From an optimization exercise on the open Yosys and OpenROAD flow, aimed at small area; shortcuts taken in it are not production practice. At most, simulation tests tie the RTL to the original design; equivalence was not proved. Not every run is shown, and edits may drop behaviour that the tests do not exercise. No functional check of the RTL was part of runs 2 to 4, 11 and 12. The clock port is modelled as an ideal driver, which makes a skipped or thinned clock tree look cheaper than it is; a real chip needs a root buffer or a tree.

--- flow/run.sh ---
#!/bin/bash
# synth_recipe.tcl (not shown) runs the flow's synth.tcl, then flattens the netlist and writes it again
# the make line also repeats each setting of config.mk as NAME=value (left out here)
make -C /OpenROAD-flow-scripts/flow DESIGN_CONFIG=/design/flow/config.mk WORK_HOME=/design/flow/orfs CLKGATE_MAP_FILE= SYNTH_SCRIPT=/design/flow/synth_recipe.tcl finish
--- flow/config.mk ---
export PLATFORM = sky130hd
export DESIGN_NAME = four_way_traffic_stop
export DESIGN_NICKNAME = four_way_traffic_stop
export VERILOG_FILES = /design/flow/design.v
export SDC_FILE = /design/flow/constraint.sdc
export NUM_CORES = 4
export LEC_CHECK = 0
export CAP_MARGIN = 20
export CORE_MARGIN = 2
export CORE_UTILIZATION = 40
export SLEW_MARGIN = 20
--- flow/design.v ---
module traffic_light(
    input  logic       clk, reset, start,
    output logic [1:0] light_color
);
    logic [2:0] k;
    wire z = (k == 3'd0);
    always_ff @(posedge clk) begin
        if (reset) begin
            light_color <= 2'b10;
            k <= 3'd4;
        end else if (z) begin
            case (light_color)
                2'b00:   k <= 3'd2;
                2'b01:   k <= 3'd4;
                default: k <= 3'd5;
            endcase
            if (start) light_color <= {light_color[0], ~(light_color[1] | light_color[0])};
        end else if (start) begin
            k <= k - 3'd1;
        end
    end
endmodule
module four_way_traffic_stop(
    input logic clk, reset, car_north, car_south, car_east, car_west,
    input logic car_north_left, car_south_left, car_east_left, car_west_left,
    output logic [1:0] light_north, light_south, light_east, light_west,
    output logic [1:0] left_north, left_south, left_east, left_west
);
    logic ax, u, v;
    logic [3:0] cnt;
    wire zt = (cnt == 4'd0);
    wire cl1 = ax ? car_east_left : car_north_left;
    wire cl2 = ax ? car_west_left : car_south_left;
    wire c1  = ax ? car_east : car_north;
    wire c2  = ax ? car_west : car_south;
    wire nu  = cl2 & (cl1 | c2);
    wire nv  = cl1 & (cl2 | c1);
    always_ff @(posedge clk) begin
        if (reset) begin
            ax <= 1'b0; u <= 1'b0; v <= 1'b0;
            cnt <= 4'd11;
        end else begin
            cnt <= zt ? 4'd11 : cnt - 4'd1;
            if (zt) begin
                if (!u && !v) begin
                    u <= nu; v <= nv;
                    if (!(nu | nv)) ax <= ~ax;
                end else begin
                    u <= 1'b0; v <= 1'b0; ax <= ~ax;
                end
            end
        end
    end
    traffic_light T_NORTH(clk, reset, ~ax & ~u, light_north);
    traffic_light T_SOUTH(clk, reset, ~ax & ~v, light_south);
    traffic_light T_EAST (clk, reset,  ax & ~u, light_east);
    traffic_light T_WEST (clk, reset,  ax & ~v, light_west);
    traffic_light L_NORTH(clk, reset, ~ax &  v, left_north);
    traffic_light L_SOUTH(clk, reset, ~ax &  u, left_south);
    traffic_light L_EAST (clk, reset,  ax &  v, left_east);
    traffic_light L_WEST (clk, reset,  ax &  u, left_west);
endmodule
--- flow/constraint.sdc ---
create_clock -name core_clock -period 10.0 [get_ports {clk}]
set_input_delay 2.0000 -clock core_clock [delete_from_list [all_inputs] [get_ports {clk}]]
set_output_delay 2.0000 -clock core_clock [all_outputs]
set_load 0.01 [all_outputs]
==> flow_metrics.env, run 1 <==
export IMPL_outcome="complete, no violations"
export IMPL_fmax_mhz=302
export IMPL_crit_chain="clkdlybuf4s50_1"
export IMPL_crit_family="buffers and inverters"
export IMPL_grt_pass1_vias=1738
export IMPL_overflow=0
export IMPL_reg2regPathDepth=5
export IMPL_cts_max_path_buffers=2
export IMPL_drive_above_1_share_pct=4.82
export IMPL_cts_setup_buffers=0
export IMPL_numCtsBuffers=5
export IMPL_cpPeakStageDelay_ns=0.58
export IMPL_core_area_sq_um=5920
export IMPL_synth_top_area_share_pct=38.2
export IMPL_holdBufCountCts=0
export IMPL_fin_nets=337
export IMPL_post_drt_via_cell_ratio=5.10
export IMPL_cp_arrival_ns=1.31
export IMPL_initial_core_util_pct=41.6
export IMPL_period_share_pct=33.1
export IMPL_ys_warn_count=2
export IMPL_clk_pin_slew_ns=0.09
export IMPL_syn_num_nets=314
export IMPL_min_period_ns=3.31
export IMPL_postRouteAntennaNets=0
export IMPL_cap_violations=0
export IMPL_fin_tns_setup_ns=0
export IMPL_synthDistinctLibCells=38
export IMPL_grt_pass1_wl_microns=7730
export IMPL_slew_headroom_pct=58.0
export IMPL_seq_area_frac_synth_pct=38.2
export IMPL_crit_path_end_kind="primary output"
export IMPL_worst_pin_slew_ns=0.629
export IMPL_path_depth=1
export IMPL_placementRows=28
export IMPL_crit_required_ns=8.00
export IMPL_clock_latency_ns=0.30
export IMPL_grt_antenna_before_repair=0
export IMPL_syn_avg_cell_area_sq_um=8.58
export IMPL_cp_start_kind="register"
export IMPL_die_x_microns=82.5
export IMPL_cts_root_buf="clkbuf_8"
export IMPL_setup_viol=0
export IMPL_r2r_start="ax"
export IMPL_htree_levels=2
export IMPL_area_growth_pct=16.3
export IMPL_synth_top_cell_by_area="dfxtp_1"
export IMPL_hpwl_microns=3080
export IMPL_die_y_microns=82.5
export IMPL_hp_start="cnt[0]"
export IMPL_path_buf_inv=1
export IMPL_hp_class="reg -> reg"
export IMPL_rsz0062_at_grt="false"
export IMPL_drt_iter0_markers=83
export IMPL_hold_path_cell_count=1
export IMPL_path_max_fanout=6
export IMPL_hold_violations=0
export IMPL_ys_ff_latch=47
export IMPL_diodes=0
export IMPL_dieArea_sq_um=6800
export IMPL_post_place_ws_ns=6.36
export IMPL_fin_worst_skew_ns=0.00813
export IMPL_place_congestion=0.730
export IMPL_rrSetupSlack_ns=8.37
export IMPL_netlist_instances=287
export IMPL_slew_viol_final=0
export IMPL_cts_resized=0
export IMPL_first_pass_iters=4
export IMPL_drc_errors=0
export IMPL_yosys_top_cells_area="dfxtp_1 (38%), ha_1 (8.6%), mux2i_1 (6.1%)"
export IMPL_grt_start_max_net_pins=36
-- run 1: routing by layer --
| metal | global-route usage, % | wire length [microns] | up-vias |
|---|---|---|---|
| li1 | - | - | 1043 |
| met1 | 19.7 | 2370 | 886 |
| met2 | 22.6 | 1940 | 31 |
| met3 | 4.13 | 170 | 7 |
| met4 | 4.50 | 56 | 0 |
| met5 | 0 | 0 | - |
-- run 1: area by class of cell --
cell class / count / area [sq um] / area share (%)
inverter: 19 / 71.3 / 2.49
sequential: 47 / 941 / 32.9
multi-input combinational: 210 / 1390 / 48.5
timing repair buffer: 27 / 265 / 9.27
clock inverter: 1 / 7.51 / 0.262
clock buffer: 7 / 96.3 / 3.37
tap: 75 / 93.8 / 3.28
-- run 1: worst max path at each step --
stage	startpoint	endpoint	slack, ns
after floorplan	reset	T_NORTH.light_color[1]	7.20
after global placement	reset	T_SOUTH.k[2]	6.40
after detailed placement	reset	L_SOUTH.k[2]	6.36
after CTS	T_SOUTH.light_color[0]	light_south[0]	6.67
after global routing	reset	L_SOUTH.k[2]	6.58
final	T_SOUTH.light_color[0]	light_south[0]	6.69
-- run 1: cells in the final DEF, fill, tap and decap left out, drive strengths merged, types with 10 or more instances in the layout --
cell type       n
a21oi          15
clkdlybuf4s50  25
dfxtp          47
ha             17
inv            19
mux2i          15
nand2          26
nand2b         10
nor2           33
o21ai          18
-- run 1: worst reg2reg max path, delay by kind of cell, from the launching register on --
kind,cells,cell delay (ns)
flops,1,0.63
buf+inv,1,0.35
compound gates,2,0.30
simple gates,2,0.26
-- run 1: kinds of logic (layout without fill, tap and decap cells) --
logic type	Yosys count	in the layout	share of synthesized area, %
compound gates	62	62	16.1
simple gates	108	108	22.7
mux	15	15	6.10
buf+inv	30	54	5.44
flops	47	47	38.2
xor+xnor	8	8	2.85
fa+ha+maj	17	17	8.64
-- run 1: metrics by stage --
step / hold slack, ns / instance area, sq um / cells
final: 0.415 / 2860 / 386
after global routing: 0.446 / 2860 / 386
after CTS: 0.418 / 2860 / 386
after detailed placement: 0.396 / 2760 / 378
after global placement: 0.384 / 2760 / 378
after floorplan: 0.371 / 2460 / 287
-- run 1: synth_stat cells, drive strengths merged --
cell type  instances
a21oi             15
nor2b              6
nor3               4
xnor2              8
o211ai             8
a211oi             8
clkbuf             2
dfxtp             47
o31ai              1
a211o              2
and2b              2
o2bb2ai            1
nor4               3
buf                9
mux2i             15
inv               19
nand2             26
a22oi              2
nor3b              2
o311ai             1
or3b               1
and2               1
nand2b            10
nand4              6
o21ai             18
ha                17
a311oi             2
nand3              8
or3                5
nor2              33
nand3b             1
o31a               4
-- run 1: registers in the layout (all words and copies together) (netlist names), 3 cells and up --
| name | flops |
|---|---|
| L_SOUTH.k | 3 |
| L_EAST.k | 3 |
| T_EAST.k | 3 |
| T_WEST.k | 3 |
| L_NORTH.k | 3 |
| T_NORTH.k | 3 |
| L_WEST.k | 3 |
| cnt | 4 |
| T_SOUTH.k | 3 |
Run 1, routing view:
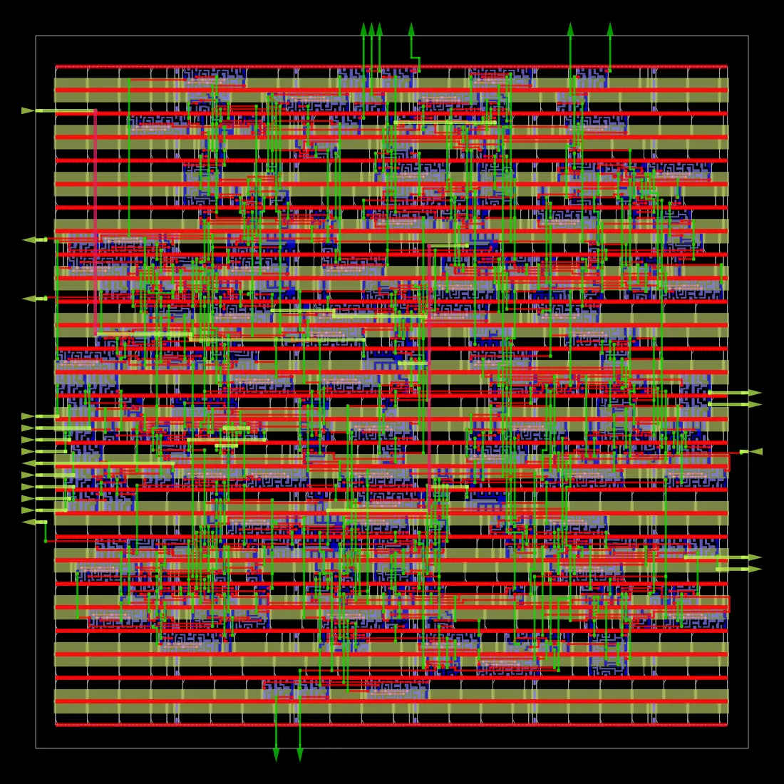
DR WL/cell: 11.8 microns
gr usage total: 14.6%
M1 WL: 2370 microns

Run 1, selected gate families:
Bar = 20 microns.
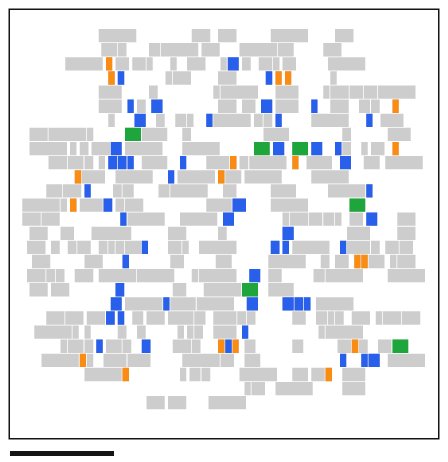
[orange] inv cells | cells: 19 | where: widely spread
[green] non-inverting ao/oa cells | cells: 6
[blue] nand cells | cells: 51
Finished Layout Cells: 386
most common cell after layout, fill and taps aside: dfxtp_1

Run 1, wires at chosen ports, followed through buffers:
Bar = 20 microns.
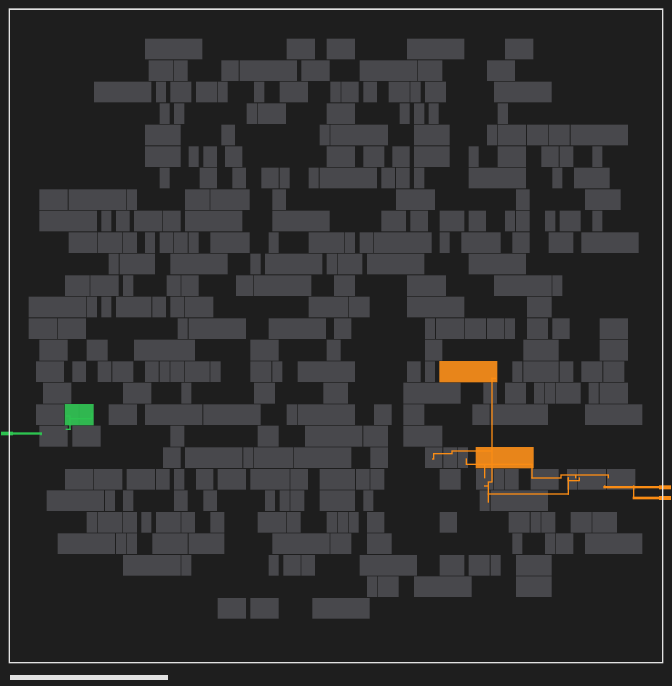
[orange] `light_west` | bits: 2 | direction: output | end cells: 2 | buffers: 2 | wire: 74.5 microns
[green] `car_south_left` | bits: 1 | direction: input | end cells: 2 | buffers: 1 | wire: 9.70 microns
IO Pins: 26
PortBufs: 25

Run 1, routed metal, one colour a layer:
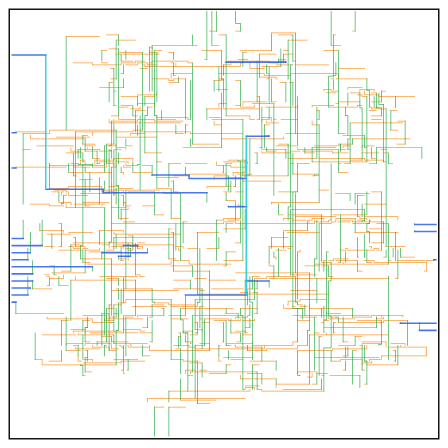
[green] M2 | wire length: 1,940 microns
[orange] M1 | wire length: 2,370 microns
[blue] M3 | wire length: 171 microns
[cyan] M4 | wire length: 56.4 microns
final wirelength: 4540 microns
Vias: 1,967

==> run 2: changes to the inputs <==
--- a/flow/design.v
+++ b/flow/design.v
@@ -2,22 +2,16 @@
     input  logic       clk, reset, start,
     output logic [1:0] light_color
 );
-    logic [2:0] k;
-    wire z = (k == 3'd0);
+    logic [2:0] k, k_n;
+    logic [1:0] c_n;
+    assign k_n[0] = (k[0] & ~k[1]) | (k[2] & start) | (reset) | (k[0] & ~start) | (~k[0] & ~k[2] & ~light_color[1]);
+    assign k_n[1] = (k[0] & ~k[1] & start & ~reset) | (k[1] & ~start & ~reset);
+    assign k_n[2] = ~((~k[2] & ~light_color[0] & ~light_color[1] & ~reset) | (k[1] & start & ~reset) | (k[0] & ~k[2] & ~reset));
+    assign c_n[0] = (~k[0] & ~k[2] & ~light_color[0] & ~light_color[1] & start & ~reset) | (light_color[0] & ~start & ~reset) | (k[0] & light_color[0] & ~reset);
+    assign c_n[1] = (light_color[1] & ~start) | (~k[0] & light_color[0] & start) | (k[0] & light_color[1]) | (k[2] & light_color[1]) | (reset);
     always_ff @(posedge clk) begin
-        if (reset) begin
-            light_color <= 2'b10;
-            k <= 3'd4;
-        end else if (z) begin
-            case (light_color)
-                2'b00:   k <= 3'd2;
-                2'b01:   k <= 3'd4;
-                default: k <= 3'd5;
-            endcase
-            if (start) light_color <= {light_color[0], ~(light_color[1] | light_color[0])};
-        end else if (start) begin
-            k <= k - 3'd1;
-        end
+        k <= k_n;
+        light_color <= c_n;
     end
 endmodule
 module four_way_traffic_stop(
==> flow/flow/run.sh (new file) <==
#!/bin/bash
# The standard layout, with the smallest buffer on each port and a clock
# tree without dummy load cells.
set -euo pipefail
export BUFFER_PORTS_ARGS="-buffer_cell sky130_fd_sc_hd__buf_1"
export CTS_ARGS="-sink_clustering_enable -repair_clock_nets -dont_use_dummy_load"
bash standard.sh > standard.log 2>&1
==> flow/standard.sh (new file) <==
#!/bin/bash
# synth_recipe.tcl (not shown) runs the flow's synth.tcl, then flattens the netlist and writes it again
# the make line also repeats each setting of config.mk as NAME=value (left out here)
make -C /OpenROAD-flow-scripts/flow DESIGN_CONFIG=/design/flow/config.mk WORK_HOME=/design/flow/orfs CLKGATE_MAP_FILE= SYNTH_SCRIPT=/design/flow/synth_recipe.tcl "${@:-finish}"
--- a/flow/config.mk
+++ b/flow/config.mk
@@ -5,6 +5,7 @@
 export SDC_FILE = /design/flow/constraint.sdc
 export NUM_CORES = 4
 export LEC_CHECK = 0
+export ABC_AREA = 1
 export CAP_MARGIN = 20
 export CORE_MARGIN = 2
 export CORE_UTILIZATION = 40
removed: flow/run.sh
Run 2, a small window of the routed layout:
Bar = 10 microns. Region (41, 4) to (71, 34) microns. Cells in grey, sequential cells in the stronger grey; small squares are vias.
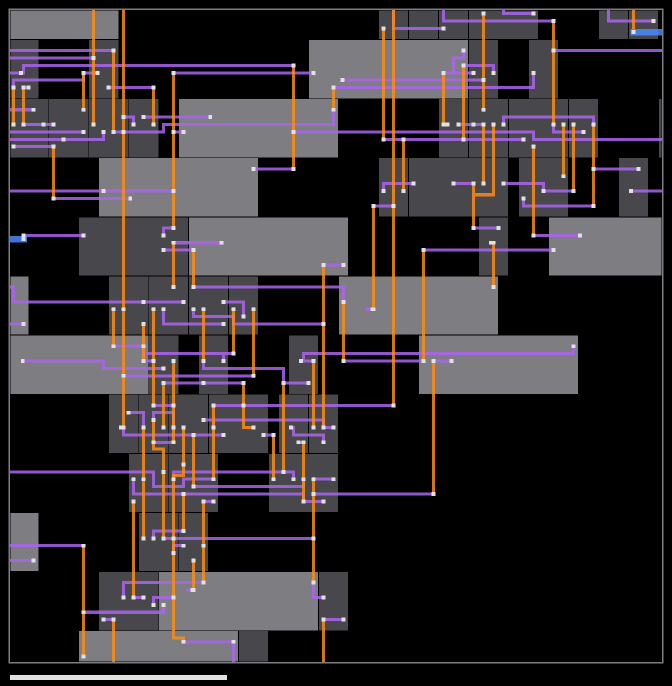
[blue] M3
[orange] M2
[purple] M1
cells with their middle in the window: 49
netlist names of flops here include: `T_NORTH.k` (3), `cnt` (3), `L_WEST.light_color` (2)
most frequent: dfxtp_1 (10), inv_1 (8), nand2_1 (6)
sequential cells in the window: 10

==> flow_metrics.env, run 2 <==
export IMPL_fin_worst_skew_ns=0.0183
export IMPL_setup_ws_ns=7.14
export IMPL_post_place_ws_ns=6.82
export IMPL_rsz0062_at_grt="false"
export IMPL_netlist_top_cells_count="dfxtp_1 (47), nand2_1 (46), nor2_1 (46)"
export IMPL_met1_usage_pct=19.6
export IMPL_die_x_microns=75.3
export IMPL_cpPeakStageDelay_ns=0.40
export IMPL_crit_family="flip-flops"
export IMPL_ys_async_sr_fraction_pct=0
export IMPL_holdBufCountCts=0
export IMPL_setup_viol=0
export IMPL_place_congestion=0.763
export IMPL_cap_violations=0
export IMPL_hp_class="reg -> reg"
export IMPL_use_met3_pct=4.50
export IMPL_drc_errors=0
export IMPL_crit_start="L_WEST.light_color[1]"
export IMPL_numCtsBuffers=5
export IMPL_seq_area_frac_synth_pct=46.2
export IMPL_cts_setup_buffers=0
export IMPL_synth_flop_cell="dfxtp_1"
export IMPL_final_cell_mix="dfxtp_1 (47), nand2_1 (46), nor2_1 (46), inv_1 (40)"
export IMPL_r2r_start="ax"
export IMPL_yosys_top_cells_area="dfxtp_1 (46%), nand2_1 (8.5%), nor2_1 (8.5%)"
export IMPL_cp_arrival_ns=0.86
export IMPL_fin_tns_setup_ns=0
export IMPL_worst_pin_slew_ns=0.616
export IMPL_syn_cell_area_sq_um=2030
export IMPL_clk_pin_slew_ns=0.08
export IMPL_path_max_fanout=4
export IMPL_slew_headroom_pct=58.9
export IMPL_overflow=0
export IMPL_fmax_mhz=349
export IMPL_synth_top_cell_by_area="dfxtp_1"
export IMPL_cts_resized=0
export IMPL_placementRows=25
export IMPL_cts_root_buf="clkbuf_8"
export IMPL_drive_above_1_share_pct=6.82
export IMPL_postRouteAntennaNets=0
export IMPL_grt_pass1_wl_microns=6360
export IMPL_numClockSinks=47
export IMPL_crit_path_end_kind="primary output"
export IMPL_netlist_instances=281
export IMPL_cp_start_kind="register"
export IMPL_area_growth_pct=11.3
export IMPL_grt_start_max_net_pins=20
export IMPL_layout_commonest_cell="dfxtp_1"
export IMPL_rrSetupSlack_ns=8.41
export IMPL_htree_levels=2
export IMPL_portBuffers=25
export IMPL_min_period_ns=2.86
export IMPL_diodes=0
export IMPL_drt_iter0_markers=73
export IMPL_slew_viol_final=0
export IMPL_synth_top_area_share_pct=46.2
export IMPL_largest_reg_flops=4
export IMPL_max_flop_register="cnt"
export IMPL_hp_start="cnt[0]"
export IMPL_top_usage_layer="met2"
export IMPL_synth_edf_count=0
export IMPL_fin_nets=321
export IMPL_clock_latency_ns=0.29
export IMPL_grtUsageMet2_pct=22.4
export IMPL_post_drt_via_cell_ratio=4.68
export IMPL_initial_core_util_pct=42.2
export IMPL_core_area_sq_um=4820
export IMPL_hold_violations=0
export IMPL_worstSetupPathType="reg -> out"
export IMPL_die_y_microns=75.3
export IMPL_ys_warn_count=2
export IMPL_synth_most_common_cell="dfxtp_1"
export IMPL_cts_tree="done"
export IMPL_first_pass_iters=4
export IMPL_hpwl_microns=2710
export IMPL_synthDistinctLibCells=29
export IMPL_ys_ff_latch=47
export IMPL_crit_slowest_cell="dfxtp_1"
export IMPL_syn_num_nets=292
export IMPL_dieArea_sq_um=5670
export IMPL_pin_count=26
export IMPL_cts_max_path_buffers=2
export IMPL_outcome="complete, no violations"
export IMPL_crit_required_ns=8.00
export IMPL_grt_pass1_vias=1524
export IMPL_grt_antenna_before_repair=0
export IMPL_period_share_pct=28.6
export IMPL_syn_avg_cell_area_sq_um=7.24
export IMPL_path_buf_inv=1
export IMPL_crit_chain="buf_1"
Run 2, routed metal, one colour a layer:
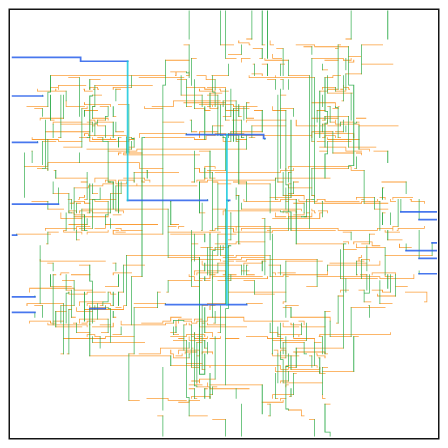
[cyan] M4 | wire length: 54.4 microns
[orange] M1 | wire length: 1,970 microns
[blue] M3 | wire length: 114 microns
[green] M2 | wire length: 1,530 microns
gr usage total: 14.5%
DR WL/cell: 9.80 microns
final wirelength: 3680 microns
Vias: 1,756

## run 2: layer usage
layer,up-vias,part of all wire (%)
met5,-,0
li1,966,-
met2,20,42
met1,765,54
met3,5,3.1
met4,0,1.5
## run 2: final timing paths
kind	endpoint	cells past startpoint
worst min register to register	cnt[0]	1
worst max-delay path	left_west[1]	1
worst max register to register	T_EAST.light_color[1]	5
worst min-delay path	cnt[0]	1
## run 2: stage by stage
stage	cells	hold slack (ns)	instance area, sq um	util (%)
after floorplan	281	0.366	2030	-
after global placement	370	0.375	2190	45.6
after detailed placement	370	0.379	2190	45.6
after CTS	375	0.399	2260	47.0
after global routing	375	0.424	2260	47.0
final	375	0.399	2260	47.0
## run 2: cell families after synthesis
kind of cell,after synthesis,share of synthesized area [%]
AO/OA/AOI/OAI,69,20.4
XOR/XNOR,1,0.431
adder cells (fa/ha/maj),1,0.615
buffers and inverters,51,9.90
flip-flops,47,46.2
AND/OR/NAND/NOR,112,22.4
## run 2: area by class of cell
class	instances	area [sq um]
Timing Repair Buffer	26	101
Multi-Input combinational cell	183	892
Inverter	47	176
Sequential cell	47	941
Fill cell	510	2550
Tap cell	67	83.8
Clock buffer	5	68.8
==> run 3: changes to the inputs <==
==> flow/flow/run.sh (replaced) <==
#!/bin/bash
# The standard layout, with the smallest buffer on each port and a clock
# tree without dummy load cells.
set -euo pipefail
export BUFFER_PORTS_ARGS="-buffer_cell sky130_fd_sc_hd__buf_1"
export CTS_ARGS="-sink_clustering_enable -repair_clock_nets -dont_use_dummy_load -sink_clustering_size 64 -sink_clustering_max_diameter 500 -buf_list sky130_fd_sc_hd__clkbuf_16"
bash standard.sh > standard.log 2>&1
Run 3, routed metal, one colour a layer:
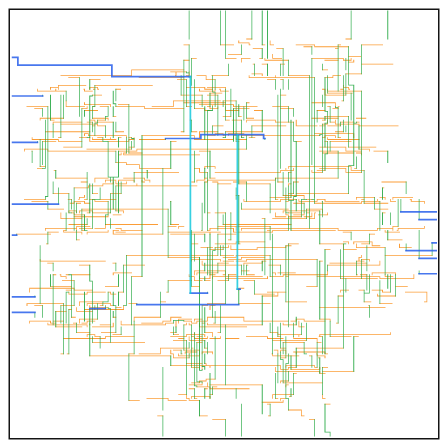
[cyan] M4 | wire length: 65.3 microns
[green] M2 | wire length: 1,590 microns
[blue] M3 | wire length: 125 microns
[orange] M1 | wire length: 2,000 microns
DR WL/cell: 10.1 microns
gr usage total: 14.9%

==> flow_metrics.env, run 3 <==
export IMPL_outcome="complete, no violations"
export IMPL_cp_arrival_ns=3.03
export IMPL_overflow=0
export IMPL_postRouteAntennaNets=0
export IMPL_setup_viol=0
export IMPL_crit_family="buffers and inverters"
export IMPL_grt_pass1_wl_microns=6450
export IMPL_largest_reg_flops=4
export IMPL_min_period_ns=2.85
export IMPL_dieArea_sq_um=5670
export IMPL_first_pass_iters=4
export IMPL_synth_top_cell_by_area="dfxtp_1"
export IMPL_hold_end="cnt[0]"
export IMPL_reg2regPathDepth=5
export IMPL_fin_area_sq_um=2320
export IMPL_path_depth=5
export IMPL_synthDistinctLibCells=29
export IMPL_path_max_fanout=19
export IMPL_ys_ff_latch=47
export IMPL_cts_tree="done"
export IMPL_cpPeakStageDelay_ns=0.40
export IMPL_hpwl_microns=2710
export IMPL_area_growth_pct=14.0
export IMPL_diodes=0
export IMPL_die_y_microns=75.3
export IMPL_placementRows=25
export IMPL_initial_core_util_pct=42.2
export IMPL_ys_warn_count=2
export IMPL_period_share_pct=28.5
export IMPL_fill_cells=502
export IMPL_final_cell_mix="dfxtp_1 (47), nand2_1 (46), nor2_1 (46), inv_1 (40)"
export IMPL_clock_latency_ns=0.28
export IMPL_cts_resized=0
export IMPL_r2r_end="T_EAST.light_color[1]"
export IMPL_crit_slowest_cell="inv_1"
export IMPL_grt_antenna_before_repair=0
export IMPL_drc_errors=0
export IMPL_whs_ns=0.395
export IMPL_synth_edf_count=0
export IMPL_cp_start_kind="input port"
export IMPL_drt_iter0_markers=86
export IMPL_yosys_area_share_adder_pct=0.615
export IMPL_netlist_top_cells_count="dfxtp_1 (47), nand2_1 (46), nor2_1 (46)"
export IMPL_fin_worst_skew_ns=0.0128
export IMPL_ys_async_sr_fraction_pct=0
export IMPL_crit_chain="buf_1 -> buf_4 -> inv_1 -> o31ai_1 -> o21bai_1"
export IMPL_hold_path_cell_count=1
export IMPL_htree_levels=2
export IMPL_fmax_mhz=351
export IMPL_synth_area_mux_share_pct=0
export IMPL_post_place_ws_ns=6.82
export IMPL_hold_violations=0
export IMPL_core_area_sq_um=4820
export IMPL_seq_area_frac_synth_pct=46.2
export IMPL_synth_xor_area_share_pct=0.431
export IMPL_numClockSinks=47
export IMPL_fin_nets=321
export IMPL_hp_class="reg -> reg"
export IMPL_crit_path_end_kind="register"
export IMPL_drive_above_1_share_pct=6.82
export IMPL_dpl_cell_area_sq_um=2190
export IMPL_r2r_start="ax"
export IMPL_rrSetupSlack_ns=8.41
export IMPL_routed_wl_microns=3780
export IMPL_dp_cells=370
export IMPL_cts_root_buf="clkbuf_16"
export IMPL_slew_headroom_pct=59.0
export IMPL_synth_simple_area_share_pct=22.4
export IMPL_synth_top_family_by_area="simple AND/OR/NAND/NOR gates"
export IMPL_syn_cell_area_sq_um=2030
export IMPL_place_congestion=0.763
export IMPL_synth_compound_gate_area_share_pct=20.4
export IMPL_synth_flop_cell="dfxtp_1"
export IMPL_synth_most_common_cell="dfxtp_1"
export IMPL_die_x_microns=75.3
export IMPL_synth_top_area_share_pct=46.2
export IMPL_grt_start_max_net_pins=20
export IMPL_pin_count=26
export IMPL_worst_pin_slew_ns=0.615
export IMPL_path_buf_inv=3
export IMPL_layout_commonest_cell="dfxtp_1"
export IMPL_netlist_instances=281
export IMPL_rsz0062_at_grt="false"
export IMPL_crit_required_ns=10.18
export IMPL_numCtsBuffers=5
export IMPL_syn_avg_cell_area_sq_um=7.24
export IMPL_setup_ws_ns=7.15
export IMPL_worstSetupPathType="in -> reg"
export IMPL_holdBufCountCts=0
export IMPL_cap_violations=0
export IMPL_slew_viol_final=0
export IMPL_fin_tns_setup_ns=0
export IMPL_post_drt_via_cell_ratio=4.71
export IMPL_yosys_top_cells_area="dfxtp_1 (46%), nand2_1 (8.5%), nor2_1 (8.5%)"
export IMPL_max_flop_register="cnt"
export IMPL_cts_max_path_buffers=2
Run 3, selected gate families:
Bar = 20 microns.
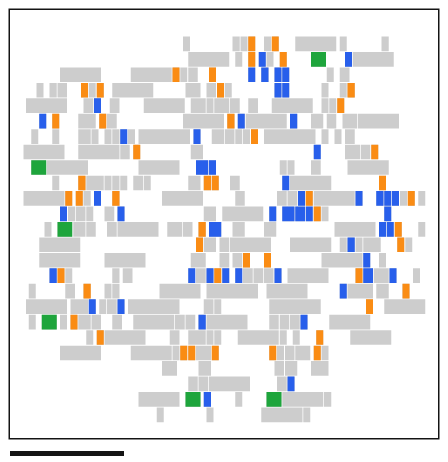
[orange] inv cells | cells: 47 | where: widely spread
[blue] nand cells | cells: 51
[green] non-inverting ao/oa cells | cells: 6
Finished Layout Cells: 375
multi-input combinational area share: 38.5%

==> run 3: cell counts after synthesis <==
Identical to the previous run, type by type.
==> run 3: worst max-delay path by stage <==
| stage | start | end | slack, ns |
|---|---|---|---|
| finish | reset | T_WEST.light_color[1] | 7.15 |
| global route | reset | T_WEST.light_color[1] | 7.00 |
| CTS | reset | T_WEST.light_color[1] | 7.13 |
| detailed placement | reset | T_WEST.light_color[1] | 6.82 |
| global placement | reset | T_WEST.light_color[1] | 6.84 |
| floorplan | reset | T_NORTH.k[0] | 7.20 |
==> run 3: area by class of cell <==
class / count / area, sq um / share of cell area, %
multi-input combinational: 183 / 892 / 38.5
timing repair buffer: 26 / 101 / 4.37
inverter: 47 / 176 / 7.61
tap: 67 / 83.8 / 3.61
clock buffer: 5 / 125 / 5.39
sequential: 47 / 941 / 40.6
==> run 3: cells by family (layout without fill, tap and decap cells) <==
family,count (synthesis),after routing
buffers and inverters,51,78
xor gates and xnor gates,1,1
and+or+nand+nor,112,112
DFF,47,47
adders and majority gates,1,1
AOI/OAI and AO/OA,69,69
==> run 3: layer usage <==
metal	part of all wire [%]	wire, microns	vias up	GRT usage [%]
met5	0	0	-	0
met1	53	2000	774	19.9
met2	42	1590	20	22.8
li1	-	-	967	-
met3	3.3	124	4	4.50
met4	1.7	65	0	5.85
==> run 4: changes to the inputs <==
==> flow/flow/run.sh (replaced) <==
#!/bin/bash
# The standard layout, with the smallest buffer on each port and a clock
# tree without dummy load cells.
set -euo pipefail
export BUFFER_PORTS_ARGS="-buffer_cell sky130_fd_sc_hd__buf_1"
export CTS_ARGS="-sink_clustering_enable -repair_clock_nets -dont_use_dummy_load -sink_clustering_size 64 -sink_clustering_max_diameter 500 -buf_list sky130_fd_sc_hd__clkbuf_8"
bash standard.sh > standard.log 2>&1
Run 4, placement view:
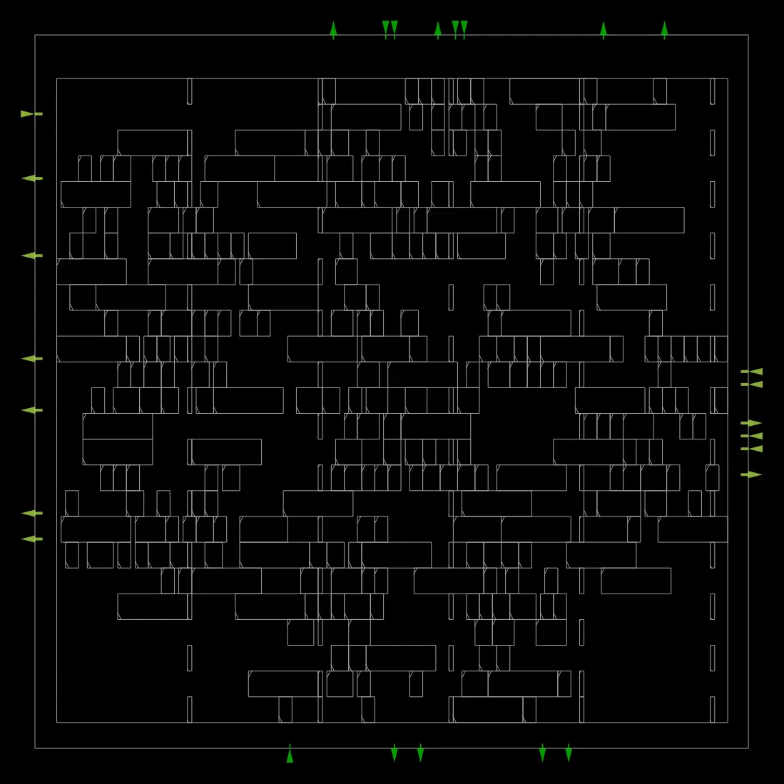
sequential cells: 47
Tapcells: 67

==> flow_metrics.env, run 4 <==
export IMPL_outcome="complete, no violations"
export IMPL_clock_latency_ns=0.29
export IMPL_post_place_ws_ns=6.82
export IMPL_fin_worst_skew_ns=0.0183
export IMPL_synth_compound_gate_area_share_pct=20.4
export IMPL_rrSetupSlack_ns=8.41
export IMPL_wl_met2_microns=1530
export IMPL_worstSetupPathType="reg -> out"
export IMPL_max_flop_register="cnt"
export IMPL_initial_core_util_pct=42.2
export IMPL_synth_most_common_cell="dfxtp_1"
export IMPL_period_share_pct=28.6
export IMPL_via_count=1756
export IMPL_met3_length_microns=114
export IMPL_crit_family="flip-flops"
export IMPL_die_x_microns=75.3
export IMPL_hp_class="reg -> reg"
export IMPL_ys_warn_count=2
export IMPL_numClockSinks=47
export IMPL_grt_pass1_vias=1524
export IMPL_wl_per_cell_microns=9.80
export IMPL_placementRows=25
export IMPL_track_usage_pct=14.5
export IMPL_numCtsBuffers=5
export IMPL_seq_area_frac_synth_pct=46.2
export IMPL_r2r_start="ax"
export IMPL_cts_resized=0
export IMPL_cts_tree="done"
export IMPL_synth_top_family_by_area="simple AND/OR/NAND/NOR gates"
export IMPL_slew_headroom_pct=58.9
export IMPL_path_max_fanout=4
export IMPL_die_y_microns=75.3
export IMPL_setup_ws_ns=7.14
export IMPL_layout_commonest_cell="dfxtp_1"
export IMPL_cap_violations=0
export IMPL_ys_async_sr_fraction_pct=0
export IMPL_grt_pass1_wl_microns=6360
export IMPL_drt_iter0_markers=73
export IMPL_synth_edf_count=0
export IMPL_syn_avg_cell_area_sq_um=7.24
export IMPL_portBuffers=25
export IMPL_netlist_top_cells_count="dfxtp_1 (47), nand2_1 (46), nor2_1 (46)"
export IMPL_hp_start="cnt[0]"
export IMPL_synth_flop_cell="dfxtp_1"
export IMPL_whs_ns=0.399
export IMPL_postRouteAntennaNets=0
export IMPL_cpPeakStageDelay_ns=0.40
export IMPL_area_growth_pct=11.3
export IMPL_htree_levels=2
export IMPL_core_area_sq_um=4820
export IMPL_crit_required_ns=8.00
export IMPL_cts_root_buf="clkbuf_8"
export IMPL_cp_start_kind="register"
export IMPL_post_drt_via_cell_ratio=4.68
export IMPL_clk_pin_slew_ns=0.08
export IMPL_cp_arrival_ns=0.86
export IMPL_grt_start_max_net_pins=20
export IMPL_overflow=0
export IMPL_path_buf_inv=1
export IMPL_holdBufCountCts=0
export IMPL_synth_top_cell_by_area="dfxtp_1"
export IMPL_synth_top_area_share_pct=46.2
export IMPL_synth_simple_area_share_pct=22.4
export IMPL_routed_wl_microns=3680
export IMPL_hpwl_microns=2710
export IMPL_drive_above_1_share_pct=6.82
export IMPL_rsz0062_at_grt="false"
export IMPL_fmax_mhz=349
export IMPL_fin_nets=321
export IMPL_worst_pin_slew_ns=0.616
export IMPL_pin_count=26
export IMPL_final_cell_mix="dfxtp_1 (47), nand2_1 (46), nor2_1 (46), inv_1 (40)"
export IMPL_crit_slowest_cell="dfxtp_1"
export IMPL_diodes=0
export IMPL_synth_xor_area_share_pct=0.431
export IMPL_cts_setup_buffers=0
export IMPL_met1_length_microns=1970
export IMPL_drc_errors=0
export IMPL_grt_antenna_before_repair=0
export IMPL_fin_tns_setup_ns=0
export IMPL_top_layer="met4"
export IMPL_setup_viol=0
export IMPL_first_pass_iters=4
export IMPL_crit_start="L_WEST.light_color[1]"
export IMPL_place_congestion=0.763
Run 4, selected gate families:
Bar = 20 microns.
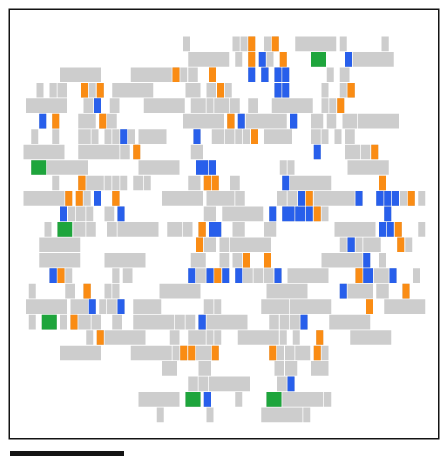
[blue] nand cells | cells: 51
[green] non-inverting ao/oa cells | cells: 6
[orange] inv cells | cells: 47 | where: widely spread
multi-input combinational area share: 39.4%

run 4: cell counts after synthesis:
No cell type changed its count.
run 4: final cells by class:
cell class                      count  area (sq um)
Clock buffer                        5          68.8
Fill cell                         510          2550
Inverter                           47           176
Multi-Input combinational cell    183           892
Sequential cell                    47           941
Tap cell                           67          83.8
Timing Repair Buffer               26           101
run 4: layer usage:
metal | global-route usage [%] | up-vias
met5 | 0 | -
met4 | 4.09 | 0
met3 | 4.50 | 5
met2 | 22.4 | 20
met1 | 19.6 | 765
li1 | - | 966
run 4: final timing paths:
path,to,cells after the start
max,left_west[1],1
min,cnt[0],1
max reg2reg,T_EAST.light_color[1],5
min reg2reg,cnt[0],1
run 4: kinds of logic (layout without fill, tap and decap cells):
| logic type | count (synthesis) | after routing |
|---|---|---|
| simple gates | 112 | 112 |
| compound gates | 69 | 69 |
| buf+inv | 51 | 78 |
| flops | 47 | 47 |
| fa+ha+maj | 1 | 1 |
| xor+xnor | 1 | 1 |
run 4: per-stage QoR:
| step | instance area, sq um | util, % | cells |
|---|---|---|---|
| after floorplan | 2030 | - | 281 |
| after global placement | 2190 | 45.6 | 370 |
| after detailed placement | 2190 | 45.6 | 370 |
| after CTS | 2260 | 47.0 | 375 |
| after global routing | 2260 | 47.0 | 375 |
| final | 2260 | 47.0 | 375 |
==> run 5: changes to the inputs <==
==> flow/design.v (replaced) <==
module traffic_light(
    input  logic       clk, reset, start,
    output logic [1:0] light_color
);
    logic [2:0] k, k_n;
    logic [1:0] c_n;
    assign k_n[0] = ~((reset) | (~k[0] & ~start) | (~k[1] & ~k[2] & start) | (k[0] & k[1]));
    assign k_n[1] = (~k[0] & k[1] & ~start) | (~k[1] & start) | (reset) | (k[0] & k[1] & ~light_color[1]);
    assign k_n[2] = (k[2] & ~start) | (k[0] & k[1] & light_color[0]) | (~k[0] & ~k[2] & start) | (reset);
    assign c_n[0] = ~((~light_color[0] & ~start) | (~k[1] & ~light_color[0]) | (~k[0] & ~light_color[0]) | (reset) | (light_color[1]) | (k[0] & k[1] & light_color[0] & start));
    assign c_n[1] = (light_color[1] & ~start) | (k[0] & k[1] & light_color[0] & start) | (~k[1] & light_color[1]) | (~k[0] & light_color[1]) | (reset);
    always_ff @(posedge clk) begin
        k <= k_n;
        light_color <= c_n;
    end
endmodule
module four_way_traffic_stop(
    input logic clk, reset, car_north, car_south, car_east, car_west,
    input logic car_north_left, car_south_left, car_east_left, car_west_left,
    output logic [1:0] light_north, light_south, light_east, light_west,
    output logic [1:0] left_north, left_south, left_east, left_west
);
    logic ax, u, v;
    logic [3:0] cnt, cnt_n;
    logic zt;
    assign cnt_n[0] = ~(cnt[1] & ~reset);
    assign cnt_n[1] = cnt[2] & ~reset;
    assign cnt_n[2] = ((cnt[0] & ~cnt[1]) | cnt[3]) & ~reset;
    assign cnt_n[3] = cnt[0] & ~cnt[3] & ~reset;
    assign zt = ~(cnt[0] | cnt[1] | cnt[2] | cnt[3]);
    wire cl1 = ax ? car_east_left : car_north_left;
    wire cl2 = ax ? car_west_left : car_south_left;
    wire c1  = ax ? car_east : car_north;
    wire c2  = ax ? car_west : car_south;
    wire nu  = cl2 & (cl1 | c2);
    wire nv  = cl1 & (cl2 | c1);
    always_ff @(posedge clk) begin
        cnt <= cnt_n;
        if (reset) begin
            ax <= 1'b0; u <= 1'b0; v <= 1'b0;
        end else if (zt) begin
            if (!u && !v) begin
                u <= nu; v <= nv;
                if (!(nu | nv)) ax <= ~ax;
            end else begin
                u <= 1'b0; v <= 1'b0; ax <= ~ax;
            end
        end
    end
    traffic_light T_NORTH(clk, reset, ~ax & ~u, light_north);
    traffic_light T_SOUTH(clk, reset, ~ax & ~v, light_south);
    traffic_light T_EAST (clk, reset,  ax & ~u, light_east);
    traffic_light T_WEST (clk, reset,  ax & ~v, light_west);
    traffic_light L_NORTH(clk, reset, ~ax &  v, left_north);
    traffic_light L_SOUTH(clk, reset, ~ax &  u, left_south);
    traffic_light L_EAST (clk, reset,  ax &  v, left_east);
    traffic_light L_WEST (clk, reset,  ax &  u, left_west);
endmodule
==> flow/flow/run.sh (replaced) <==
#!/bin/bash
# The standard layout (standard.sh) with three changes:
# - synthesis maps with an area-oriented ABC script (flow/synth.tcl),
# - each port gets the smallest buffer (buf_1),
# - the clock tree is built without dummy load cells.
set -euo pipefail
W=$PWD
export AREA_ABC_SCRIPT=$W/flow/area.abc
export FLOW_SYNTH_TCL=$W/synth_recipe.tcl
export BUFFER_PORTS_ARGS="-buffer_cell sky130_fd_sc_hd__buf_1"
export CTS_ARGS="-sink_clustering_enable -repair_clock_nets -dont_use_dummy_load"
sed "s|SYNTH_SCRIPT=[^ ]*|SYNTH_SCRIPT=$W/flow/synth.tcl|" standard.sh > area_standard.sh
bash area_standard.sh > standard.log 2>&1
==> flow/flow/area.abc (new file) <==
strash
dch -f
amap
strash
dch -f
amap
topo
==> flow/flow/synth.tcl (new file) <==
# The standard synthesis (synth_recipe.tcl), with ABC's technology
# mapping done by an area-oriented script (flow/area.abc) in place of ORFS's.
proc abc {args} {
  set i [lsearch -exact $args -script]
  if { $i >= 0 } {
    lset args [expr {$i + 1}] $::env(AREA_ABC_SCRIPT)
  }
  yosys abc {*}$args
}
source $::env(FLOW_SYNTH_TCL)
--- a/flow/config.mk
+++ b/flow/config.mk
@@ -5,7 +5,6 @@
 export SDC_FILE = /design/flow/constraint.sdc
 export NUM_CORES = 4
 export LEC_CHECK = 0
-export ABC_AREA = 1
 export CAP_MARGIN = 20
 export CORE_MARGIN = 2
 export CORE_UTILIZATION = 40
Run 5, placement view:
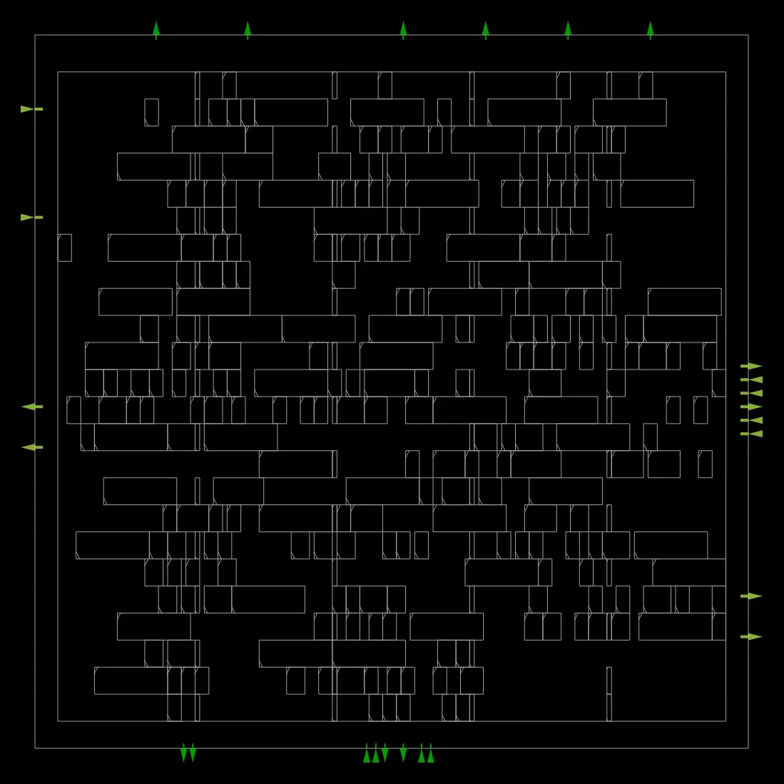
Core Region: 4380 sq um
# fillers: 461
sequential share of cell area: 45.6%
final design utilization: 47.0%
Finished Layout Cells: 313

==> flow_metrics.env, run 5 <==
export IMPL_drive_above_1_share_pct=1.92
export IMPL_rsz0062_at_grt="false"
export IMPL_dieArea_sq_um=5140
export IMPL_min_period_ns=3.59
export IMPL_fin_nets=273
export IMPL_netlist_top_cells_count="dfxtp_1 (47), nor2_1 (45), clkinv_1 (34)"
export IMPL_crit_family="buffers and inverters"
export IMPL_grt_pass1_wl_microns=6270
export IMPL_fin_area_sq_um=2060
export IMPL_multiInputGateArea_sq_um=766
export IMPL_synth_most_common_cell="dfxtp_1"
export IMPL_synth_flop_cell="dfxtp_1"
export IMPL_cts_setup_buffers=0
export IMPL_htree_levels=2
export IMPL_crit_slowest_cell="clkinv_1"
export IMPL_synth_edf_count=0
export IMPL_setup_viol=0
export IMPL_hpwl_microns=2470
export IMPL_fmax_mhz=279
export IMPL_numCtsBuffers=5
export IMPL_syn_avg_cell_area_sq_um=7.94
export IMPL_cts_tree="done"
export IMPL_max_flop_register="cnt"
export IMPL_outcome="complete, no violations"
export IMPL_ys_ff_latch=47
export IMPL_layout_commonest_cell="dfxtp_1"
export IMPL_setup_ws_ns=6.41
export IMPL_crit_path_end_kind="register"
export IMPL_syn_cell_area_sq_um=1830
export IMPL_cts_resized=0
export IMPL_worst_pin_slew_ns=0.789
export IMPL_synthDistinctLibCells=20
export IMPL_ys_warn_count=2
export IMPL_path_buf_inv=2
export IMPL_area_sequential_sq_um=941
export IMPL_place_congestion=0.807
export IMPL_track_usage_pct=15.3
export IMPL_cts_max_path_buffers=2
export IMPL_slew_viol_final=0
export IMPL_cap_violations=0
export IMPL_synth_top_cell_by_area="dfxtp_1"
export IMPL_ys_async_sr_fraction_pct=0
export IMPL_clk_pin_slew_ns=0.08
export IMPL_hold_violations=0
Run 5, routed metal, one colour a layer:
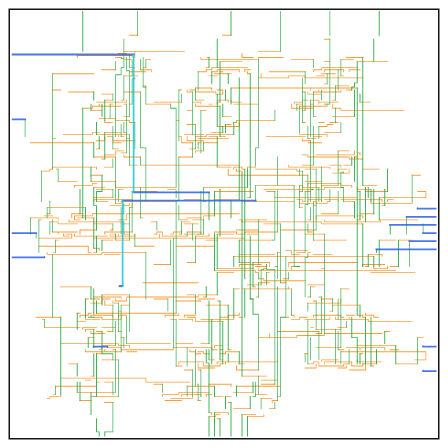
[green] M2 | wire length: 1,490 microns
[cyan] M4 | wire length: 37.4 microns
[blue] M3 | wire length: 105 microns
[orange] M1 | wire length: 1,750 microns
Vias: 1,569
final wirelength: 3380 microns
DR WL/cell: 10.8 microns

## run 5: routing by layer
metal | vias to the layer above | share of wire (%) | GRT usage (%)
met2 | 18 | 44 | 24.7
met5 | - | 0 | 0
met1 | 686 | 52 | 19.5
met4 | 0 | 1.1 | 6.92
met3 | 4 | 3.1 | 3.52
li1 | 861 | - | -
## run 5: layout make-up
cell class              instances  share of cell area, %
flip-flops and latches         47                   45.6
multi-input cells             150                   37.1
inverters                      34                   6.19
repair buffers                 25                   4.55
clock buffers                   5                   3.34
well taps                      52                   3.16
## run 5: cells by family (layout without fill, tap and decap cells)
logic type | after synthesis | count (layout) | synth area share (%)
AOI/OAI and AO/OA | 53 | 53 | 19.0
buffers and inverters | 34 | 64 | 6.96
and+or+nand+nor | 97 | 97 | 22.8
DFF | 47 | 47 | 51.3
## run 5: final timing paths
kind,from,endpoint
setup reg to reg,ax,ax
setup / recovery,reset,L_EAST.light_color[1]
hold / removal,cnt[1],cnt[0]
hold reg to reg,cnt[1],cnt[0]
==> run 6: changes to the inputs <==
==> flow/flow/run.sh (replaced) <==
#!/bin/bash
# The standard layout (standard.sh) with three changes:
# - synthesis maps with an area-oriented ABC script (flow/synth.tcl),
# - each port gets the smallest buffer (buf_1),
# - the clock tree is built without dummy load cells, and without its
#   root buffer, with leaf buffers sized to their loads (flow/post_cts.tcl).
set -euo pipefail
W=$PWD
export AREA_ABC_SCRIPT=$W/flow/area.abc
export FLOW_SYNTH_TCL=$W/synth_recipe.tcl
export BUFFER_PORTS_ARGS="-buffer_cell sky130_fd_sc_hd__buf_1"
export CTS_ARGS="-sink_clustering_enable -repair_clock_nets -dont_use_dummy_load"
export POST_CTS_TCL=$W/flow/post_cts.tcl
sed "s|SYNTH_SCRIPT=[^ ]*|SYNTH_SCRIPT=$W/flow/synth.tcl|" standard.sh > area_standard.sh
bash area_standard.sh > standard.log 2>&1
==> flow/flow/post_cts.tcl (new file) <==
set root [get_cells -quiet clkbuf_0_clk]
set leaves {}
if { [llength $root] == 1 } {
  set rootnet [get_nets clknet_0_clk]
  set leafpins [get_pins -of_objects $rootnet -filter "direction==input"]
  if { [llength $leafpins] <= 4 } {
    set clknet [get_nets clk]
    foreach p $leafpins {
      lappend leaves [get_cells -of_objects $p]
      disconnect_pin $rootnet $p
      connect_pin $clknet $p
    }
    delete_instance $root
    delete_net $rootnet
  }
}
set_propagated_clock [all_clocks]
foreach leaf $leaves {
  set onet [get_nets -of_objects [get_pins -of_objects $leaf -filter "direction==output"]]
  set sinks [get_pins -of_objects $onet -filter "direction==input"]
  foreach size {2 4 8 16} {
    replace_cell $leaf sky130_fd_sc_hd__clkbuf_$size
    estimate_parasitics -placement
    set worst 0
    foreach p $sinks {
      set s [get_property $p slew_max]
      if { $s > $worst } { set worst $s }
    }
    puts "clock leaf [get_full_name $leaf]: clkbuf_$size, [llength $sinks] sinks, worst slew $worst"
    if { $worst < 0.105 } { break }
  }
}
detailed_placement
check_placement -verbose
estimate_parasitics -placement
report_clock_skew
report_worst_slack -min
report_worst_slack -max
Run 6, placement view:
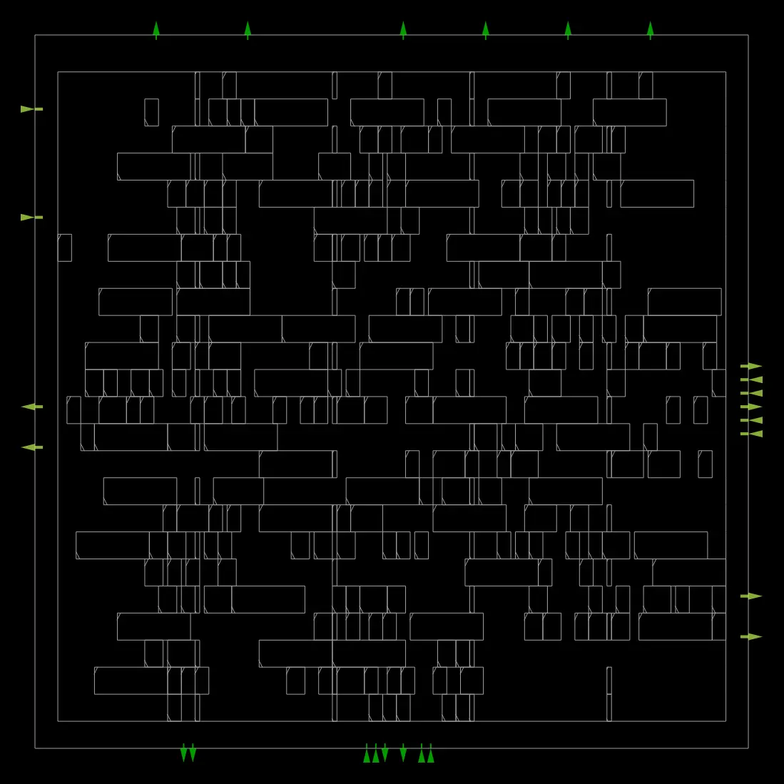
Tapcells: 52
Finished Layout Cells: 312

==> flow_metrics.env, run 6 <==
export IMPL_outcome="complete, no violations"
export IMPL_diodes=0
export IMPL_area_growth_pct=11.3
export IMPL_cpPeakStageDelay_ns=0.77
export IMPL_cap_violations=0
export IMPL_numClockSinks=47
export IMPL_yosys_top_cells_area="dfxtp_1 (51%), nor2_1 (9.2%), clkinv_1 (7.0%)"
export IMPL_placementRows=24
export IMPL_cp_start_kind="input port"
export IMPL_min_period_ns=3.74
export IMPL_rsz0062_at_grt="false"
export IMPL_die_x_microns=71.7
export IMPL_synth_top_cell_by_area="dfxtp_1"
export IMPL_fin_nets=272
export IMPL_reg2regPathDepth=7
export IMPL_rrSetupSlack_ns=7.80
export IMPL_slew_viol_final=0
export IMPL_r2r_end="ax"
export IMPL_synth_top_area_share_pct=51.3
export IMPL_post_drt_via_cell_ratio=5.02
export IMPL_ys_ff_latch=47
export IMPL_hold_violations=0
export IMPL_crit_path_end_kind="register"
export IMPL_worst_pin_slew_ns=0.787
export IMPL_r2r_start="ax"
export IMPL_die_y_microns=71.7
export IMPL_syn_cell_area_sq_um=1830
export IMPL_grt_start_max_net_pins=23
export IMPL_largest_reg_flops=4
export IMPL_clock_latency_ns=0.16
export IMPL_pin_count=26
export IMPL_fin_tns_setup_ns=0
export IMPL_max_flop_register="cnt"
export IMPL_track_usage_pct=14.9
export IMPL_setup_viol=0
export IMPL_routed_wl_microns=3340
export IMPL_synth_edf_count=0
export IMPL_grt_antenna_before_repair=0
export IMPL_layout_commonest_cell="dfxtp_1"
export IMPL_path_max_fanout=22
export IMPL_seq_area_frac_synth_pct=51.3
export IMPL_crit_slowest_cell="clkinv_1"
export IMPL_syn_num_nets=241
export IMPL_drt_iter0_markers=59
export IMPL_fin_worst_skew_ns=0.0279
export IMPL_netlist_top_cells_count="dfxtp_1 (47), nor2_1 (45), clkinv_1 (34)"
export IMPL_place_congestion=0.807
export IMPL_crit_chain="buf_1 -> clkinv_1 -> o21ai_0 -> o21bai_1"
export IMPL_hold_path_cell_count=1
export IMPL_ys_warn_count=2
export IMPL_overflow=0
export IMPL_hold_end="cnt[0]"
export IMPL_synthDistinctLibCells=20
export IMPL_synth_most_common_cell="dfxtp_1"
export IMPL_clk_pin_slew_ns=0.08
export IMPL_final_util_pct=46.6
export IMPL_portBuffers=25
export IMPL_grt_pass1_wl_microns=6220
export IMPL_final_cell_mix="dfxtp_1 (47), nor2_1 (45), clkinv_1 (34), buf_1 (25), nor3_1 (20)"
export IMPL_period_share_pct=37.4
export IMPL_cp_arrival_ns=3.81
export IMPL_hpwl_microns=2470
export IMPL_worstSetupPathType="in -> reg"
export IMPL_drive_above_1_share_pct=1.54
export IMPL_hp_start="cnt[1]"
export IMPL_postRouteAntennaNets=0
export IMPL_grt_pass1_vias=1521
export IMPL_netlist_instances=231
export IMPL_wl_per_cell_microns=10.7
export IMPL_syn_avg_cell_area_sq_um=7.94
export IMPL_first_pass_iters=4
export IMPL_hp_class="reg -> reg"
export IMPL_path_buf_inv=2
export IMPL_drc_errors=0
export IMPL_fmax_mhz=268
export IMPL_slew_headroom_pct=47.5
export IMPL_crit_required_ns=10.07
export IMPL_ys_async_sr_fraction_pct=0
export IMPL_dieArea_sq_um=5140
export IMPL_core_area_sq_um=4380
export IMPL_initial_core_util_pct=41.8
export IMPL_synth_flop_cell="dfxtp_1"
export IMPL_dp_cells=308
export IMPL_crit_family="buffers and inverters"
export IMPL_via_count=1566
Run 6, selected gate families:
Bar = 20 microns.
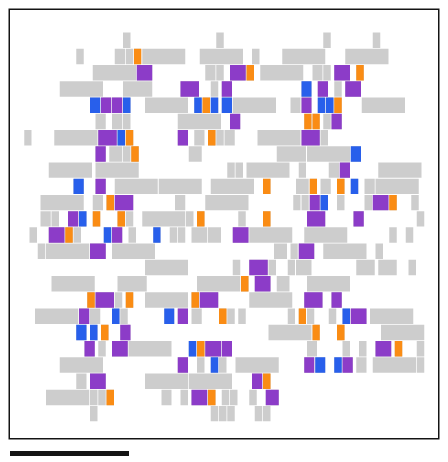
[blue] nand cells | cells: 25
[purple] aoi and oai cells | cells: 51
[orange] inv cells | cells: 34
multi-input combinational area share: 37.5%

==> run 6: cell counts after synthesis <==
No cell type changed its count.
==> run 6: metal layers <==
| metal | GRT usage, % | vias to the layer above | part of all wire, % |
|---|---|---|---|
| li1 | - | 859 | - |
| met1 | 19.5 | 682 | 52 |
| met3 | 3.09 | 6 | 2.8 |
| met5 | 0 | - | 0 |
| met2 | 24.7 | 19 | 44 |
| met4 | 5.03 | 0 | 1.1 |
==> run 6: cell families (layout without fill, tap and decap cells) <==
group,count (synthesis),after routing,share of synthesized area (%)
buf+inv,34,63,6.96
compound gates,53,53,19.0
flops,47,47,51.3
simple gates,97,97,22.8
==> run 6: layout make-up <==
type / count / area [sq um]
multi-input cells: 150 / 766
inverters: 34 / 128
fillers: 464 / 2340
repair buffers: 25 / 93.8
well taps: 52 / 65.1
flip-flops and latches: 47 / 941
clock buffers: 4 / 48.8
==> run 6: how the worst max path moves through the flow <==
stage	from	endpoint	slack [ns]	cells after the start
3_5_place_dp	reset	L_NORTH.light_color[1]	6.03	4
3_3_place_gp	reset	L_EAST.light_color[0]	6.09	4
6_report	reset	L_EAST.light_color[1]	6.26	4
2_1_floorplan	car_north_left	ax	7.03	6
5_1_grt	reset	L_EAST.light_color[1]	5.94	4
==> run 6: stage by stage <==
step | instance area [sq um] | setup WS (ns) | hold WS [ns]
floorplan | 1830 | 7.03 | 0.375
global placement | 1990 | 6.09 | 0.390
detailed placement | 1990 | 6.03 | 0.397
global route | 2040 | 5.94 | 0.457
finish | 2040 | 6.26 | 0.434
==> run 6: worst reg2reg max path: stages (launching register included) <==
cell and delay (ns):
dfxtp_1 0.58, clkinv_1 0.35, o22ai_1 0.28, o21ai_0 0.16, a41oi_1 0.29, nor2b_1 0.20
nor2_1 0.05, a211oi_1 0.20
==> run 7: changes to the inputs <==
==> flow/flow/run.sh (replaced) <==
#!/bin/bash
# The standard layout (standard.sh) with three changes:
# - synthesis maps with area-oriented ABC scripts, keeping the smallest
#   result (flow/synth.tcl),
# - each port gets the smallest buffer (buf_1),
# - the clock tree is built without dummy load cells, and without its
#   root buffer, with leaf buffers sized to their loads (flow/post_cts.tcl).
set -euo pipefail
W=$PWD
export AREA_ABC_DIR=$W/flow/abc
export FLOW_SYNTH_TCL=$W/synth_recipe.tcl
export BUFFER_PORTS_ARGS="-buffer_cell sky130_fd_sc_hd__buf_1"
export CTS_ARGS="-sink_clustering_enable -repair_clock_nets -dont_use_dummy_load"
export POST_CTS_TCL=$W/flow/post_cts.tcl
sed "s|SYNTH_SCRIPT=[^ ]*|SYNTH_SCRIPT=$W/flow/synth.tcl|" standard.sh > area_standard.sh
bash area_standard.sh > standard.log 2>&1
==> flow/flow/abc/a1.abc (new file) <==
strash
dch -f
amap
strash
dch -f
amap
topo
==> flow/flow/abc/a12.abc (new file) <==
strash
dch -f
amap -F 10 -A 20
topo
==> flow/flow/abc/a2.abc (new file) <==
strash
dch -f
amap
topo
==> flow/flow/abc/b1.abc (new file) <==
strash
dch
amap
topo
==> flow/flow/abc/b12.abc (new file) <==
sop
fx
strash
dch -f
amap
topo
==> flow/flow/abc/b3.abc (new file) <==
strash
balance
dch -f
amap
topo
==> flow/flow/abc/b4.abc (new file) <==
strash
drw
dch -f
amap
topo
==> flow/flow/abc/b9.abc (new file) <==
strash
rewrite -l
rewrite -z -l
dch -f
amap
topo
--- a/flow/flow/post_cts.tcl
+++ b/flow/flow/post_cts.tcl
@@ -27,7 +27,7 @@
       if { $s > $worst } { set worst $s }
     }
     puts "clock leaf [get_full_name $leaf]: clkbuf_$size, [llength $sinks] sinks, worst slew $worst"
-    if { $worst < 0.105 } { break }
+    if { $worst < 0.115 } { break }
   }
 }
 detailed_placement
==> flow/flow/synth.tcl (replaced) <==
# The standard synthesis (synth_recipe.tcl), with ABC's technology
# mapping done by area-oriented scripts (flow/abc/*.abc) in place of ORFS's:
# each script maps the same logic and the smallest result is kept.
proc abc {args} {
  set i [lsearch -exact $args -script]
  set lib [lindex $args [expr {[lsearch -exact $args -liberty] + 1}]]
  yosys design -save area_abc_in
  set best_area 1e18
  set best_script ""
  foreach script [lsort [glob $::env(AREA_ABC_DIR)/*.abc]] {
    yosys design -load area_abc_in
    lset args [expr {$i + 1}] $script
    yosys abc {*}$args
    set st [tee -q -s result.string stat -liberty $lib]
    set area 1e18
    foreach {m a} [regexp -all -inline {Chip area for [^:]*: ([0-9.]+)} $st] { set area $a }
    puts "area_abc: $script -> $area"
    if { $area < $best_area } {
      set best_area $area
      set best_script $script
      yosys design -save area_abc_best
    }
  }
  puts "area_abc: kept $best_script ($best_area)"
  yosys design -load area_abc_best
}
source $::env(FLOW_SYNTH_TCL)
removed: flow/flow/area.abc
Run 7, placement view:
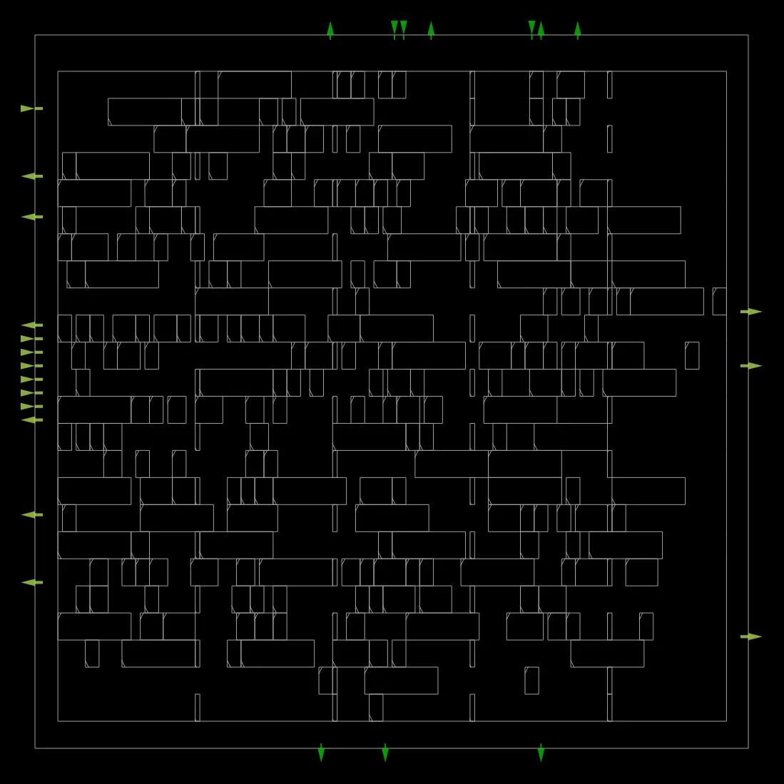
Finished Layout Cells: 302
final design utilization: 46.5%
Cell Rows: 24
sequential share of cell area: 46.1%
# fillers: 446

==> flow_metrics.env, run 7 <==
export IMPL_fin_tns_setup_ns=0
export IMPL_setup_viol=0
export IMPL_clk_pin_slew_ns=0.11
export IMPL_die_x_microns=71.7
export IMPL_grt_pass1_wl_microns=6060
export IMPL_setup_ws_ns=6.78
export IMPL_cp_start_kind="input port"
export IMPL_drive_above_1_share_pct=2.00
export IMPL_grt_start_max_net_pins=26
export IMPL_diodes=0
export IMPL_synth_top_cell_by_area="dfxtp_1"
export IMPL_hold_violations=0
export IMPL_grt_antenna_before_repair=0
export IMPL_outcome="complete, no violations"
export IMPL_largest_reg_flops=4
export IMPL_synth_edf_count=0
export IMPL_syn_avg_cell_area_sq_um=8.32
export IMPL_ys_async_sr_fraction_pct=0
export IMPL_area_growth_pct=11.4
export IMPL_final_cell_mix="dfxtp_1 (47), nor2_1 (32), clkinv_1 (28), nand2_1 (25), buf_1 (25)"
export IMPL_clock_latency_ns=0.17
export IMPL_layout_commonest_cell="dfxtp_1"
export IMPL_crit_path_end_kind="register"
export IMPL_dp_cells=298
export IMPL_ys_ff_latch=47
export IMPL_synth_most_common_cell="dfxtp_1"
export IMPL_first_pass_iters=4
export IMPL_synth_top_area_share_pct=51.4
export IMPL_whs_ns=0.429
export IMPL_die_y_microns=71.7
export IMPL_via_count=1602
export IMPL_place_congestion=0.737
export IMPL_overflow=0
export IMPL_post_place_ws_ns=6.60
export IMPL_post_drt_via_cell_ratio=5.30
export IMPL_fin_worst_skew_ns=0.0320
export IMPL_slew_headroom_pct=57.6
export IMPL_ys_warn_count=2
export IMPL_core_area_sq_um=4380
export IMPL_netlist_top_cells_count="dfxtp_1 (47), nor2_1 (32), clkinv_1 (28)"
export IMPL_postRouteAntennaNets=0
export IMPL_netlist_instances=220
export IMPL_fin_nets=262
export IMPL_worst_pin_slew_ns=0.630
export IMPL_synthDistinctLibCells=22
export IMPL_syn_num_nets=230
export IMPL_wl_per_cell_microns=11.4
export IMPL_grt_pass1_vias=1368
export IMPL_period_share_pct=32.2
export IMPL_cap_violations=0
export IMPL_hpwl_microns=2500
export IMPL_initial_core_util_pct=41.8
export IMPL_fmax_mhz=310
export IMPL_rsz0062_at_grt="false"
export IMPL_syn_cell_area_sq_um=1830
Run 7, a small window of the routed layout:
Bar = 10 microns. Region (39, 3) to (69, 33) microns. Cells in grey, sequential cells in the stronger grey; small squares are vias.
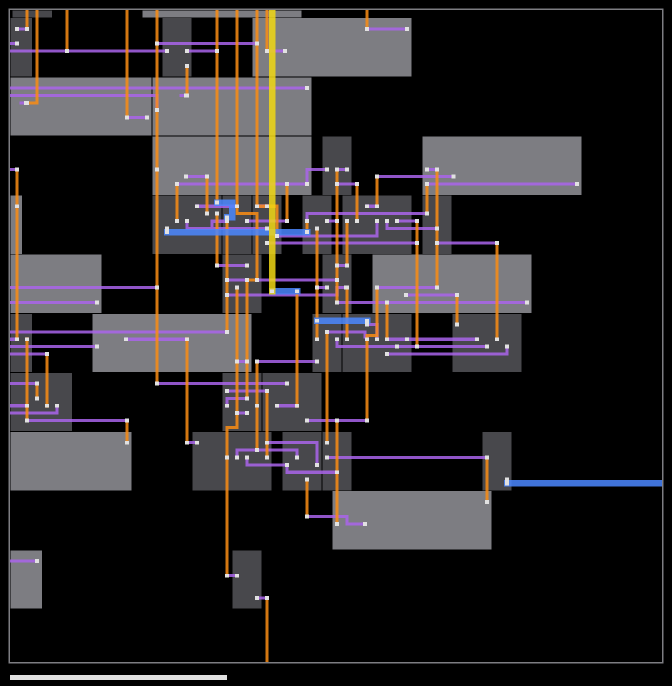
[purple] M1
[orange] M2
[yellow] M4
[blue] M3
cells with their middle in the window: 33
most frequent: dfxtp_1 (10), clkinv_1 (4), nand2_1 (4)
netlist names of flops here include: `T_SOUTH.k` (3), `T_SOUTH.light_color` (2), `T_WEST.k` (2)
sequential cells in the window: 10

run 7: cell count changes after synthesis, moves of 5 or more:
cell	delta
nor2_1	-13
nand2_1	+8
o21ai_0	+8
o21bai_1	-8
a21oi_1	-7
nand3_1	-7
clkinv_1	-6
o211a_1	+5
o22ai_1	+5
o311ai_0	+5
run 7: cell families (layout without fill, tap and decap cells):
kind of cell	Yosys count	count (layout)	share of synthesized area (%)
AO/OA/AOI/OAI	65	65	24.7
buffers and inverters	28	58	5.74
flip-flops	47	47	51.4
AND/OR/NAND/NOR	80	80	18.1
run 7: path summary, 6_finish.rpt:
kind | startpoint | end | slack, ns | cells past startpoint
hold / removal | cnt[1] | cnt[0] | 0.43 | 1
setup reg to reg | ax | ax | 8.16 | 8
setup / recovery | reset | L_WEST.k[2] | 6.78 | 6
hold reg to reg | cnt[1] | cnt[0] | 0.43 | 1
run 7: per-layer routing:
| metal | GRT usage, % | share of wire [%] |
|---|---|---|
| met1 | 21.0 | 51 |
| met2 | 21.6 | 42 |
| met5 | 0 | 0 |
| met3 | 3.09 | 4.8 |
| met4 | 6.29 | 1.8 |
run 7: worst max-delay path, stage by stage:
cell	delay [ns]
buf_1	0.07
buf_4	0.27
clkinv_1	0.49
nand2_1	0.24
o21ai_0	0.10
o311ai_0	0.09
run 7: final cells by class:
cell class | instances | area, sq um
Inverter | 28 | 105
Timing Repair Buffer | 26 | 101
Sequential cell | 47 | 941
Tap cell | 52 | 65.1
Multi-Input combinational cell | 145 | 785
Clock buffer | 4 | 42.5
Fill cell | 446 | 2340
==> run 8: changes to the inputs <==
==> flow/flow/abc/s01.abc (new file) <==
strash
dch -f
amap
topo
==> flow/flow/abc/s02.abc (new file) <==
strash
dch
amap
topo
==> flow/flow/abc/s03.abc (new file) <==
strash
dch -f
amap -F 10 -A 20
topo
==> flow/flow/abc/s04.abc (new file) <==
strash
dch -f
amap
strash
dch -f
amap
topo
==> flow/flow/abc/s05.abc (new file) <==
strash
balance
dch -f
amap
topo
==> flow/flow/abc/s06.abc (new file) <==
strash
balance
dch
amap
topo
==> flow/flow/abc/s07.abc (new file) <==
strash
balance
dch -f
amap -F 10 -A 20
topo
==> flow/flow/abc/s08.abc (new file) <==
strash
balance
dch -f
amap
strash
dch -f
amap
topo
==> flow/flow/abc/s09.abc (new file) <==
strash
rewrite -l
rewrite -z -l
dch -f
amap
topo
==> flow/flow/abc/s10.abc (new file) <==
strash
rewrite -l
rewrite -z -l
dch
amap
topo
==> flow/flow/abc/s11.abc (new file) <==
strash
rewrite -l
rewrite -z -l
dch -f
amap -F 10 -A 20
topo
==> flow/flow/abc/s12.abc (new file) <==
strash
rewrite -l
rewrite -z -l
dch -f
amap
strash
dch -f
amap
topo
==> flow/flow/abc/s13.abc (new file) <==
strash
drw
dch -f
amap
topo
==> flow/flow/abc/s14.abc (new file) <==
strash
drw
dch
amap
topo
==> flow/flow/abc/s15.abc (new file) <==
strash
drw
dch -f
amap -F 10 -A 20
topo
==> flow/flow/abc/s16.abc (new file) <==
strash
drw
dch -f
amap
strash
dch -f
amap
topo
==> flow/flow/abc/s17.abc (new file) <==
strash
balance
rewrite
refactor
balance
rewrite
rewrite -z
balance
refactor -z
rewrite -z
balance
dch -f
amap
topo
==> flow/flow/abc/s18.abc (new file) <==
strash
balance
rewrite
refactor
balance
rewrite
rewrite -z
balance
refactor -z
rewrite -z
balance
dch
amap
topo
==> flow/flow/abc/s19.abc (new file) <==
strash
balance
rewrite
refactor
balance
rewrite
rewrite -z
balance
refactor -z
rewrite -z
balance
dch -f
amap -F 10 -A 20
topo
==> flow/flow/abc/s20.abc (new file) <==
strash
balance
rewrite
refactor
balance
rewrite
rewrite -z
balance
refactor -z
rewrite -z
balance
dch -f
amap
strash
dch -f
amap
topo
==> flow/flow/abc/s25.abc (new file) <==
strash
rewrite -l
refactor -l
rewrite -z -l
dch -f
amap
topo
==> flow/flow/abc/s26.abc (new file) <==
strash
rewrite -l
refactor -l
rewrite -z -l
dch
amap
topo
==> flow/flow/abc/s27.abc (new file) <==
strash
rewrite -l
refactor -l
rewrite -z -l
dch -f
amap -F 10 -A 20
topo
==> flow/flow/abc/s28.abc (new file) <==
strash
rewrite -l
refactor -l
rewrite -z -l
dch -f
amap
strash
dch -f
amap
topo
removed: flow/flow/abc/a1.abc
removed: flow/flow/abc/a12.abc
removed: flow/flow/abc/a2.abc
removed: flow/flow/abc/b1.abc
removed: flow/flow/abc/b12.abc
removed: flow/flow/abc/b3.abc
removed: flow/flow/abc/b4.abc
removed: flow/flow/abc/b9.abc
Run 8, routed metal, one colour a layer:
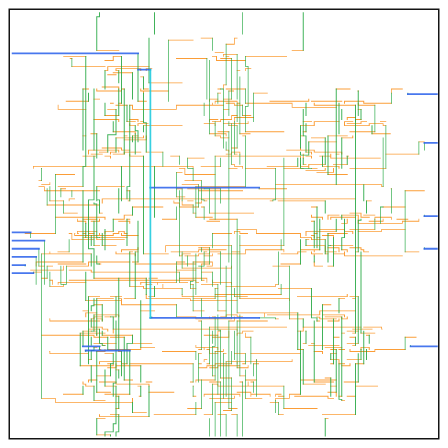
[blue] M3 | wire length: 107 microns
[orange] M1 | wire length: 1,760 microns
[green] M2 | wire length: 1,460 microns
[cyan] M4 | wire length: 41.5 microns
final wirelength: 3370 microns
DR WL/cell: 10.8 microns
gr usage total: 14.7%

==> flow_metrics.env, run 8 <==
export IMPL_worstSetupPathType="in -> reg"
export IMPL_rsz0062_at_grt="false"
export IMPL_post_place_ws_ns=6.69
export IMPL_setup_viol=0
export IMPL_path_buf_inv=3
export IMPL_pin_count=26
export IMPL_outcome="complete, no violations"
export IMPL_initial_core_util_pct=41.6
export IMPL_hpwl_microns=2450
export IMPL_largest_reg_flops=4
export IMPL_synth_top_area_share_pct=51.6
export IMPL_crit_required_ns=10.07
export IMPL_drive_above_1_share_pct=1.93
export IMPL_period_share_pct=31.3
export IMPL_min_period_ns=3.13
export IMPL_r2r_start="ax"
export IMPL_place_congestion=0.761
export IMPL_synth_flop_cell="dfxtp_1"
export IMPL_cp_start_kind="input port"
export IMPL_grt_antenna_before_repair=0
export IMPL_fin_nets=271
export IMPL_dieArea_sq_um=5110
export IMPL_crit_path_end_kind="register"
export IMPL_drt_iter0_markers=51
export IMPL_crit_family="buffers and inverters"
export IMPL_diodes=0
export IMPL_slew_headroom_pct=68.2
export IMPL_grt_pass1_wl_microns=6040
export IMPL_placementRows=24
export IMPL_layout_commonest_cell="dfxtp_1"
export IMPL_crit_slowest_cell="clkinv_1"
export IMPL_setup_ws_ns=6.87
export IMPL_fin_tns_setup_ns=0
export IMPL_syn_num_nets=239
export IMPL_postRouteAntennaNets=0
export IMPL_synth_most_common_cell="dfxtp_1"
export IMPL_grt_start_max_net_pins=24
export IMPL_netlist_instances=229
export IMPL_syn_avg_cell_area_sq_um=7.96
export IMPL_post_drt_via_cell_ratio=5.09
export IMPL_cp_arrival_ns=3.20
export IMPL_crit_chain="buf_1 -> buf_4 -> clkinv_1 -> o21ai_0 -> o21bai_1"
Run 8, selected gate families:
Bar = 20 microns.
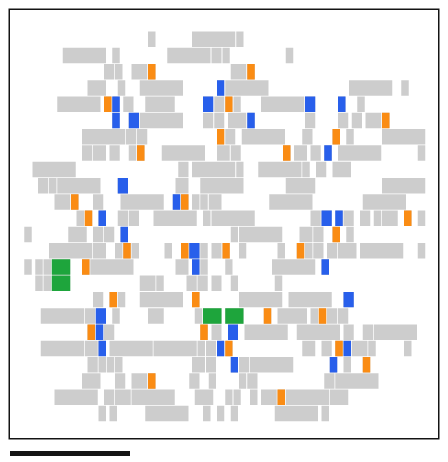
[green] non-inverting ao/oa cells | cells: 4
[orange] inv cells | cells: 30
[blue] nand cells | cells: 27
multi-input combinational area share: 37.8%
Finished Layout Cells: 311

## run 8: routing by layer
layer  track usage, %  wire, microns  vias to the layer above
met5                0              0                        -
met2             22.7           1460                       21
met1             19.9           1760                      701
met3             3.80            106                        3
li1                 -              -                      857
met4             5.03             41                        0
## run 8: kinds of logic after synthesis
| logic type | count (synthesis) | synth area share, % |
|---|---|---|
| AOI/OAI and AO/OA | 50 | 17.5 |
| buffers and inverters | 30 | 6.18 |
| DFF | 47 | 51.6 |
| and+or+nand+nor | 102 | 24.7 |
## run 8: through the flow
step                instances  cell area, sq um  hold slack [ns]  util (%)
global placement          307              1990            0.402      45.4
floorplan                 229              1820            0.380         -
global route              311              2040            0.459      46.5
detailed placement        307              1990            0.396      45.4
finish                    311              2040            0.420      46.5
## run 8: path summary, 6_finish.rpt
kind                            slack (ns)  cells after the start                endpoint
worst max-delay path                  6.87                      5  L_NORTH.light_color[1]
worst min-delay path                  0.42                      1                  cnt[0]
worst max register to register        7.96                      7                      ax
worst min register to register        0.42                      1                  cnt[0]
## run 8: layout make-up
| cell class | instances | area, sq um |
|---|---|---|
| fill | 454 | 2350 |
| sequential | 47 | 941 |
| multi-input combinational | 152 | 769 |
| inverter | 30 | 113 |
| timing repair buffer | 26 | 101 |
| tap | 52 | 65.1 |
| clock buffer | 4 | 48.8 |
--- run 9 (changed files replaced; the others as in run 8) ---
removed: flow/flow/abc/s01.abc
removed: flow/flow/abc/s02.abc
removed: flow/flow/abc/s03.abc
removed: flow/flow/abc/s04.abc
removed: flow/flow/abc/s05.abc
removed: flow/flow/abc/s06.abc
removed: flow/flow/abc/s07.abc
removed: flow/flow/abc/s08.abc
removed: flow/flow/abc/s09.abc
removed: flow/flow/abc/s10.abc
removed: flow/flow/abc/s11.abc
removed: flow/flow/abc/s12.abc
removed: flow/flow/abc/s13.abc
removed: flow/flow/abc/s14.abc
removed: flow/flow/abc/s15.abc
removed: flow/flow/abc/s16.abc
removed: flow/flow/abc/s17.abc
removed: flow/flow/abc/s18.abc
removed: flow/flow/abc/s19.abc
removed: flow/flow/abc/s20.abc
removed: flow/flow/abc/s25.abc
removed: flow/flow/abc/s26.abc
removed: flow/flow/abc/s27.abc
removed: flow/flow/abc/s28.abc
==> flow/design.v <==
module traffic_light(
    input  logic       clk, reset, start,
    output logic [1:0] light_color
);
    logic [2:0] k, k_n;
    logic [1:0] c_n;
    assign k_n[0] = ~((k[1] & ~k[2] & ~light_color[0] & ~light_color[1] & ~reset) | (~k[0] & ~start & ~reset) | (k[1] & k[2] & start & ~reset));
    assign k_n[1] = ~((~k[1] & ~start & ~reset) | (k[1] & ~k[2] & ~light_color[0] & ~reset) | (~k[0] & start & ~reset));
    assign k_n[2] = ~((~k[1] & ~k[2] & ~reset) | (~k[0] & ~k[1] & start & ~reset));
    assign c_n[0] = ~((~light_color[0] & ~start) | (~k[1] & ~light_color[0]) | (k[2] & ~light_color[0]) | (reset) | (light_color[1]) | (k[1] & ~k[2] & light_color[0] & start));
    assign c_n[1] = (light_color[1] & ~start) | (k[1] & ~k[2] & light_color[0] & start) | (~k[1] & light_color[1]) | (k[2] & light_color[1]) | (reset);
    always_ff @(posedge clk) begin
        k <= k_n;
        light_color <= c_n;
    end
endmodule
module four_way_traffic_stop(
    input logic clk, reset, car_north, car_south, car_east, car_west,
    input logic car_north_left, car_south_left, car_east_left, car_west_left,
    output logic [1:0] light_north, light_south, light_east, light_west,
    output logic [1:0] left_north, left_south, left_east, left_west
);
    logic ax, u, v;
    logic [3:0] cnt, cnt_n;
    logic zt;
    assign cnt_n[0] = ~(cnt[1] & ~reset);
    assign cnt_n[1] = cnt[2] & ~reset;
    assign cnt_n[2] = ((cnt[0] & ~cnt[1]) | cnt[3]) & ~reset;
    assign cnt_n[3] = cnt[0] & ~cnt[3] & ~reset;
    assign zt = ~(cnt[0] | cnt[1] | cnt[2] | cnt[3]);
    wire cl1 = ax ? car_east_left : car_north_left;
    wire cl2 = ax ? car_west_left : car_south_left;
    wire c1  = ax ? car_east : car_north;
    wire c2  = ax ? car_west : car_south;
    wire nu  = cl2 & (cl1 | c2);
    wire nv  = cl1 & (cl2 | c1);
    always_ff @(posedge clk) begin
        cnt <= cnt_n;
        if (reset) begin
            ax <= 1'b0; u <= 1'b0; v <= 1'b0;
        end else if (zt) begin
            if (!u && !v) begin
                u <= nu; v <= nv;
                if (!(nu | nv)) ax <= ~ax;
            end else begin
                u <= 1'b0; v <= 1'b0; ax <= ~ax;
            end
        end
    end
    traffic_light T_NORTH(clk, reset, ~ax & ~u, light_north);
    traffic_light T_SOUTH(clk, reset, ~ax & ~v, light_south);
    traffic_light T_EAST (clk, reset,  ax & ~u, light_east);
    traffic_light T_WEST (clk, reset,  ax & ~v, light_west);
    traffic_light L_NORTH(clk, reset, ~ax &  v, left_north);
    traffic_light L_SOUTH(clk, reset, ~ax &  u, left_south);
    traffic_light L_EAST (clk, reset,  ax &  v, left_east);
    traffic_light L_WEST (clk, reset,  ax &  u, left_west);
endmodule
==> flow/flow/run.sh <==
#!/bin/bash
# The standard layout (standard.sh) with three changes:
# - synthesis maps with area-oriented ABC scripts, keeping the smallest
#   result (flow/synth.tcl,
#   flow/abc_scripts.txt),
# - each port gets the smallest buffer (buf_1),
# - the clock tree is built without dummy load cells, and without its
#   root buffer, with leaf buffers sized to their loads (flow/post_cts.tcl).
set -euo pipefail
W=$PWD
export AREA_ABC_SCRIPTS=$W/flow/abc_scripts.txt
export AREA_ABC_TMP=$W
export FLOW_SYNTH_TCL=$W/synth_recipe.tcl
export BUFFER_PORTS_ARGS="-buffer_cell sky130_fd_sc_hd__buf_1"
export CTS_ARGS="-sink_clustering_enable -repair_clock_nets -dont_use_dummy_load"
export POST_CTS_TCL=$W/flow/post_cts.tcl
sed "s|SYNTH_SCRIPT=[^ ]*|SYNTH_SCRIPT=$W/flow/synth.tcl|" standard.sh > area_standard.sh
bash area_standard.sh > standard.log 2>&1
==> flow/flow/abc_scripts.txt <==
strash
dch -f
amap
topo
#---
strash
dch
amap
topo
#---
strash
dch -f
amap -F 10 -A 20
topo
#---
strash
dch -f
amap
strash
dch -f
amap
topo
#---
strash
dch -f
map -a
topo
#---
strash
dch -f
amap -A 0.5
topo
#---
strash
balance
dch -f
amap
topo
#---
strash
balance
dch
amap
topo
#---
strash
balance
dch -f
amap -F 10 -A 20
topo
#---
strash
balance
dch -f
amap
strash
dch -f
amap
topo
#---
strash
balance
dch -f
map -a
topo
#---
strash
balance
dch -f
amap -A 0.5
topo
#---
strash
rewrite -l
rewrite -z -l
dch -f
amap
topo
#---
strash
rewrite -l
rewrite -z -l
dch
amap
topo
#---
strash
rewrite -l
rewrite -z -l
dch -f
amap -F 10 -A 20
topo
#---
strash
rewrite -l
rewrite -z -l
dch -f
amap
strash
dch -f
amap
topo
#---
strash
rewrite -l
rewrite -z -l
dch -f
map -a
topo
#---
strash
rewrite -l
rewrite -z -l
dch -f
amap -A 0.5
topo
#---
strash
drw
dch -f
amap
topo
#---
strash
drw
dch
amap
topo
#---
strash
drw
dch -f
amap -F 10 -A 20
topo
#---
strash
drw
dch -f
amap
strash
dch -f
amap
topo
#---
strash
drw
dch -f
map -a
topo
#---
strash
drw
dch -f
amap -A 0.5
topo
#---
strash
balance
rewrite
refactor
balance
rewrite
rewrite -z
balance
refactor -z
rewrite -z
balance
dch -f
amap
topo
#---
strash
balance
rewrite
refactor
balance
rewrite
rewrite -z
balance
refactor -z
rewrite -z
balance
dch
amap
topo
#---
strash
balance
rewrite
refactor
balance
rewrite
rewrite -z
balance
refactor -z
rewrite -z
balance
dch -f
amap -F 10 -A 20
topo
#---
strash
balance
rewrite
refactor
balance
rewrite
rewrite -z
balance
refactor -z
rewrite -z
balance
dch -f
amap
strash
dch -f
amap
topo
#---
strash
balance
rewrite
refactor
balance
rewrite
rewrite -z
balance
refactor -z
rewrite -z
balance
dch -f
map -a
topo
#---
strash
balance
rewrite
refactor
balance
rewrite
rewrite -z
balance
refactor -z
rewrite -z
balance
dch -f
amap -A 0.5
topo
#---
strash
rewrite -l
refactor -l
rewrite -z -l
dch -f
amap
topo
#---
strash
rewrite -l
refactor -l
rewrite -z -l
dch
amap
topo
#---
strash
rewrite -l
refactor -l
rewrite -z -l
dch -f
amap -F 10 -A 20
topo
#---
strash
rewrite -l
refactor -l
rewrite -z -l
dch -f
amap
strash
dch -f
amap
topo
#---
strash
rewrite -l
refactor -l
rewrite -z -l
dch -f
map -a
topo
#---
strash
rewrite -l
refactor -l
rewrite -z -l
dch -f
amap -A 0.5
topo
#---
strash
dc2
dch -f
amap
topo
#---
strash
dc2
dch
amap
topo
#---
strash
dc2
dch -f
amap -F 10 -A 20
topo
#---
strash
dc2
dch -f
amap
strash
dch -f
amap
topo
#---
strash
dc2
dch -f
map -a
topo
#---
strash
dc2
dch -f
amap -A 0.5
topo
#---
strash
resub
rewrite -z
dch -f
amap
topo
#---
strash
resub
rewrite -z
dch
amap
topo
#---
strash
resub
rewrite -z
dch -f
amap -F 10 -A 20
topo
#---
strash
resub
rewrite -z
dch -f
amap
strash
dch -f
amap
topo
#---
strash
resub
rewrite -z
dch -f
map -a
topo
#---
strash
resub
rewrite -z
dch -f
amap -A 0.5
topo
#---
strash
refactor -N 12
dch -f
amap
topo
#---
strash
refactor -N 12
dch
amap
topo
#---
strash
refactor -N 12
dch -f
amap -F 10 -A 20
topo
#---
strash
refactor -N 12
dch -f
amap
strash
dch -f
amap
topo
#---
strash
refactor -N 12
dch -f
map -a
topo
#---
strash
refactor -N 12
dch -f
amap -A 0.5
topo
#---
strash
balance
rewrite -z
refactor -z
dch -f
amap
topo
#---
strash
balance
rewrite -z
refactor -z
dch
amap
topo
#---
strash
balance
rewrite -z
refactor -z
dch -f
amap -F 10 -A 20
topo
#---
strash
balance
rewrite -z
refactor -z
dch -f
amap
strash
dch -f
amap
topo
#---
strash
balance
rewrite -z
refactor -z
dch -f
map -a
topo
#---
strash
balance
rewrite -z
refactor -z
dch -f
amap -A 0.5
topo
==> flow/flow/synth.tcl <==
# The standard synthesis (synth_recipe.tcl), with ABC's technology
# mapping done by area-oriented scripts (flow/abc_scripts.txt, separated by
# "#---" lines) in place of ORFS's: each script maps the same logic and the
# smallest result is kept.
proc abc {args} {
  set i [lsearch -exact $args -script]
  set lib [lindex $args [expr {[lsearch -exact $args -liberty] + 1}]]
  set f [open $::env(AREA_ABC_SCRIPTS)]
  set scripts [split [string map [list "#---" "\x01"] [read $f]] "\x01"]
  close $f
  yosys design -save area_abc_in
  set best_area 1e18
  set best_n -1
  set n 0
  foreach text $scripts {
    if { [string trim $text] eq "" } { continue }
    incr n
    set script $::env(AREA_ABC_TMP)/area_$n.abc
    set g [open $script w]
    puts $g [string trim $text]
    close $g
    yosys design -load area_abc_in
    lset args [expr {$i + 1}] $script
    if { [catch { yosys abc {*}$args } err] } {
      puts "area_abc: script $n failed: $err"
      continue
    }
    set st [tee -q -s result.string stat -liberty $lib]
    set area 1e18
    foreach {m a} [regexp -all -inline {Chip area for [^:]*: ([0-9.]+)} $st] { set area $a }
    puts "area_abc: script $n -> $area"
    if { $area < $best_area } {
      set best_area $area
      set best_n $n
      yosys design -save area_abc_best
    }
  }
  puts "area_abc: kept script $best_n ($best_area)"
  yosys design -load area_abc_best
}
source $::env(FLOW_SYNTH_TCL)
==> flow/config.mk <==
export PLATFORM = sky130hd
export DESIGN_NAME = four_way_traffic_stop
export DESIGN_NICKNAME = four_way_traffic_stop
export VERILOG_FILES = /design/flow/design.v
export SDC_FILE = /design/flow/constraint.sdc
export NUM_CORES = 4
export LEC_CHECK = 0
export CAP_MARGIN = 0
export CORE_MARGIN = 2
export CORE_UTILIZATION = 75
export PLACE_DENSITY = 0.85
export SLEW_MARGIN = 0
Run 9, a small window of the routed layout:
Bar = 10 microns. Region (22, 0) to (52, 30) microns. Cells in grey, sequential cells in the stronger grey; small squares are vias.
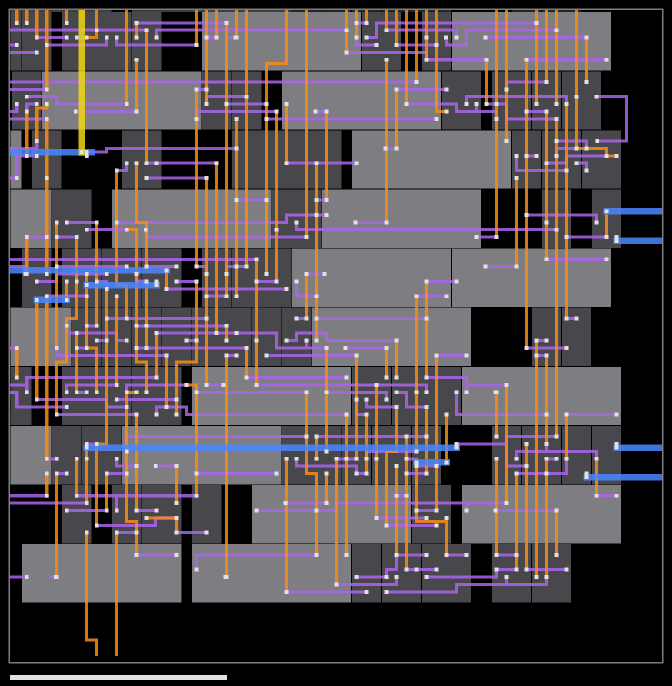
[purple] M1
[blue] M3
[yellow] M4
[orange] M2
netlist names of flops here include: `L_NORTH.k` (3), `cnt` (3), `L_EAST.k` (2)
cells with their middle in the window: 79
most frequent: dfxtp_1 (17), clkinv_1 (12), o21ai_0 (11)
sequential cells in the window: 17

==> flow_metrics.env, run 9 <==
export IMPL_r2r_end="ax"
export IMPL_dieArea_sq_um=2730
export IMPL_fin_tns_setup_ns=0
export IMPL_fmax_mhz=310
export IMPL_cpPeakStageDelay_ns=0.45
export IMPL_numClockSinks=47
export IMPL_crit_required_ns=10.04
export IMPL_synth_area_mux_share_pct=0
export IMPL_grt_start_max_net_pins=33
export IMPL_hold_violations=0
export IMPL_hpwl_microns=2450
export IMPL_min_period_ns=3.23
export IMPL_worstSetupPathType="in -> reg"
export IMPL_diodes=0
export IMPL_netlist_instances=212
export IMPL_ys_warn_count=2
export IMPL_cap_violations=0
export IMPL_die_y_microns=52.3
export IMPL_clock_latency_ns=0.17
export IMPL_drt_iter0_markers=59
export IMPL_largest_reg_flops=4
export IMPL_synth_xor_area_share_pct=0
export IMPL_crit_start="reset"
export IMPL_seq_area_frac_synth_pct=53.8
export IMPL_whs_ns=0.440
export IMPL_die_x_microns=52.3
export IMPL_area_sequential_sq_um=941
export IMPL_cp_start_kind="input port"
export IMPL_syn_avg_cell_area_sq_um=8.24
export IMPL_fin_nets=254
export IMPL_post_drt_via_cell_ratio=5.87
export IMPL_place_congestion=0.815
export IMPL_multiInputGateArea_sq_um=713
export IMPL_grt_pass1_wl_microns=5600
export IMPL_netlist_top_cells_count="dfxtp_1 (47), nor2_1 (38), o21ai_0 (27)"
export IMPL_crit_end="T_EAST.k[1]"
export IMPL_synthDistinctLibCells=21
export IMPL_setup_viol=0
export IMPL_grt_antenna_before_repair=0
export IMPL_syn_num_nets=222
export IMPL_first_pass_iters=5
export IMPL_fill_cells=124
export IMPL_path_max_fanout=32
export IMPL_slew_headroom_pct=71.9
export IMPL_crit_chain="buf_1 -> buf_4 -> clkinv_1 -> a221oi_1"
export IMPL_outcome="complete, no violations"
export IMPL_rsz0062_at_grt="false"
export IMPL_ys_async_sr_fraction_pct=0
export IMPL_worst_pin_slew_ns=0.419
export IMPL_synth_simple_area_share_pct=16.8
export IMPL_final_cell_mix="dfxtp_1 (47), nor2_1 (38), o21ai_0 (27), clkinv_1 (25), buf_1 (25)"
export IMPL_synth_compound_gate_area_share_pct=24.1
export IMPL_syn_cell_area_sq_um=1750
export IMPL_fin_worst_skew_ns=0.0313
export IMPL_cp_arrival_ns=3.27
export IMPL_reg2regPathDepth=7
export IMPL_period_share_pct=32.3
export IMPL_core_area_sq_um=2210
export IMPL_track_usage_pct=27.5
export IMPL_crit_slowest_cell="clkinv_1"
export IMPL_slew_viol_final=0
export IMPL_portBuffers=25
export IMPL_yosys_area_share_adder_pct=0
export IMPL_synth_flop_cell="dfxtp_1"
export IMPL_max_flop_register="cnt"
export IMPL_placementRows=17
export IMPL_area_growth_pct=10.2
export IMPL_hp_class="reg -> reg"
export IMPL_pin_count=26
export IMPL_clk_pin_slew_ns=0.08
export IMPL_synth_top_area_share_pct=53.8
export IMPL_ys_ff_latch=47
export IMPL_initial_core_util_pct=79.0
export IMPL_synth_top_family_by_area="compound AO/OA/AOI/OAI gates"
export IMPL_synth_top_cell_by_area="dfxtp_1"
export IMPL_layout_commonest_cell="dfxtp_1"
export IMPL_r2r_start="ax"
export IMPL_drive_above_1_share_pct=2.07
export IMPL_grt_pass1_vias=1370
export IMPL_drc_errors=0
export IMPL_dpl_cell_area_sq_um=1880
export IMPL_synth_edf_count=0
export IMPL_yosys_top_cells_area="dfxtp_1 (54%), nor2_1 (8.2%), o21ai_0 (7.7%)"
export IMPL_overflow=0
export IMPL_fin_area_sq_um=1930
export IMPL_crit_path_end_kind="register"
Run 9, routed metal, one colour a layer:
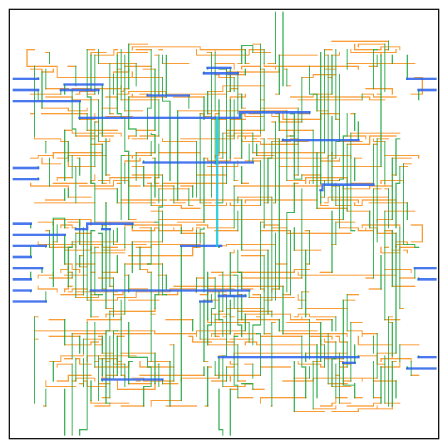
[orange] M1 | wire length: 1,540 microns
[cyan] M4 | wire length: 15.6 microns
[blue] M3 | wire length: 204 microns
[green] M2 | wire length: 1,640 microns
final wirelength: 3390 microns
DR WL/cell: 12.6 microns
Vias: 1,584

==> run 9: changes by cell type after synthesis, moves of 7 or more <==
cell	change
nand3_1	-7
o21ai_0	+17
nor3_1	-16
o21bai_1	-8
a211oi_1	+7
nor4_1	-8
==> run 9: through the flow <==
| stage | instances | worst slack (ns) | util (%) |
|---|---|---|---|
| 2_1_floorplan | 212 | 7.03 | - |
| 3_3_place_gp | 266 | 6.78 | 85.2 |
| 3_5_place_dp | 266 | 6.63 | 85.2 |
| 5_1_grt | 270 | 6.68 | 87.1 |
| 6_report | 270 | 6.77 | 87.1 |
==> run 9: per-layer routing <==
metal	track usage [%]	wire length (microns)	vias to the layer above	share of wire [%]
li1	-	-	803	-
met4	8.55	15	0	0.44
met3	6.29	203	2	6.0
met5	0	0	-	0
met1	33.9	1540	720	45
met2	47.7	1640	59	48
==> run 9: layout make-up <==
cell class,count,area share (%)
Timing Repair Buffer,26,5.26
Multi-Input combinational cell,140,37.0
Sequential cell,47,48.8
Tap cell,28,1.82
Inverter,25,4.87
Clock buffer,4,2.21
==> run 9: kinds of logic after synthesis <==
| logic type | after synthesis |
|---|---|
| and+or+nand+nor | 70 |
| AOI/OAI and AO/OA | 70 |
| DFF | 47 |
| buffers and inverters | 25 |
==> run 9: worst min-delay path by stage <==
stage | startpoint | to | slack, ns | cells past startpoint
3_5_place_dp | cnt[1] | cnt[0] | 0.40 | 1
2_1_floorplan | cnt[1] | cnt[0] | 0.37 | 1
5_1_grt | cnt[1] | cnt[0] | 0.47 | 1
6_report | cnt[1] | cnt[0] | 0.44 | 1
3_3_place_gp | cnt[1] | cnt[0] | 0.38 | 1
==> run 9: critical path: cells and delay by family <==
| kind | cells | cell delay (ns) |
|---|---|---|
| buf+inv | 3 | 0.86 |
| compound gates | 1 | 0.40 |
==> run 10: changes to the inputs <==
==> flow/config.mk (replaced) <==
export PLATFORM = sky130hd
export DESIGN_NAME = four_way_traffic_stop
export DESIGN_NICKNAME = four_way_traffic_stop
export VERILOG_FILES = /design/flow/design.v
export SDC_FILE = /design/flow/constraint.sdc
export NUM_CORES = 4
export LEC_CHECK = 0
export CAP_MARGIN = 20
export CORE_MARGIN = 2
export CORE_UTILIZATION = 40
export SLEW_MARGIN = 20
Run 10, wires at chosen ports, followed through buffers:
Bar = 20 microns.
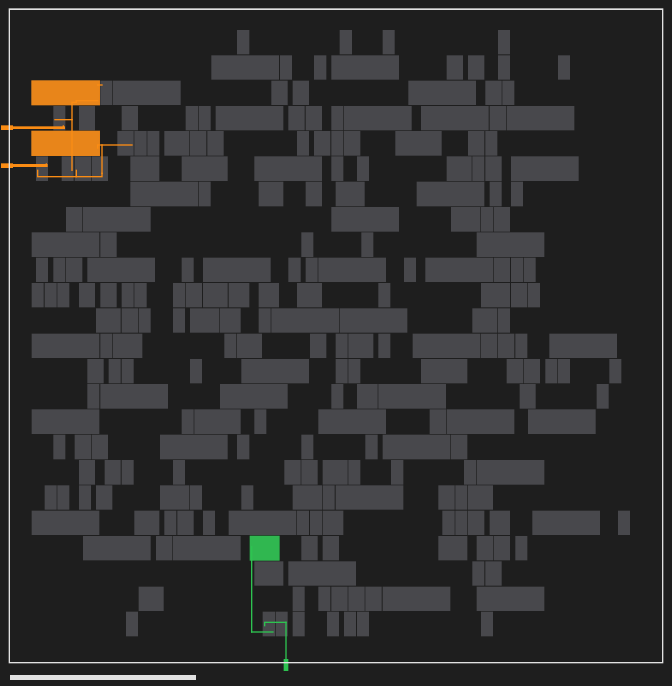
[orange] `light_west` | bits: 2 | direction: output | end cells: 2 | buffers: 2 | wire: 37.3 microns
[green] `car_south_left` | bits: 1 | direction: input | end cells: 1 | buffers: 1 | wire: 18.0 microns

==> flow_metrics.env, run 10 <==
export IMPL_synth_most_common_cell="dfxtp_1"
export IMPL_post_drt_via_cell_ratio=5.18
export IMPL_crit_path_end_kind="register"
export IMPL_grt_start_max_net_pins=33
export IMPL_place_congestion=0.801
export IMPL_overflow=0
export IMPL_numClockSinks=47
export IMPL_postRouteAntennaNets=0
export IMPL_r2r_start="ax"
export IMPL_cpPeakStageDelay_ns=0.47
export IMPL_drt_iter0_markers=43
export IMPL_period_share_pct=32.0
export IMPL_path_buf_inv=3
export IMPL_seq_area_frac_synth_pct=53.8
export IMPL_via_count=1523
export IMPL_outcome="complete, no violations"
export IMPL_max_flop_register="cnt"
export IMPL_hp_class="reg -> reg"
export IMPL_dieArea_sq_um=4910
export IMPL_final_cell_mix="dfxtp_1 (47), nor2_1 (38), o21ai_0 (27), clkinv_1 (25), buf_1 (25)"
export IMPL_cp_start_kind="input port"
export IMPL_initial_core_util_pct=40.7
export IMPL_crit_required_ns=10.05
export IMPL_rrSetupSlack_ns=8.01
export IMPL_netlist_instances=212
export IMPL_hp_start="cnt[1]"
export IMPL_reg2regPathDepth=7
export IMPL_grt_pass1_vias=1373
export IMPL_ys_ff_latch=47
export IMPL_routed_wl_microns=3270
export IMPL_met3_length_microns=106
export IMPL_crit_family="buffers and inverters"
export IMPL_placementRows=24
export IMPL_yosys_top_cells_area="dfxtp_1 (54%), nor2_1 (8.2%), o21ai_0 (7.7%)"
export IMPL_drc_errors=0
export IMPL_ys_async_sr_fraction_pct=0
export IMPL_hold_end="cnt[0]"
export IMPL_area_growth_pct=12.7
export IMPL_top_layer="met4"
export IMPL_netlist_top_cells_count="dfxtp_1 (47), nor2_1 (38), o21ai_0 (27)"
export IMPL_fin_worst_skew_ns=0.00586
export IMPL_syn_num_nets=222
export IMPL_setup_viol=0
export IMPL_wl_met2_microns=1460
export IMPL_crit_slowest_cell="clkinv_1"
export IMPL_die_x_microns=70.1
export IMPL_diodes=0
export IMPL_whs_ns=0.422
export IMPL_die_y_microns=70.1
export IMPL_pin_count=26
export IMPL_core_area_sq_um=4290
export IMPL_slew_viol_final=0
export IMPL_met1_length_microns=1660
export IMPL_slew_headroom_pct=70.2
export IMPL_hpwl_microns=2340
export IMPL_syn_avg_cell_area_sq_um=8.24
export IMPL_fmax_mhz=312
Run 10, a small window of the routed layout:
Bar = 10 microns. Region (38, 3) to (68, 33) microns. Cells in grey, sequential cells in the stronger grey; small squares are vias.
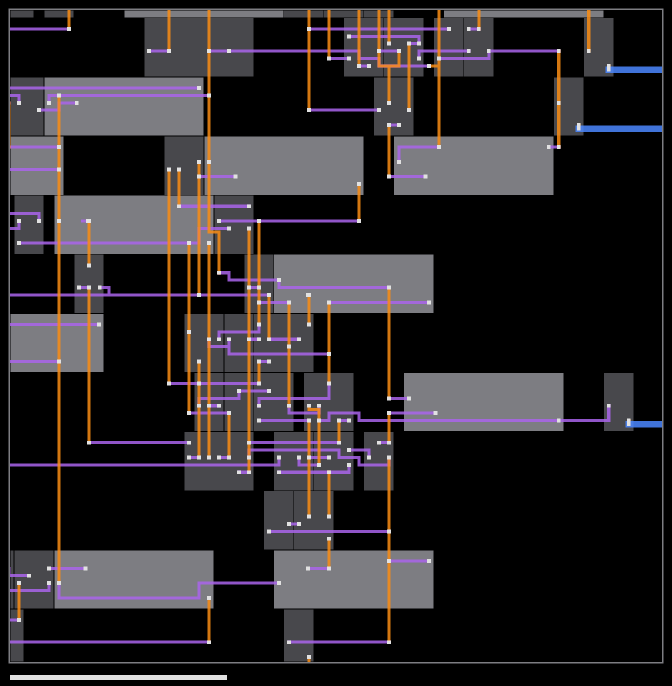
[blue] M3
[orange] M2
[purple] M1
netlist names of flops here include: `L_NORTH.k` (3), `L_NORTH.light_color` (2)
sequential cells in the window: 9
most frequent: dfxtp_1 (9), o21ai_0 (7), clkinv_1 (5)
cells with their middle in the window: 39

## run 10: kinds of logic after synthesis
family                 Yosys count  share of synthesized area [%]
AND/OR/NAND/NOR                 70                           16.8
AO/OA/AOI/OAI                   70                           24.1
flip-flops                      47                           53.8
buffers and inverters           25                           5.37
## run 10: how the worst max path moves through the flow
stage | end | slack, ns
final | T_NORTH.k[1] | 6.80
after global routing | T_NORTH.k[1] | 6.61
after detailed placement | T_NORTH.k[1] | 6.64
after global placement | T_SOUTH.k[1] | 6.71
after floorplan | ax | 7.03
## run 10: area by class of cell
cell class / instances / area, sq um
Clock buffer: 4 / 55.1
Fill cell: 458 / 2320
Tap cell: 52 / 65.1
Inverter: 25 / 93.8
Multi-Input combinational cell: 140 / 713
Timing Repair Buffer: 26 / 101
Sequential cell: 47 / 941
## run 10: routing by layer
| layer | GRT usage (%) | vias to the layer above |
|---|---|---|
| met3 | 4.91 | 4 |
| met5 | 0 | - |
| met4 | 4.49 | 0 |
| met1 | 17.9 | 695 |
| met2 | 23.6 | 20 |
| li1 | - | 804 |
## run 10: metrics by stage
step           worst slack, ns  util [%]  cell area, sq um
5_1_grt                   6.61      45.9              1970
2_1_floorplan             7.03         -              1750
6_report                  6.80      45.9              1970
3_3_place_gp              6.71      44.6              1910
3_5_place_dp              6.64      44.6              1910
==> run 11: changes to the inputs <==
--- a/flow/design.v
+++ b/flow/design.v
@@ -4,11 +4,11 @@
 );
     logic [2:0] k, k_n;
     logic [1:0] c_n;
-    assign k_n[0] = ~((k[1] & ~k[2] & ~light_color[0] & ~light_color[1] & ~reset) | (~k[0] & ~start & ~reset) | (k[1] & k[2] & start & ~reset));
-    assign k_n[1] = ~((~k[1] & ~start & ~reset) | (k[1] & ~k[2] & ~light_color[0] & ~reset) | (~k[0] & start & ~reset));
-    assign k_n[2] = ~((~k[1] & ~k[2] & ~reset) | (~k[0] & ~k[1] & start & ~reset));
-    assign c_n[0] = ~((~light_color[0] & ~start) | (~k[1] & ~light_color[0]) | (k[2] & ~light_color[0]) | (reset) | (light_color[1]) | (k[1] & ~k[2] & light_color[0] & start));
-    assign c_n[1] = (light_color[1] & ~start) | (k[1] & ~k[2] & light_color[0] & start) | (~k[1] & light_color[1]) | (k[2] & light_color[1]) | (reset);
+    assign k_n[0] = (k[0] & k[1] & ~reset) | (k[1] & k[2] & start & ~reset);
+    assign k_n[1] = (k[1] & ~start & ~reset) | (k[0] & ~k[1] & ~light_color[0] & ~reset) | (k[2] & start & ~reset);
+    assign k_n[2] = (k[0] & ~k[1] & ~light_color[0] & ~light_color[1] & ~reset) | (k[2] & ~start & ~reset) | (~k[0] & ~k[1] & start & ~reset);
+    assign c_n[0] = ~((~light_color[0] & ~start) | (~k[0] & ~light_color[0]) | (reset) | (k[0] & ~k[1] & light_color[0] & start) | (k[1] & ~light_color[0]) | (light_color[1]));
+    assign c_n[1] = (light_color[1] & ~start) | (k[0] & ~k[1] & light_color[0] & start) | (~k[0] & light_color[1]) | (k[1] & light_color[1]) | (reset);
     always_ff @(posedge clk) begin
         k <= k_n;
         light_color <= c_n;
--- a/flow/config.mk
+++ b/flow/config.mk
@@ -7,5 +7,6 @@
 export LEC_CHECK = 0
 export CAP_MARGIN = 20
 export CORE_MARGIN = 2
-export CORE_UTILIZATION = 40
+export CORE_UTILIZATION = 65
+export PLACE_DENSITY = 0.75
 export SLEW_MARGIN = 20
Run 11, placement view:
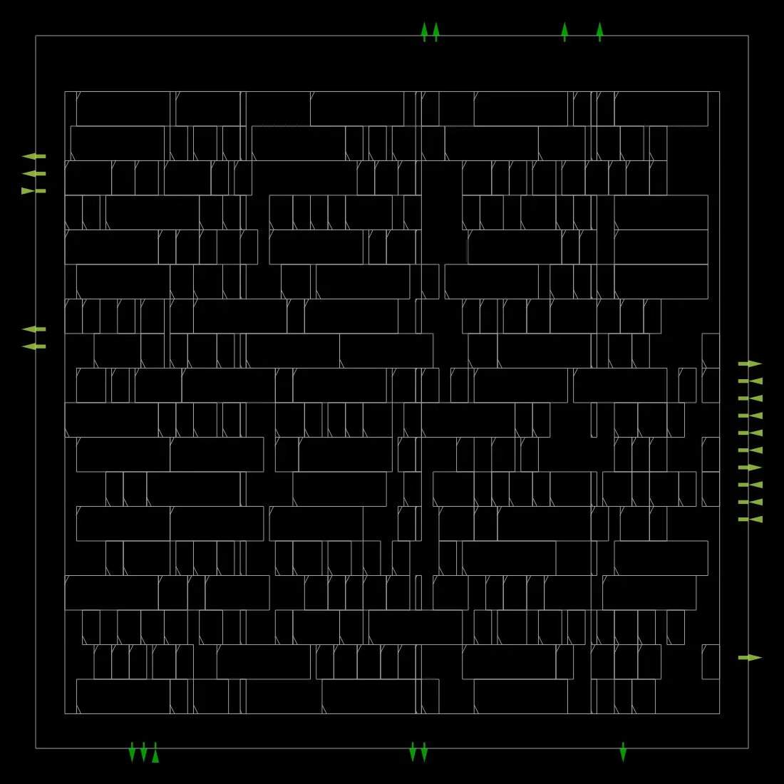
Cell Rows: 18
sequential share of cell area: 48.4%
Finished Layout Cells: 277
Core Region: 2520 sq um
final design utilization: 77.1%

==> flow_metrics.env, run 11 <==
export IMPL_grt_pass1_vias=1399
export IMPL_ys_ff_latch=47
export IMPL_clk_pin_slew_ns=0.11
export IMPL_initial_core_util_pct=69.9
export IMPL_yosys_top_cells_area="dfxtp_1 (53%), nor2_1 (8.7%), a21oi_1 (7.1%)"
export IMPL_crit_path_end_kind="register"
export IMPL_max_flop_register="cnt"
export IMPL_first_pass_iters=4
export IMPL_outcome="complete, no violations"
export IMPL_drt_iter0_markers=94
export IMPL_synth_top_cell_by_area="dfxtp_1"
export IMPL_seq_area_frac_synth_pct=53.4
export IMPL_dpl_cell_area_sq_um=1900
export IMPL_hpwl_microns=2470
export IMPL_cap_violations=0
export IMPL_fin_worst_skew_ns=0.0261
export IMPL_pin_count=26
export IMPL_path_max_fanout=2
export IMPL_fin_tns_setup_ns=0
export IMPL_diodes=0
export IMPL_fmax_mhz=327
export IMPL_track_usage_pct=22.7
export IMPL_ys_async_sr_fraction_pct=0
export IMPL_syn_cell_area_sq_um=1760
export IMPL_clock_latency_ns=0.16
export IMPL_numClockSinks=47
export IMPL_rsz0062_at_grt="false"
export IMPL_die_y_microns=56.1
export IMPL_rrSetupSlack_ns=7.93
export IMPL_grt_start_max_net_pins=31
export IMPL_syn_num_nets=227
export IMPL_hold_violations=0
export IMPL_area_growth_pct=10.3
export IMPL_drive_above_1_share_pct=2.02
export IMPL_netlist_instances=217
export IMPL_period_share_pct=30.5
export IMPL_post_drt_via_cell_ratio=5.81
export IMPL_synth_most_common_cell="dfxtp_1"
export IMPL_largest_reg_flops=4
export IMPL_overflow=0
export IMPL_ys_warn_count=2
export IMPL_slew_viol_final=0
export IMPL_synth_flop_cell="dfxtp_1"
export IMPL_grt_pass1_wl_microns=5780
export IMPL_layout_commonest_cell="dfxtp_1"
export IMPL_slew_headroom_pct=58.0
export IMPL_postRouteAntennaNets=0
export IMPL_min_period_ns=3.05
export IMPL_via_count=1609
export IMPL_grt_antenna_before_repair=0
export IMPL_crit_required_ns=10.05
export IMPL_cp_start_kind="input port"
export IMPL_final_cell_mix="dfxtp_1 (47), nor2_1 (41), clkinv_1 (28), a21oi_1 (25), buf_1 (25)"
export IMPL_die_x_microns=56.1
export IMPL_place_congestion=0.770
export IMPL_portBuffers=25
export IMPL_fin_nets=259
export IMPL_synthDistinctLibCells=18
export IMPL_syn_avg_cell_area_sq_um=8.12
export IMPL_routed_wl_microns=3320
export IMPL_dieArea_sq_um=3140
export IMPL_synth_top_area_share_pct=53.4
export IMPL_fin_area_sq_um=1940
export IMPL_drc_errors=0
export IMPL_wl_per_cell_microns=12.0
export IMPL_worst_pin_slew_ns=0.624
export IMPL_cp_arrival_ns=3.10
export IMPL_worstSetupPathType="in -> reg"
export IMPL_hp_class="reg -> reg"
export IMPL_setup_viol=0
export IMPL_synth_edf_count=0
export IMPL_netlist_top_cells_count="dfxtp_1 (47), nor2_1 (41), clkinv_1 (28)"
Run 11, a small window of the routed layout:
Bar = 10 microns. Region (26, 0) to (56, 30) microns. Cells in grey, sequential cells in the stronger grey; small squares are vias.
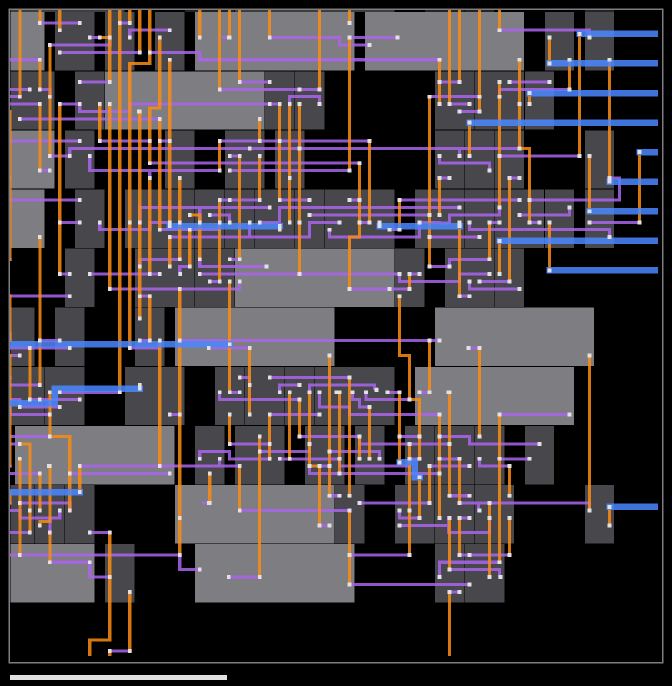
[orange] M2
[purple] M1
[blue] M3
cells with their middle in the window: 78
sequential cells in the window: 11
most frequent: nor2_1 (14), buf_1 (13), dfxtp_1 (11)
netlist names of flops here include: `T_NORTH.k` (3), `T_NORTH.light_color` (2), `T_WEST.light_color` (2)

## run 11: cell types whose count changed in the layout (fill, tap and decap cells not counted), sizes merged, moves of 3 or more
| cell | delta |
|---|---|
| nor3 | +4 |
| a222oi | +8 |
| a221oi | -5 |
| clkinv | +3 |
| nand2 | +3 |
| o22ai | +10 |
| a21oi | +5 |
| a211oi | -8 |
| nor2 | +3 |
| o21ai | -12 |
## run 11: stage by stage
stage                     hold slack (ns)  utilization (%)  cells  setup slack, ns
after detailed placement            0.394             75.4    273             6.76
after global routing                0.436             77.1    277             6.80
final                               0.412             77.1    277             6.95
after floorplan                     0.380                -    217             7.03
after global placement              0.390             75.4    273             6.82
## run 11: final timing paths
check / start / endpoint / depth (start not counted)
worst min register to register: cnt[1] / cnt[0] / 1
worst min-delay path: cnt[1] / cnt[0] / 1
worst max register to register: ax / L_WEST.light_color[0] / 7
worst max-delay path: car_north / ax / 6
## run 11: worst max-delay path: stages
cell       delay (ns)
buf_1            0.07
o22ai_1          0.07
a2111oi_0        0.58
nor2_1           0.13
o21ai_0          0.18
a21oi_1          0.06
## run 11: layer usage
layer | routed length [microns] | GRT usage, % | vias to the layer above
li1 | - | - | 820
met1 | 1520 | 29.1 | 746
met2 | 1590 | 38.0 | 40
met3 | 177 | 5.81 | 3
met4 | 38 | 6.12 | 0
met5 | 0 | 0 | -
## run 11: area by class of cell
class                      count  area, sq um  area share (%)
timing repair buffer          26          101            5.21
tap                           30         37.5            1.93
clock buffer                   4         42.5            2.19
sequential                    47          941            48.4
multi-input combinational    142          717            36.9
inverter                      28          105            5.41
## run 11: logic make-up after synthesis
kind of cell           Yosys count  synth area share, %
flip-flops                      47                 53.4
AND/OR/NAND/NOR                 77                 18.0
buffers and inverters           28                 5.96
AO/OA/AOI/OAI                   65                 22.7
==> run 12: changes to the inputs <==
--- a/flow/config.mk
+++ b/flow/config.mk
@@ -7,6 +7,5 @@
 export LEC_CHECK = 0
 export CAP_MARGIN = 20
 export CORE_MARGIN = 2
-export CORE_UTILIZATION = 65
-export PLACE_DENSITY = 0.75
+export CORE_UTILIZATION = 40
 export SLEW_MARGIN = 20
Run 12, a small window of the routed layout:
Bar = 10 microns. Region (38, 3) to (68, 33) microns. Cells in grey, sequential cells in the stronger grey; small squares are vias.
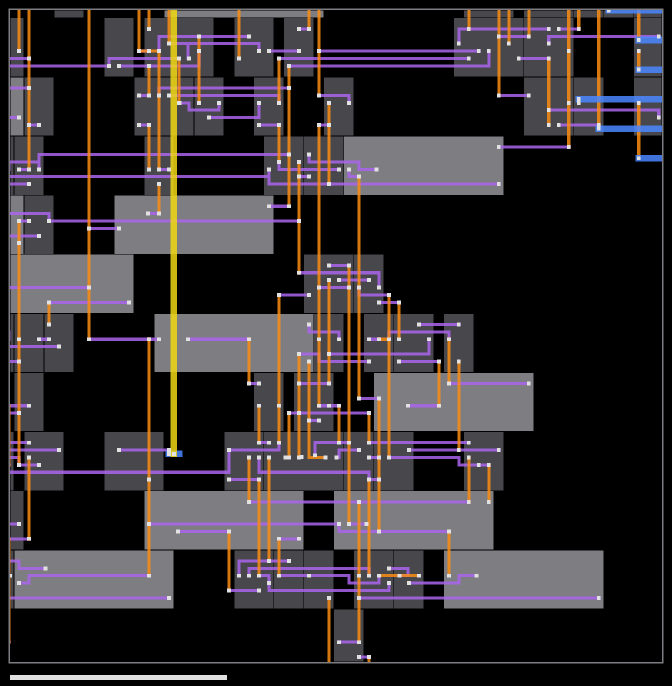
[blue] M3
[purple] M1
[orange] M2
[yellow] M4
most frequent: dfxtp_1 (9), clkinv_1 (8), nor2_1 (8)
netlist names of flops here include: `T_NORTH.k` (3), `T_NORTH.light_color` (2)
cells with their middle in the window: 53
sequential cells in the window: 9

==> flow_metrics.env, run 12 <==
export IMPL_rsz0062_at_grt="false"
export IMPL_dieArea_sq_um=4950
export IMPL_drive_above_1_share_pct=2.02
export IMPL_core_area_sq_um=4290
export IMPL_portBuffers=25
export IMPL_synth_most_common_cell="dfxtp_1"
export IMPL_placementRows=24
export IMPL_synth_top_cell_by_area="dfxtp_1"
export IMPL_fmax_mhz=324
export IMPL_wl_per_cell_microns=10.4
export IMPL_synth_flop_cell="dfxtp_1"
export IMPL_via_count=1515
export IMPL_ys_warn_count=2
export IMPL_drc_errors=0
export IMPL_overflow=0
export IMPL_synthDistinctLibCells=18
export IMPL_dp_cells=295
export IMPL_place_congestion=0.737
export IMPL_hpwl_microns=2270
export IMPL_min_period_ns=3.08
export IMPL_pin_count=26
export IMPL_clk_pin_slew_ns=0.10
export IMPL_track_usage_pct=13.5
export IMPL_routed_wl_microns=3100
export IMPL_grt_start_max_net_pins=31
export IMPL_cp_start_kind="input port"
export IMPL_worst_pin_slew_ns=0.656
export IMPL_postRouteAntennaNets=0
export IMPL_layout_commonest_cell="dfxtp_1"
export IMPL_syn_num_nets=227
export IMPL_slew_headroom_pct=55.2
export IMPL_ys_async_sr_fraction_pct=0
export IMPL_largest_reg_flops=4
export IMPL_first_pass_iters=5
export IMPL_cap_violations=0
export IMPL_fin_worst_skew_ns=0.0253
export IMPL_numClockSinks=47
export IMPL_synth_edf_count=0
export IMPL_final_cell_mix="dfxtp_1 (47), nor2_1 (41), clkinv_1 (28), a21oi_1 (25), buf_1 (25)"
export IMPL_synth_xor_area_share_pct=0
export IMPL_hp_class="reg -> reg"
export IMPL_fin_tns_setup_ns=0
export IMPL_netlist_instances=217
export IMPL_dpl_cell_area_sq_um=1930
export IMPL_crit_chain="buf_1 -> o22ai_1 -> a2111oi_0 -> nor2_1 -> o21ai_0 -> a21oi_1"
export IMPL_synth_top_family_by_area="compound AO/OA/AOI/OAI gates"
export IMPL_path_max_fanout=2
export IMPL_synth_compound_gate_area_share_pct=22.7
export IMPL_cpPeakStageDelay_ns=0.65
export IMPL_yosys_area_share_adder_pct=0
export IMPL_initial_core_util_pct=41.1
export IMPL_period_share_pct=30.8
export IMPL_max_flop_register="cnt"
export IMPL_post_drt_via_cell_ratio=5.07
export IMPL_synth_simple_area_share_pct=18.0
export IMPL_setup_viol=0
export IMPL_cp_arrival_ns=3.13
export IMPL_slew_viol_final=0
export IMPL_ys_ff_latch=47
export IMPL_area_growth_pct=12.2
export IMPL_fin_area_sq_um=1980
export IMPL_syn_avg_cell_area_sq_um=8.12
export IMPL_drt_iter0_markers=72
export IMPL_diodes=0
export IMPL_synth_top_area_share_pct=53.4
export IMPL_worstSetupPathType="in -> reg"
export IMPL_instances_no_fill=299
export IMPL_outcome="complete, no violations"
export IMPL_die_y_microns=70.4
Run 12, wires at chosen ports, followed through buffers:
Bar = 20 microns.
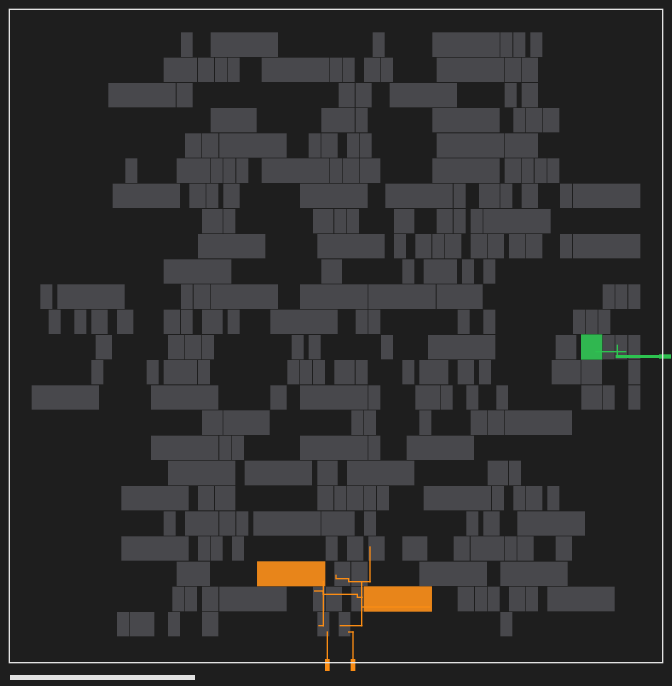
[orange] `light_west` | bits: 2 | direction: output | end cells: 2 | buffers: 2 | wire: 39.8 microns
[green] `car_south_left` | bits: 1 | direction: input | end cells: 1 | buffers: 1 | wire: 8.80 microns

## run 12: cell counts after synthesis
Identical to the previous run, type by type.
## run 12: final timing paths
kind / startpoint / end / slack [ns] / cells past startpoint
setup reg to reg: ax / L_EAST.light_color[0] / 8.06 / 7
hold / removal: cnt[1] / cnt[0] / 0.41 / 1
setup / recovery: car_north / ax / 6.92 / 6
hold reg to reg: cnt[1] / cnt[0] / 0.41 / 1
## run 12: cell type report
| type | count | area [sq um] |
|---|---|---|
| fillers | 430 | 2320 |
| flip-flops and latches | 47 | 941 |
| inverters | 28 | 105 |
| multi-input cells | 142 | 717 |
| repair buffers | 26 | 101 |
| clock buffers | 4 | 48.8 |
| well taps | 52 | 65.1 |
## run 12: per-stage QoR
step                      worst slack (ns)  hold WS [ns]
after floorplan                       7.03         0.380
after global placement                6.80         0.398
after detailed placement              6.76         0.396
after global routing                  6.84         0.422
final                                 6.92         0.413
## run 12: kinds of logic after synthesis
family                 after synthesis
DFF                                 47
AOI/OAI and AO/OA                   65
buffers and inverters               28
and+or+nand+nor                     77
## run 12: routing by layer
metal	up-vias	track usage, %	routed length [microns]	part of all wire [%]
met4	0	6.41	59	1.9
li1	825	-	-	-
met2	21	21.5	1370	44
met1	664	17.7	1550	50
met5	-	0	0	0
met3	5	2.60	107	3.5
## run 12: critical path: cells and delay by family
kind | cells | cell delay [ns]
simple gates | 1 | 0.13
compound gates | 4 | 0.93
buf+inv | 1 | 0.07

==> port drivers added, routing unchanged <==
No port has a modelled driver above. Below, the same layouts with a new extraction and two added sets of constraints.
Step 1: set_driving_cell puts a clkbuf_16 on clk and a buf_2 on each other input, an assumption about the parent block.
Step 2 also shifts input and output timing later by t, the mid clock arrival at the registers, as if the neighbouring blocks saw the same clock.
Slacks: ideal ports / drivers / drivers and shift; pairs: ideal ports / drivers.
run | t, ns | setup WS [ns] | worst register clock-pin slew, ns | worst slew at a driven data input, ns
run 1 | 0.326 | 6.686 / 6.659 / 6.385 | 0.09 / 0.09 | 0.03
run 2 | 0.311 | 7.137 / 7.111 / 6.866 | 0.09 / 0.09 | 0.03
run 3 | 0.311 | 7.149 / 7.120 / 6.853 | 0.06 / 0.06 | 0.03
run 4 | 0.311 | 7.137 / 7.111 / 6.866 | 0.09 / 0.09 | 0.03
run 5 | 0.313 | 6.414 / 6.415 / 6.102 | 0.08 / 0.08 | 0.03
run 6 | 0.195 | 6.264 / 6.285 / 6.090 | 0.10 / 0.10 | 0.03
run 7 | 0.205 | 6.776 / 6.804 / 6.599 | 0.11 / 0.11 | 0.03
run 8 | 0.200 | 6.870 / 6.896 / 6.696 | 0.10 / 0.10 | 0.03
run 9 | 0.198 | 6.771 / 6.781 / 6.583 | 0.11 / 0.11 | 0.04
run 10 | 0.188 | 6.795 / 6.825 / 6.638 | 0.08 / 0.08 | 0.04
run 11 | 0.200 | 6.946 / 6.971 / 6.771 | 0.11 / 0.11 | 0.03
run 12 | 0.197 | 6.918 / 6.942 / 6.746 | 0.10 / 0.10 | 0.03
After both steps setup and hold are still met in every run listed. The setup slack of run 5, which loses most, moves by +0.001 ns with the drivers and by -0.312 ns with both steps.
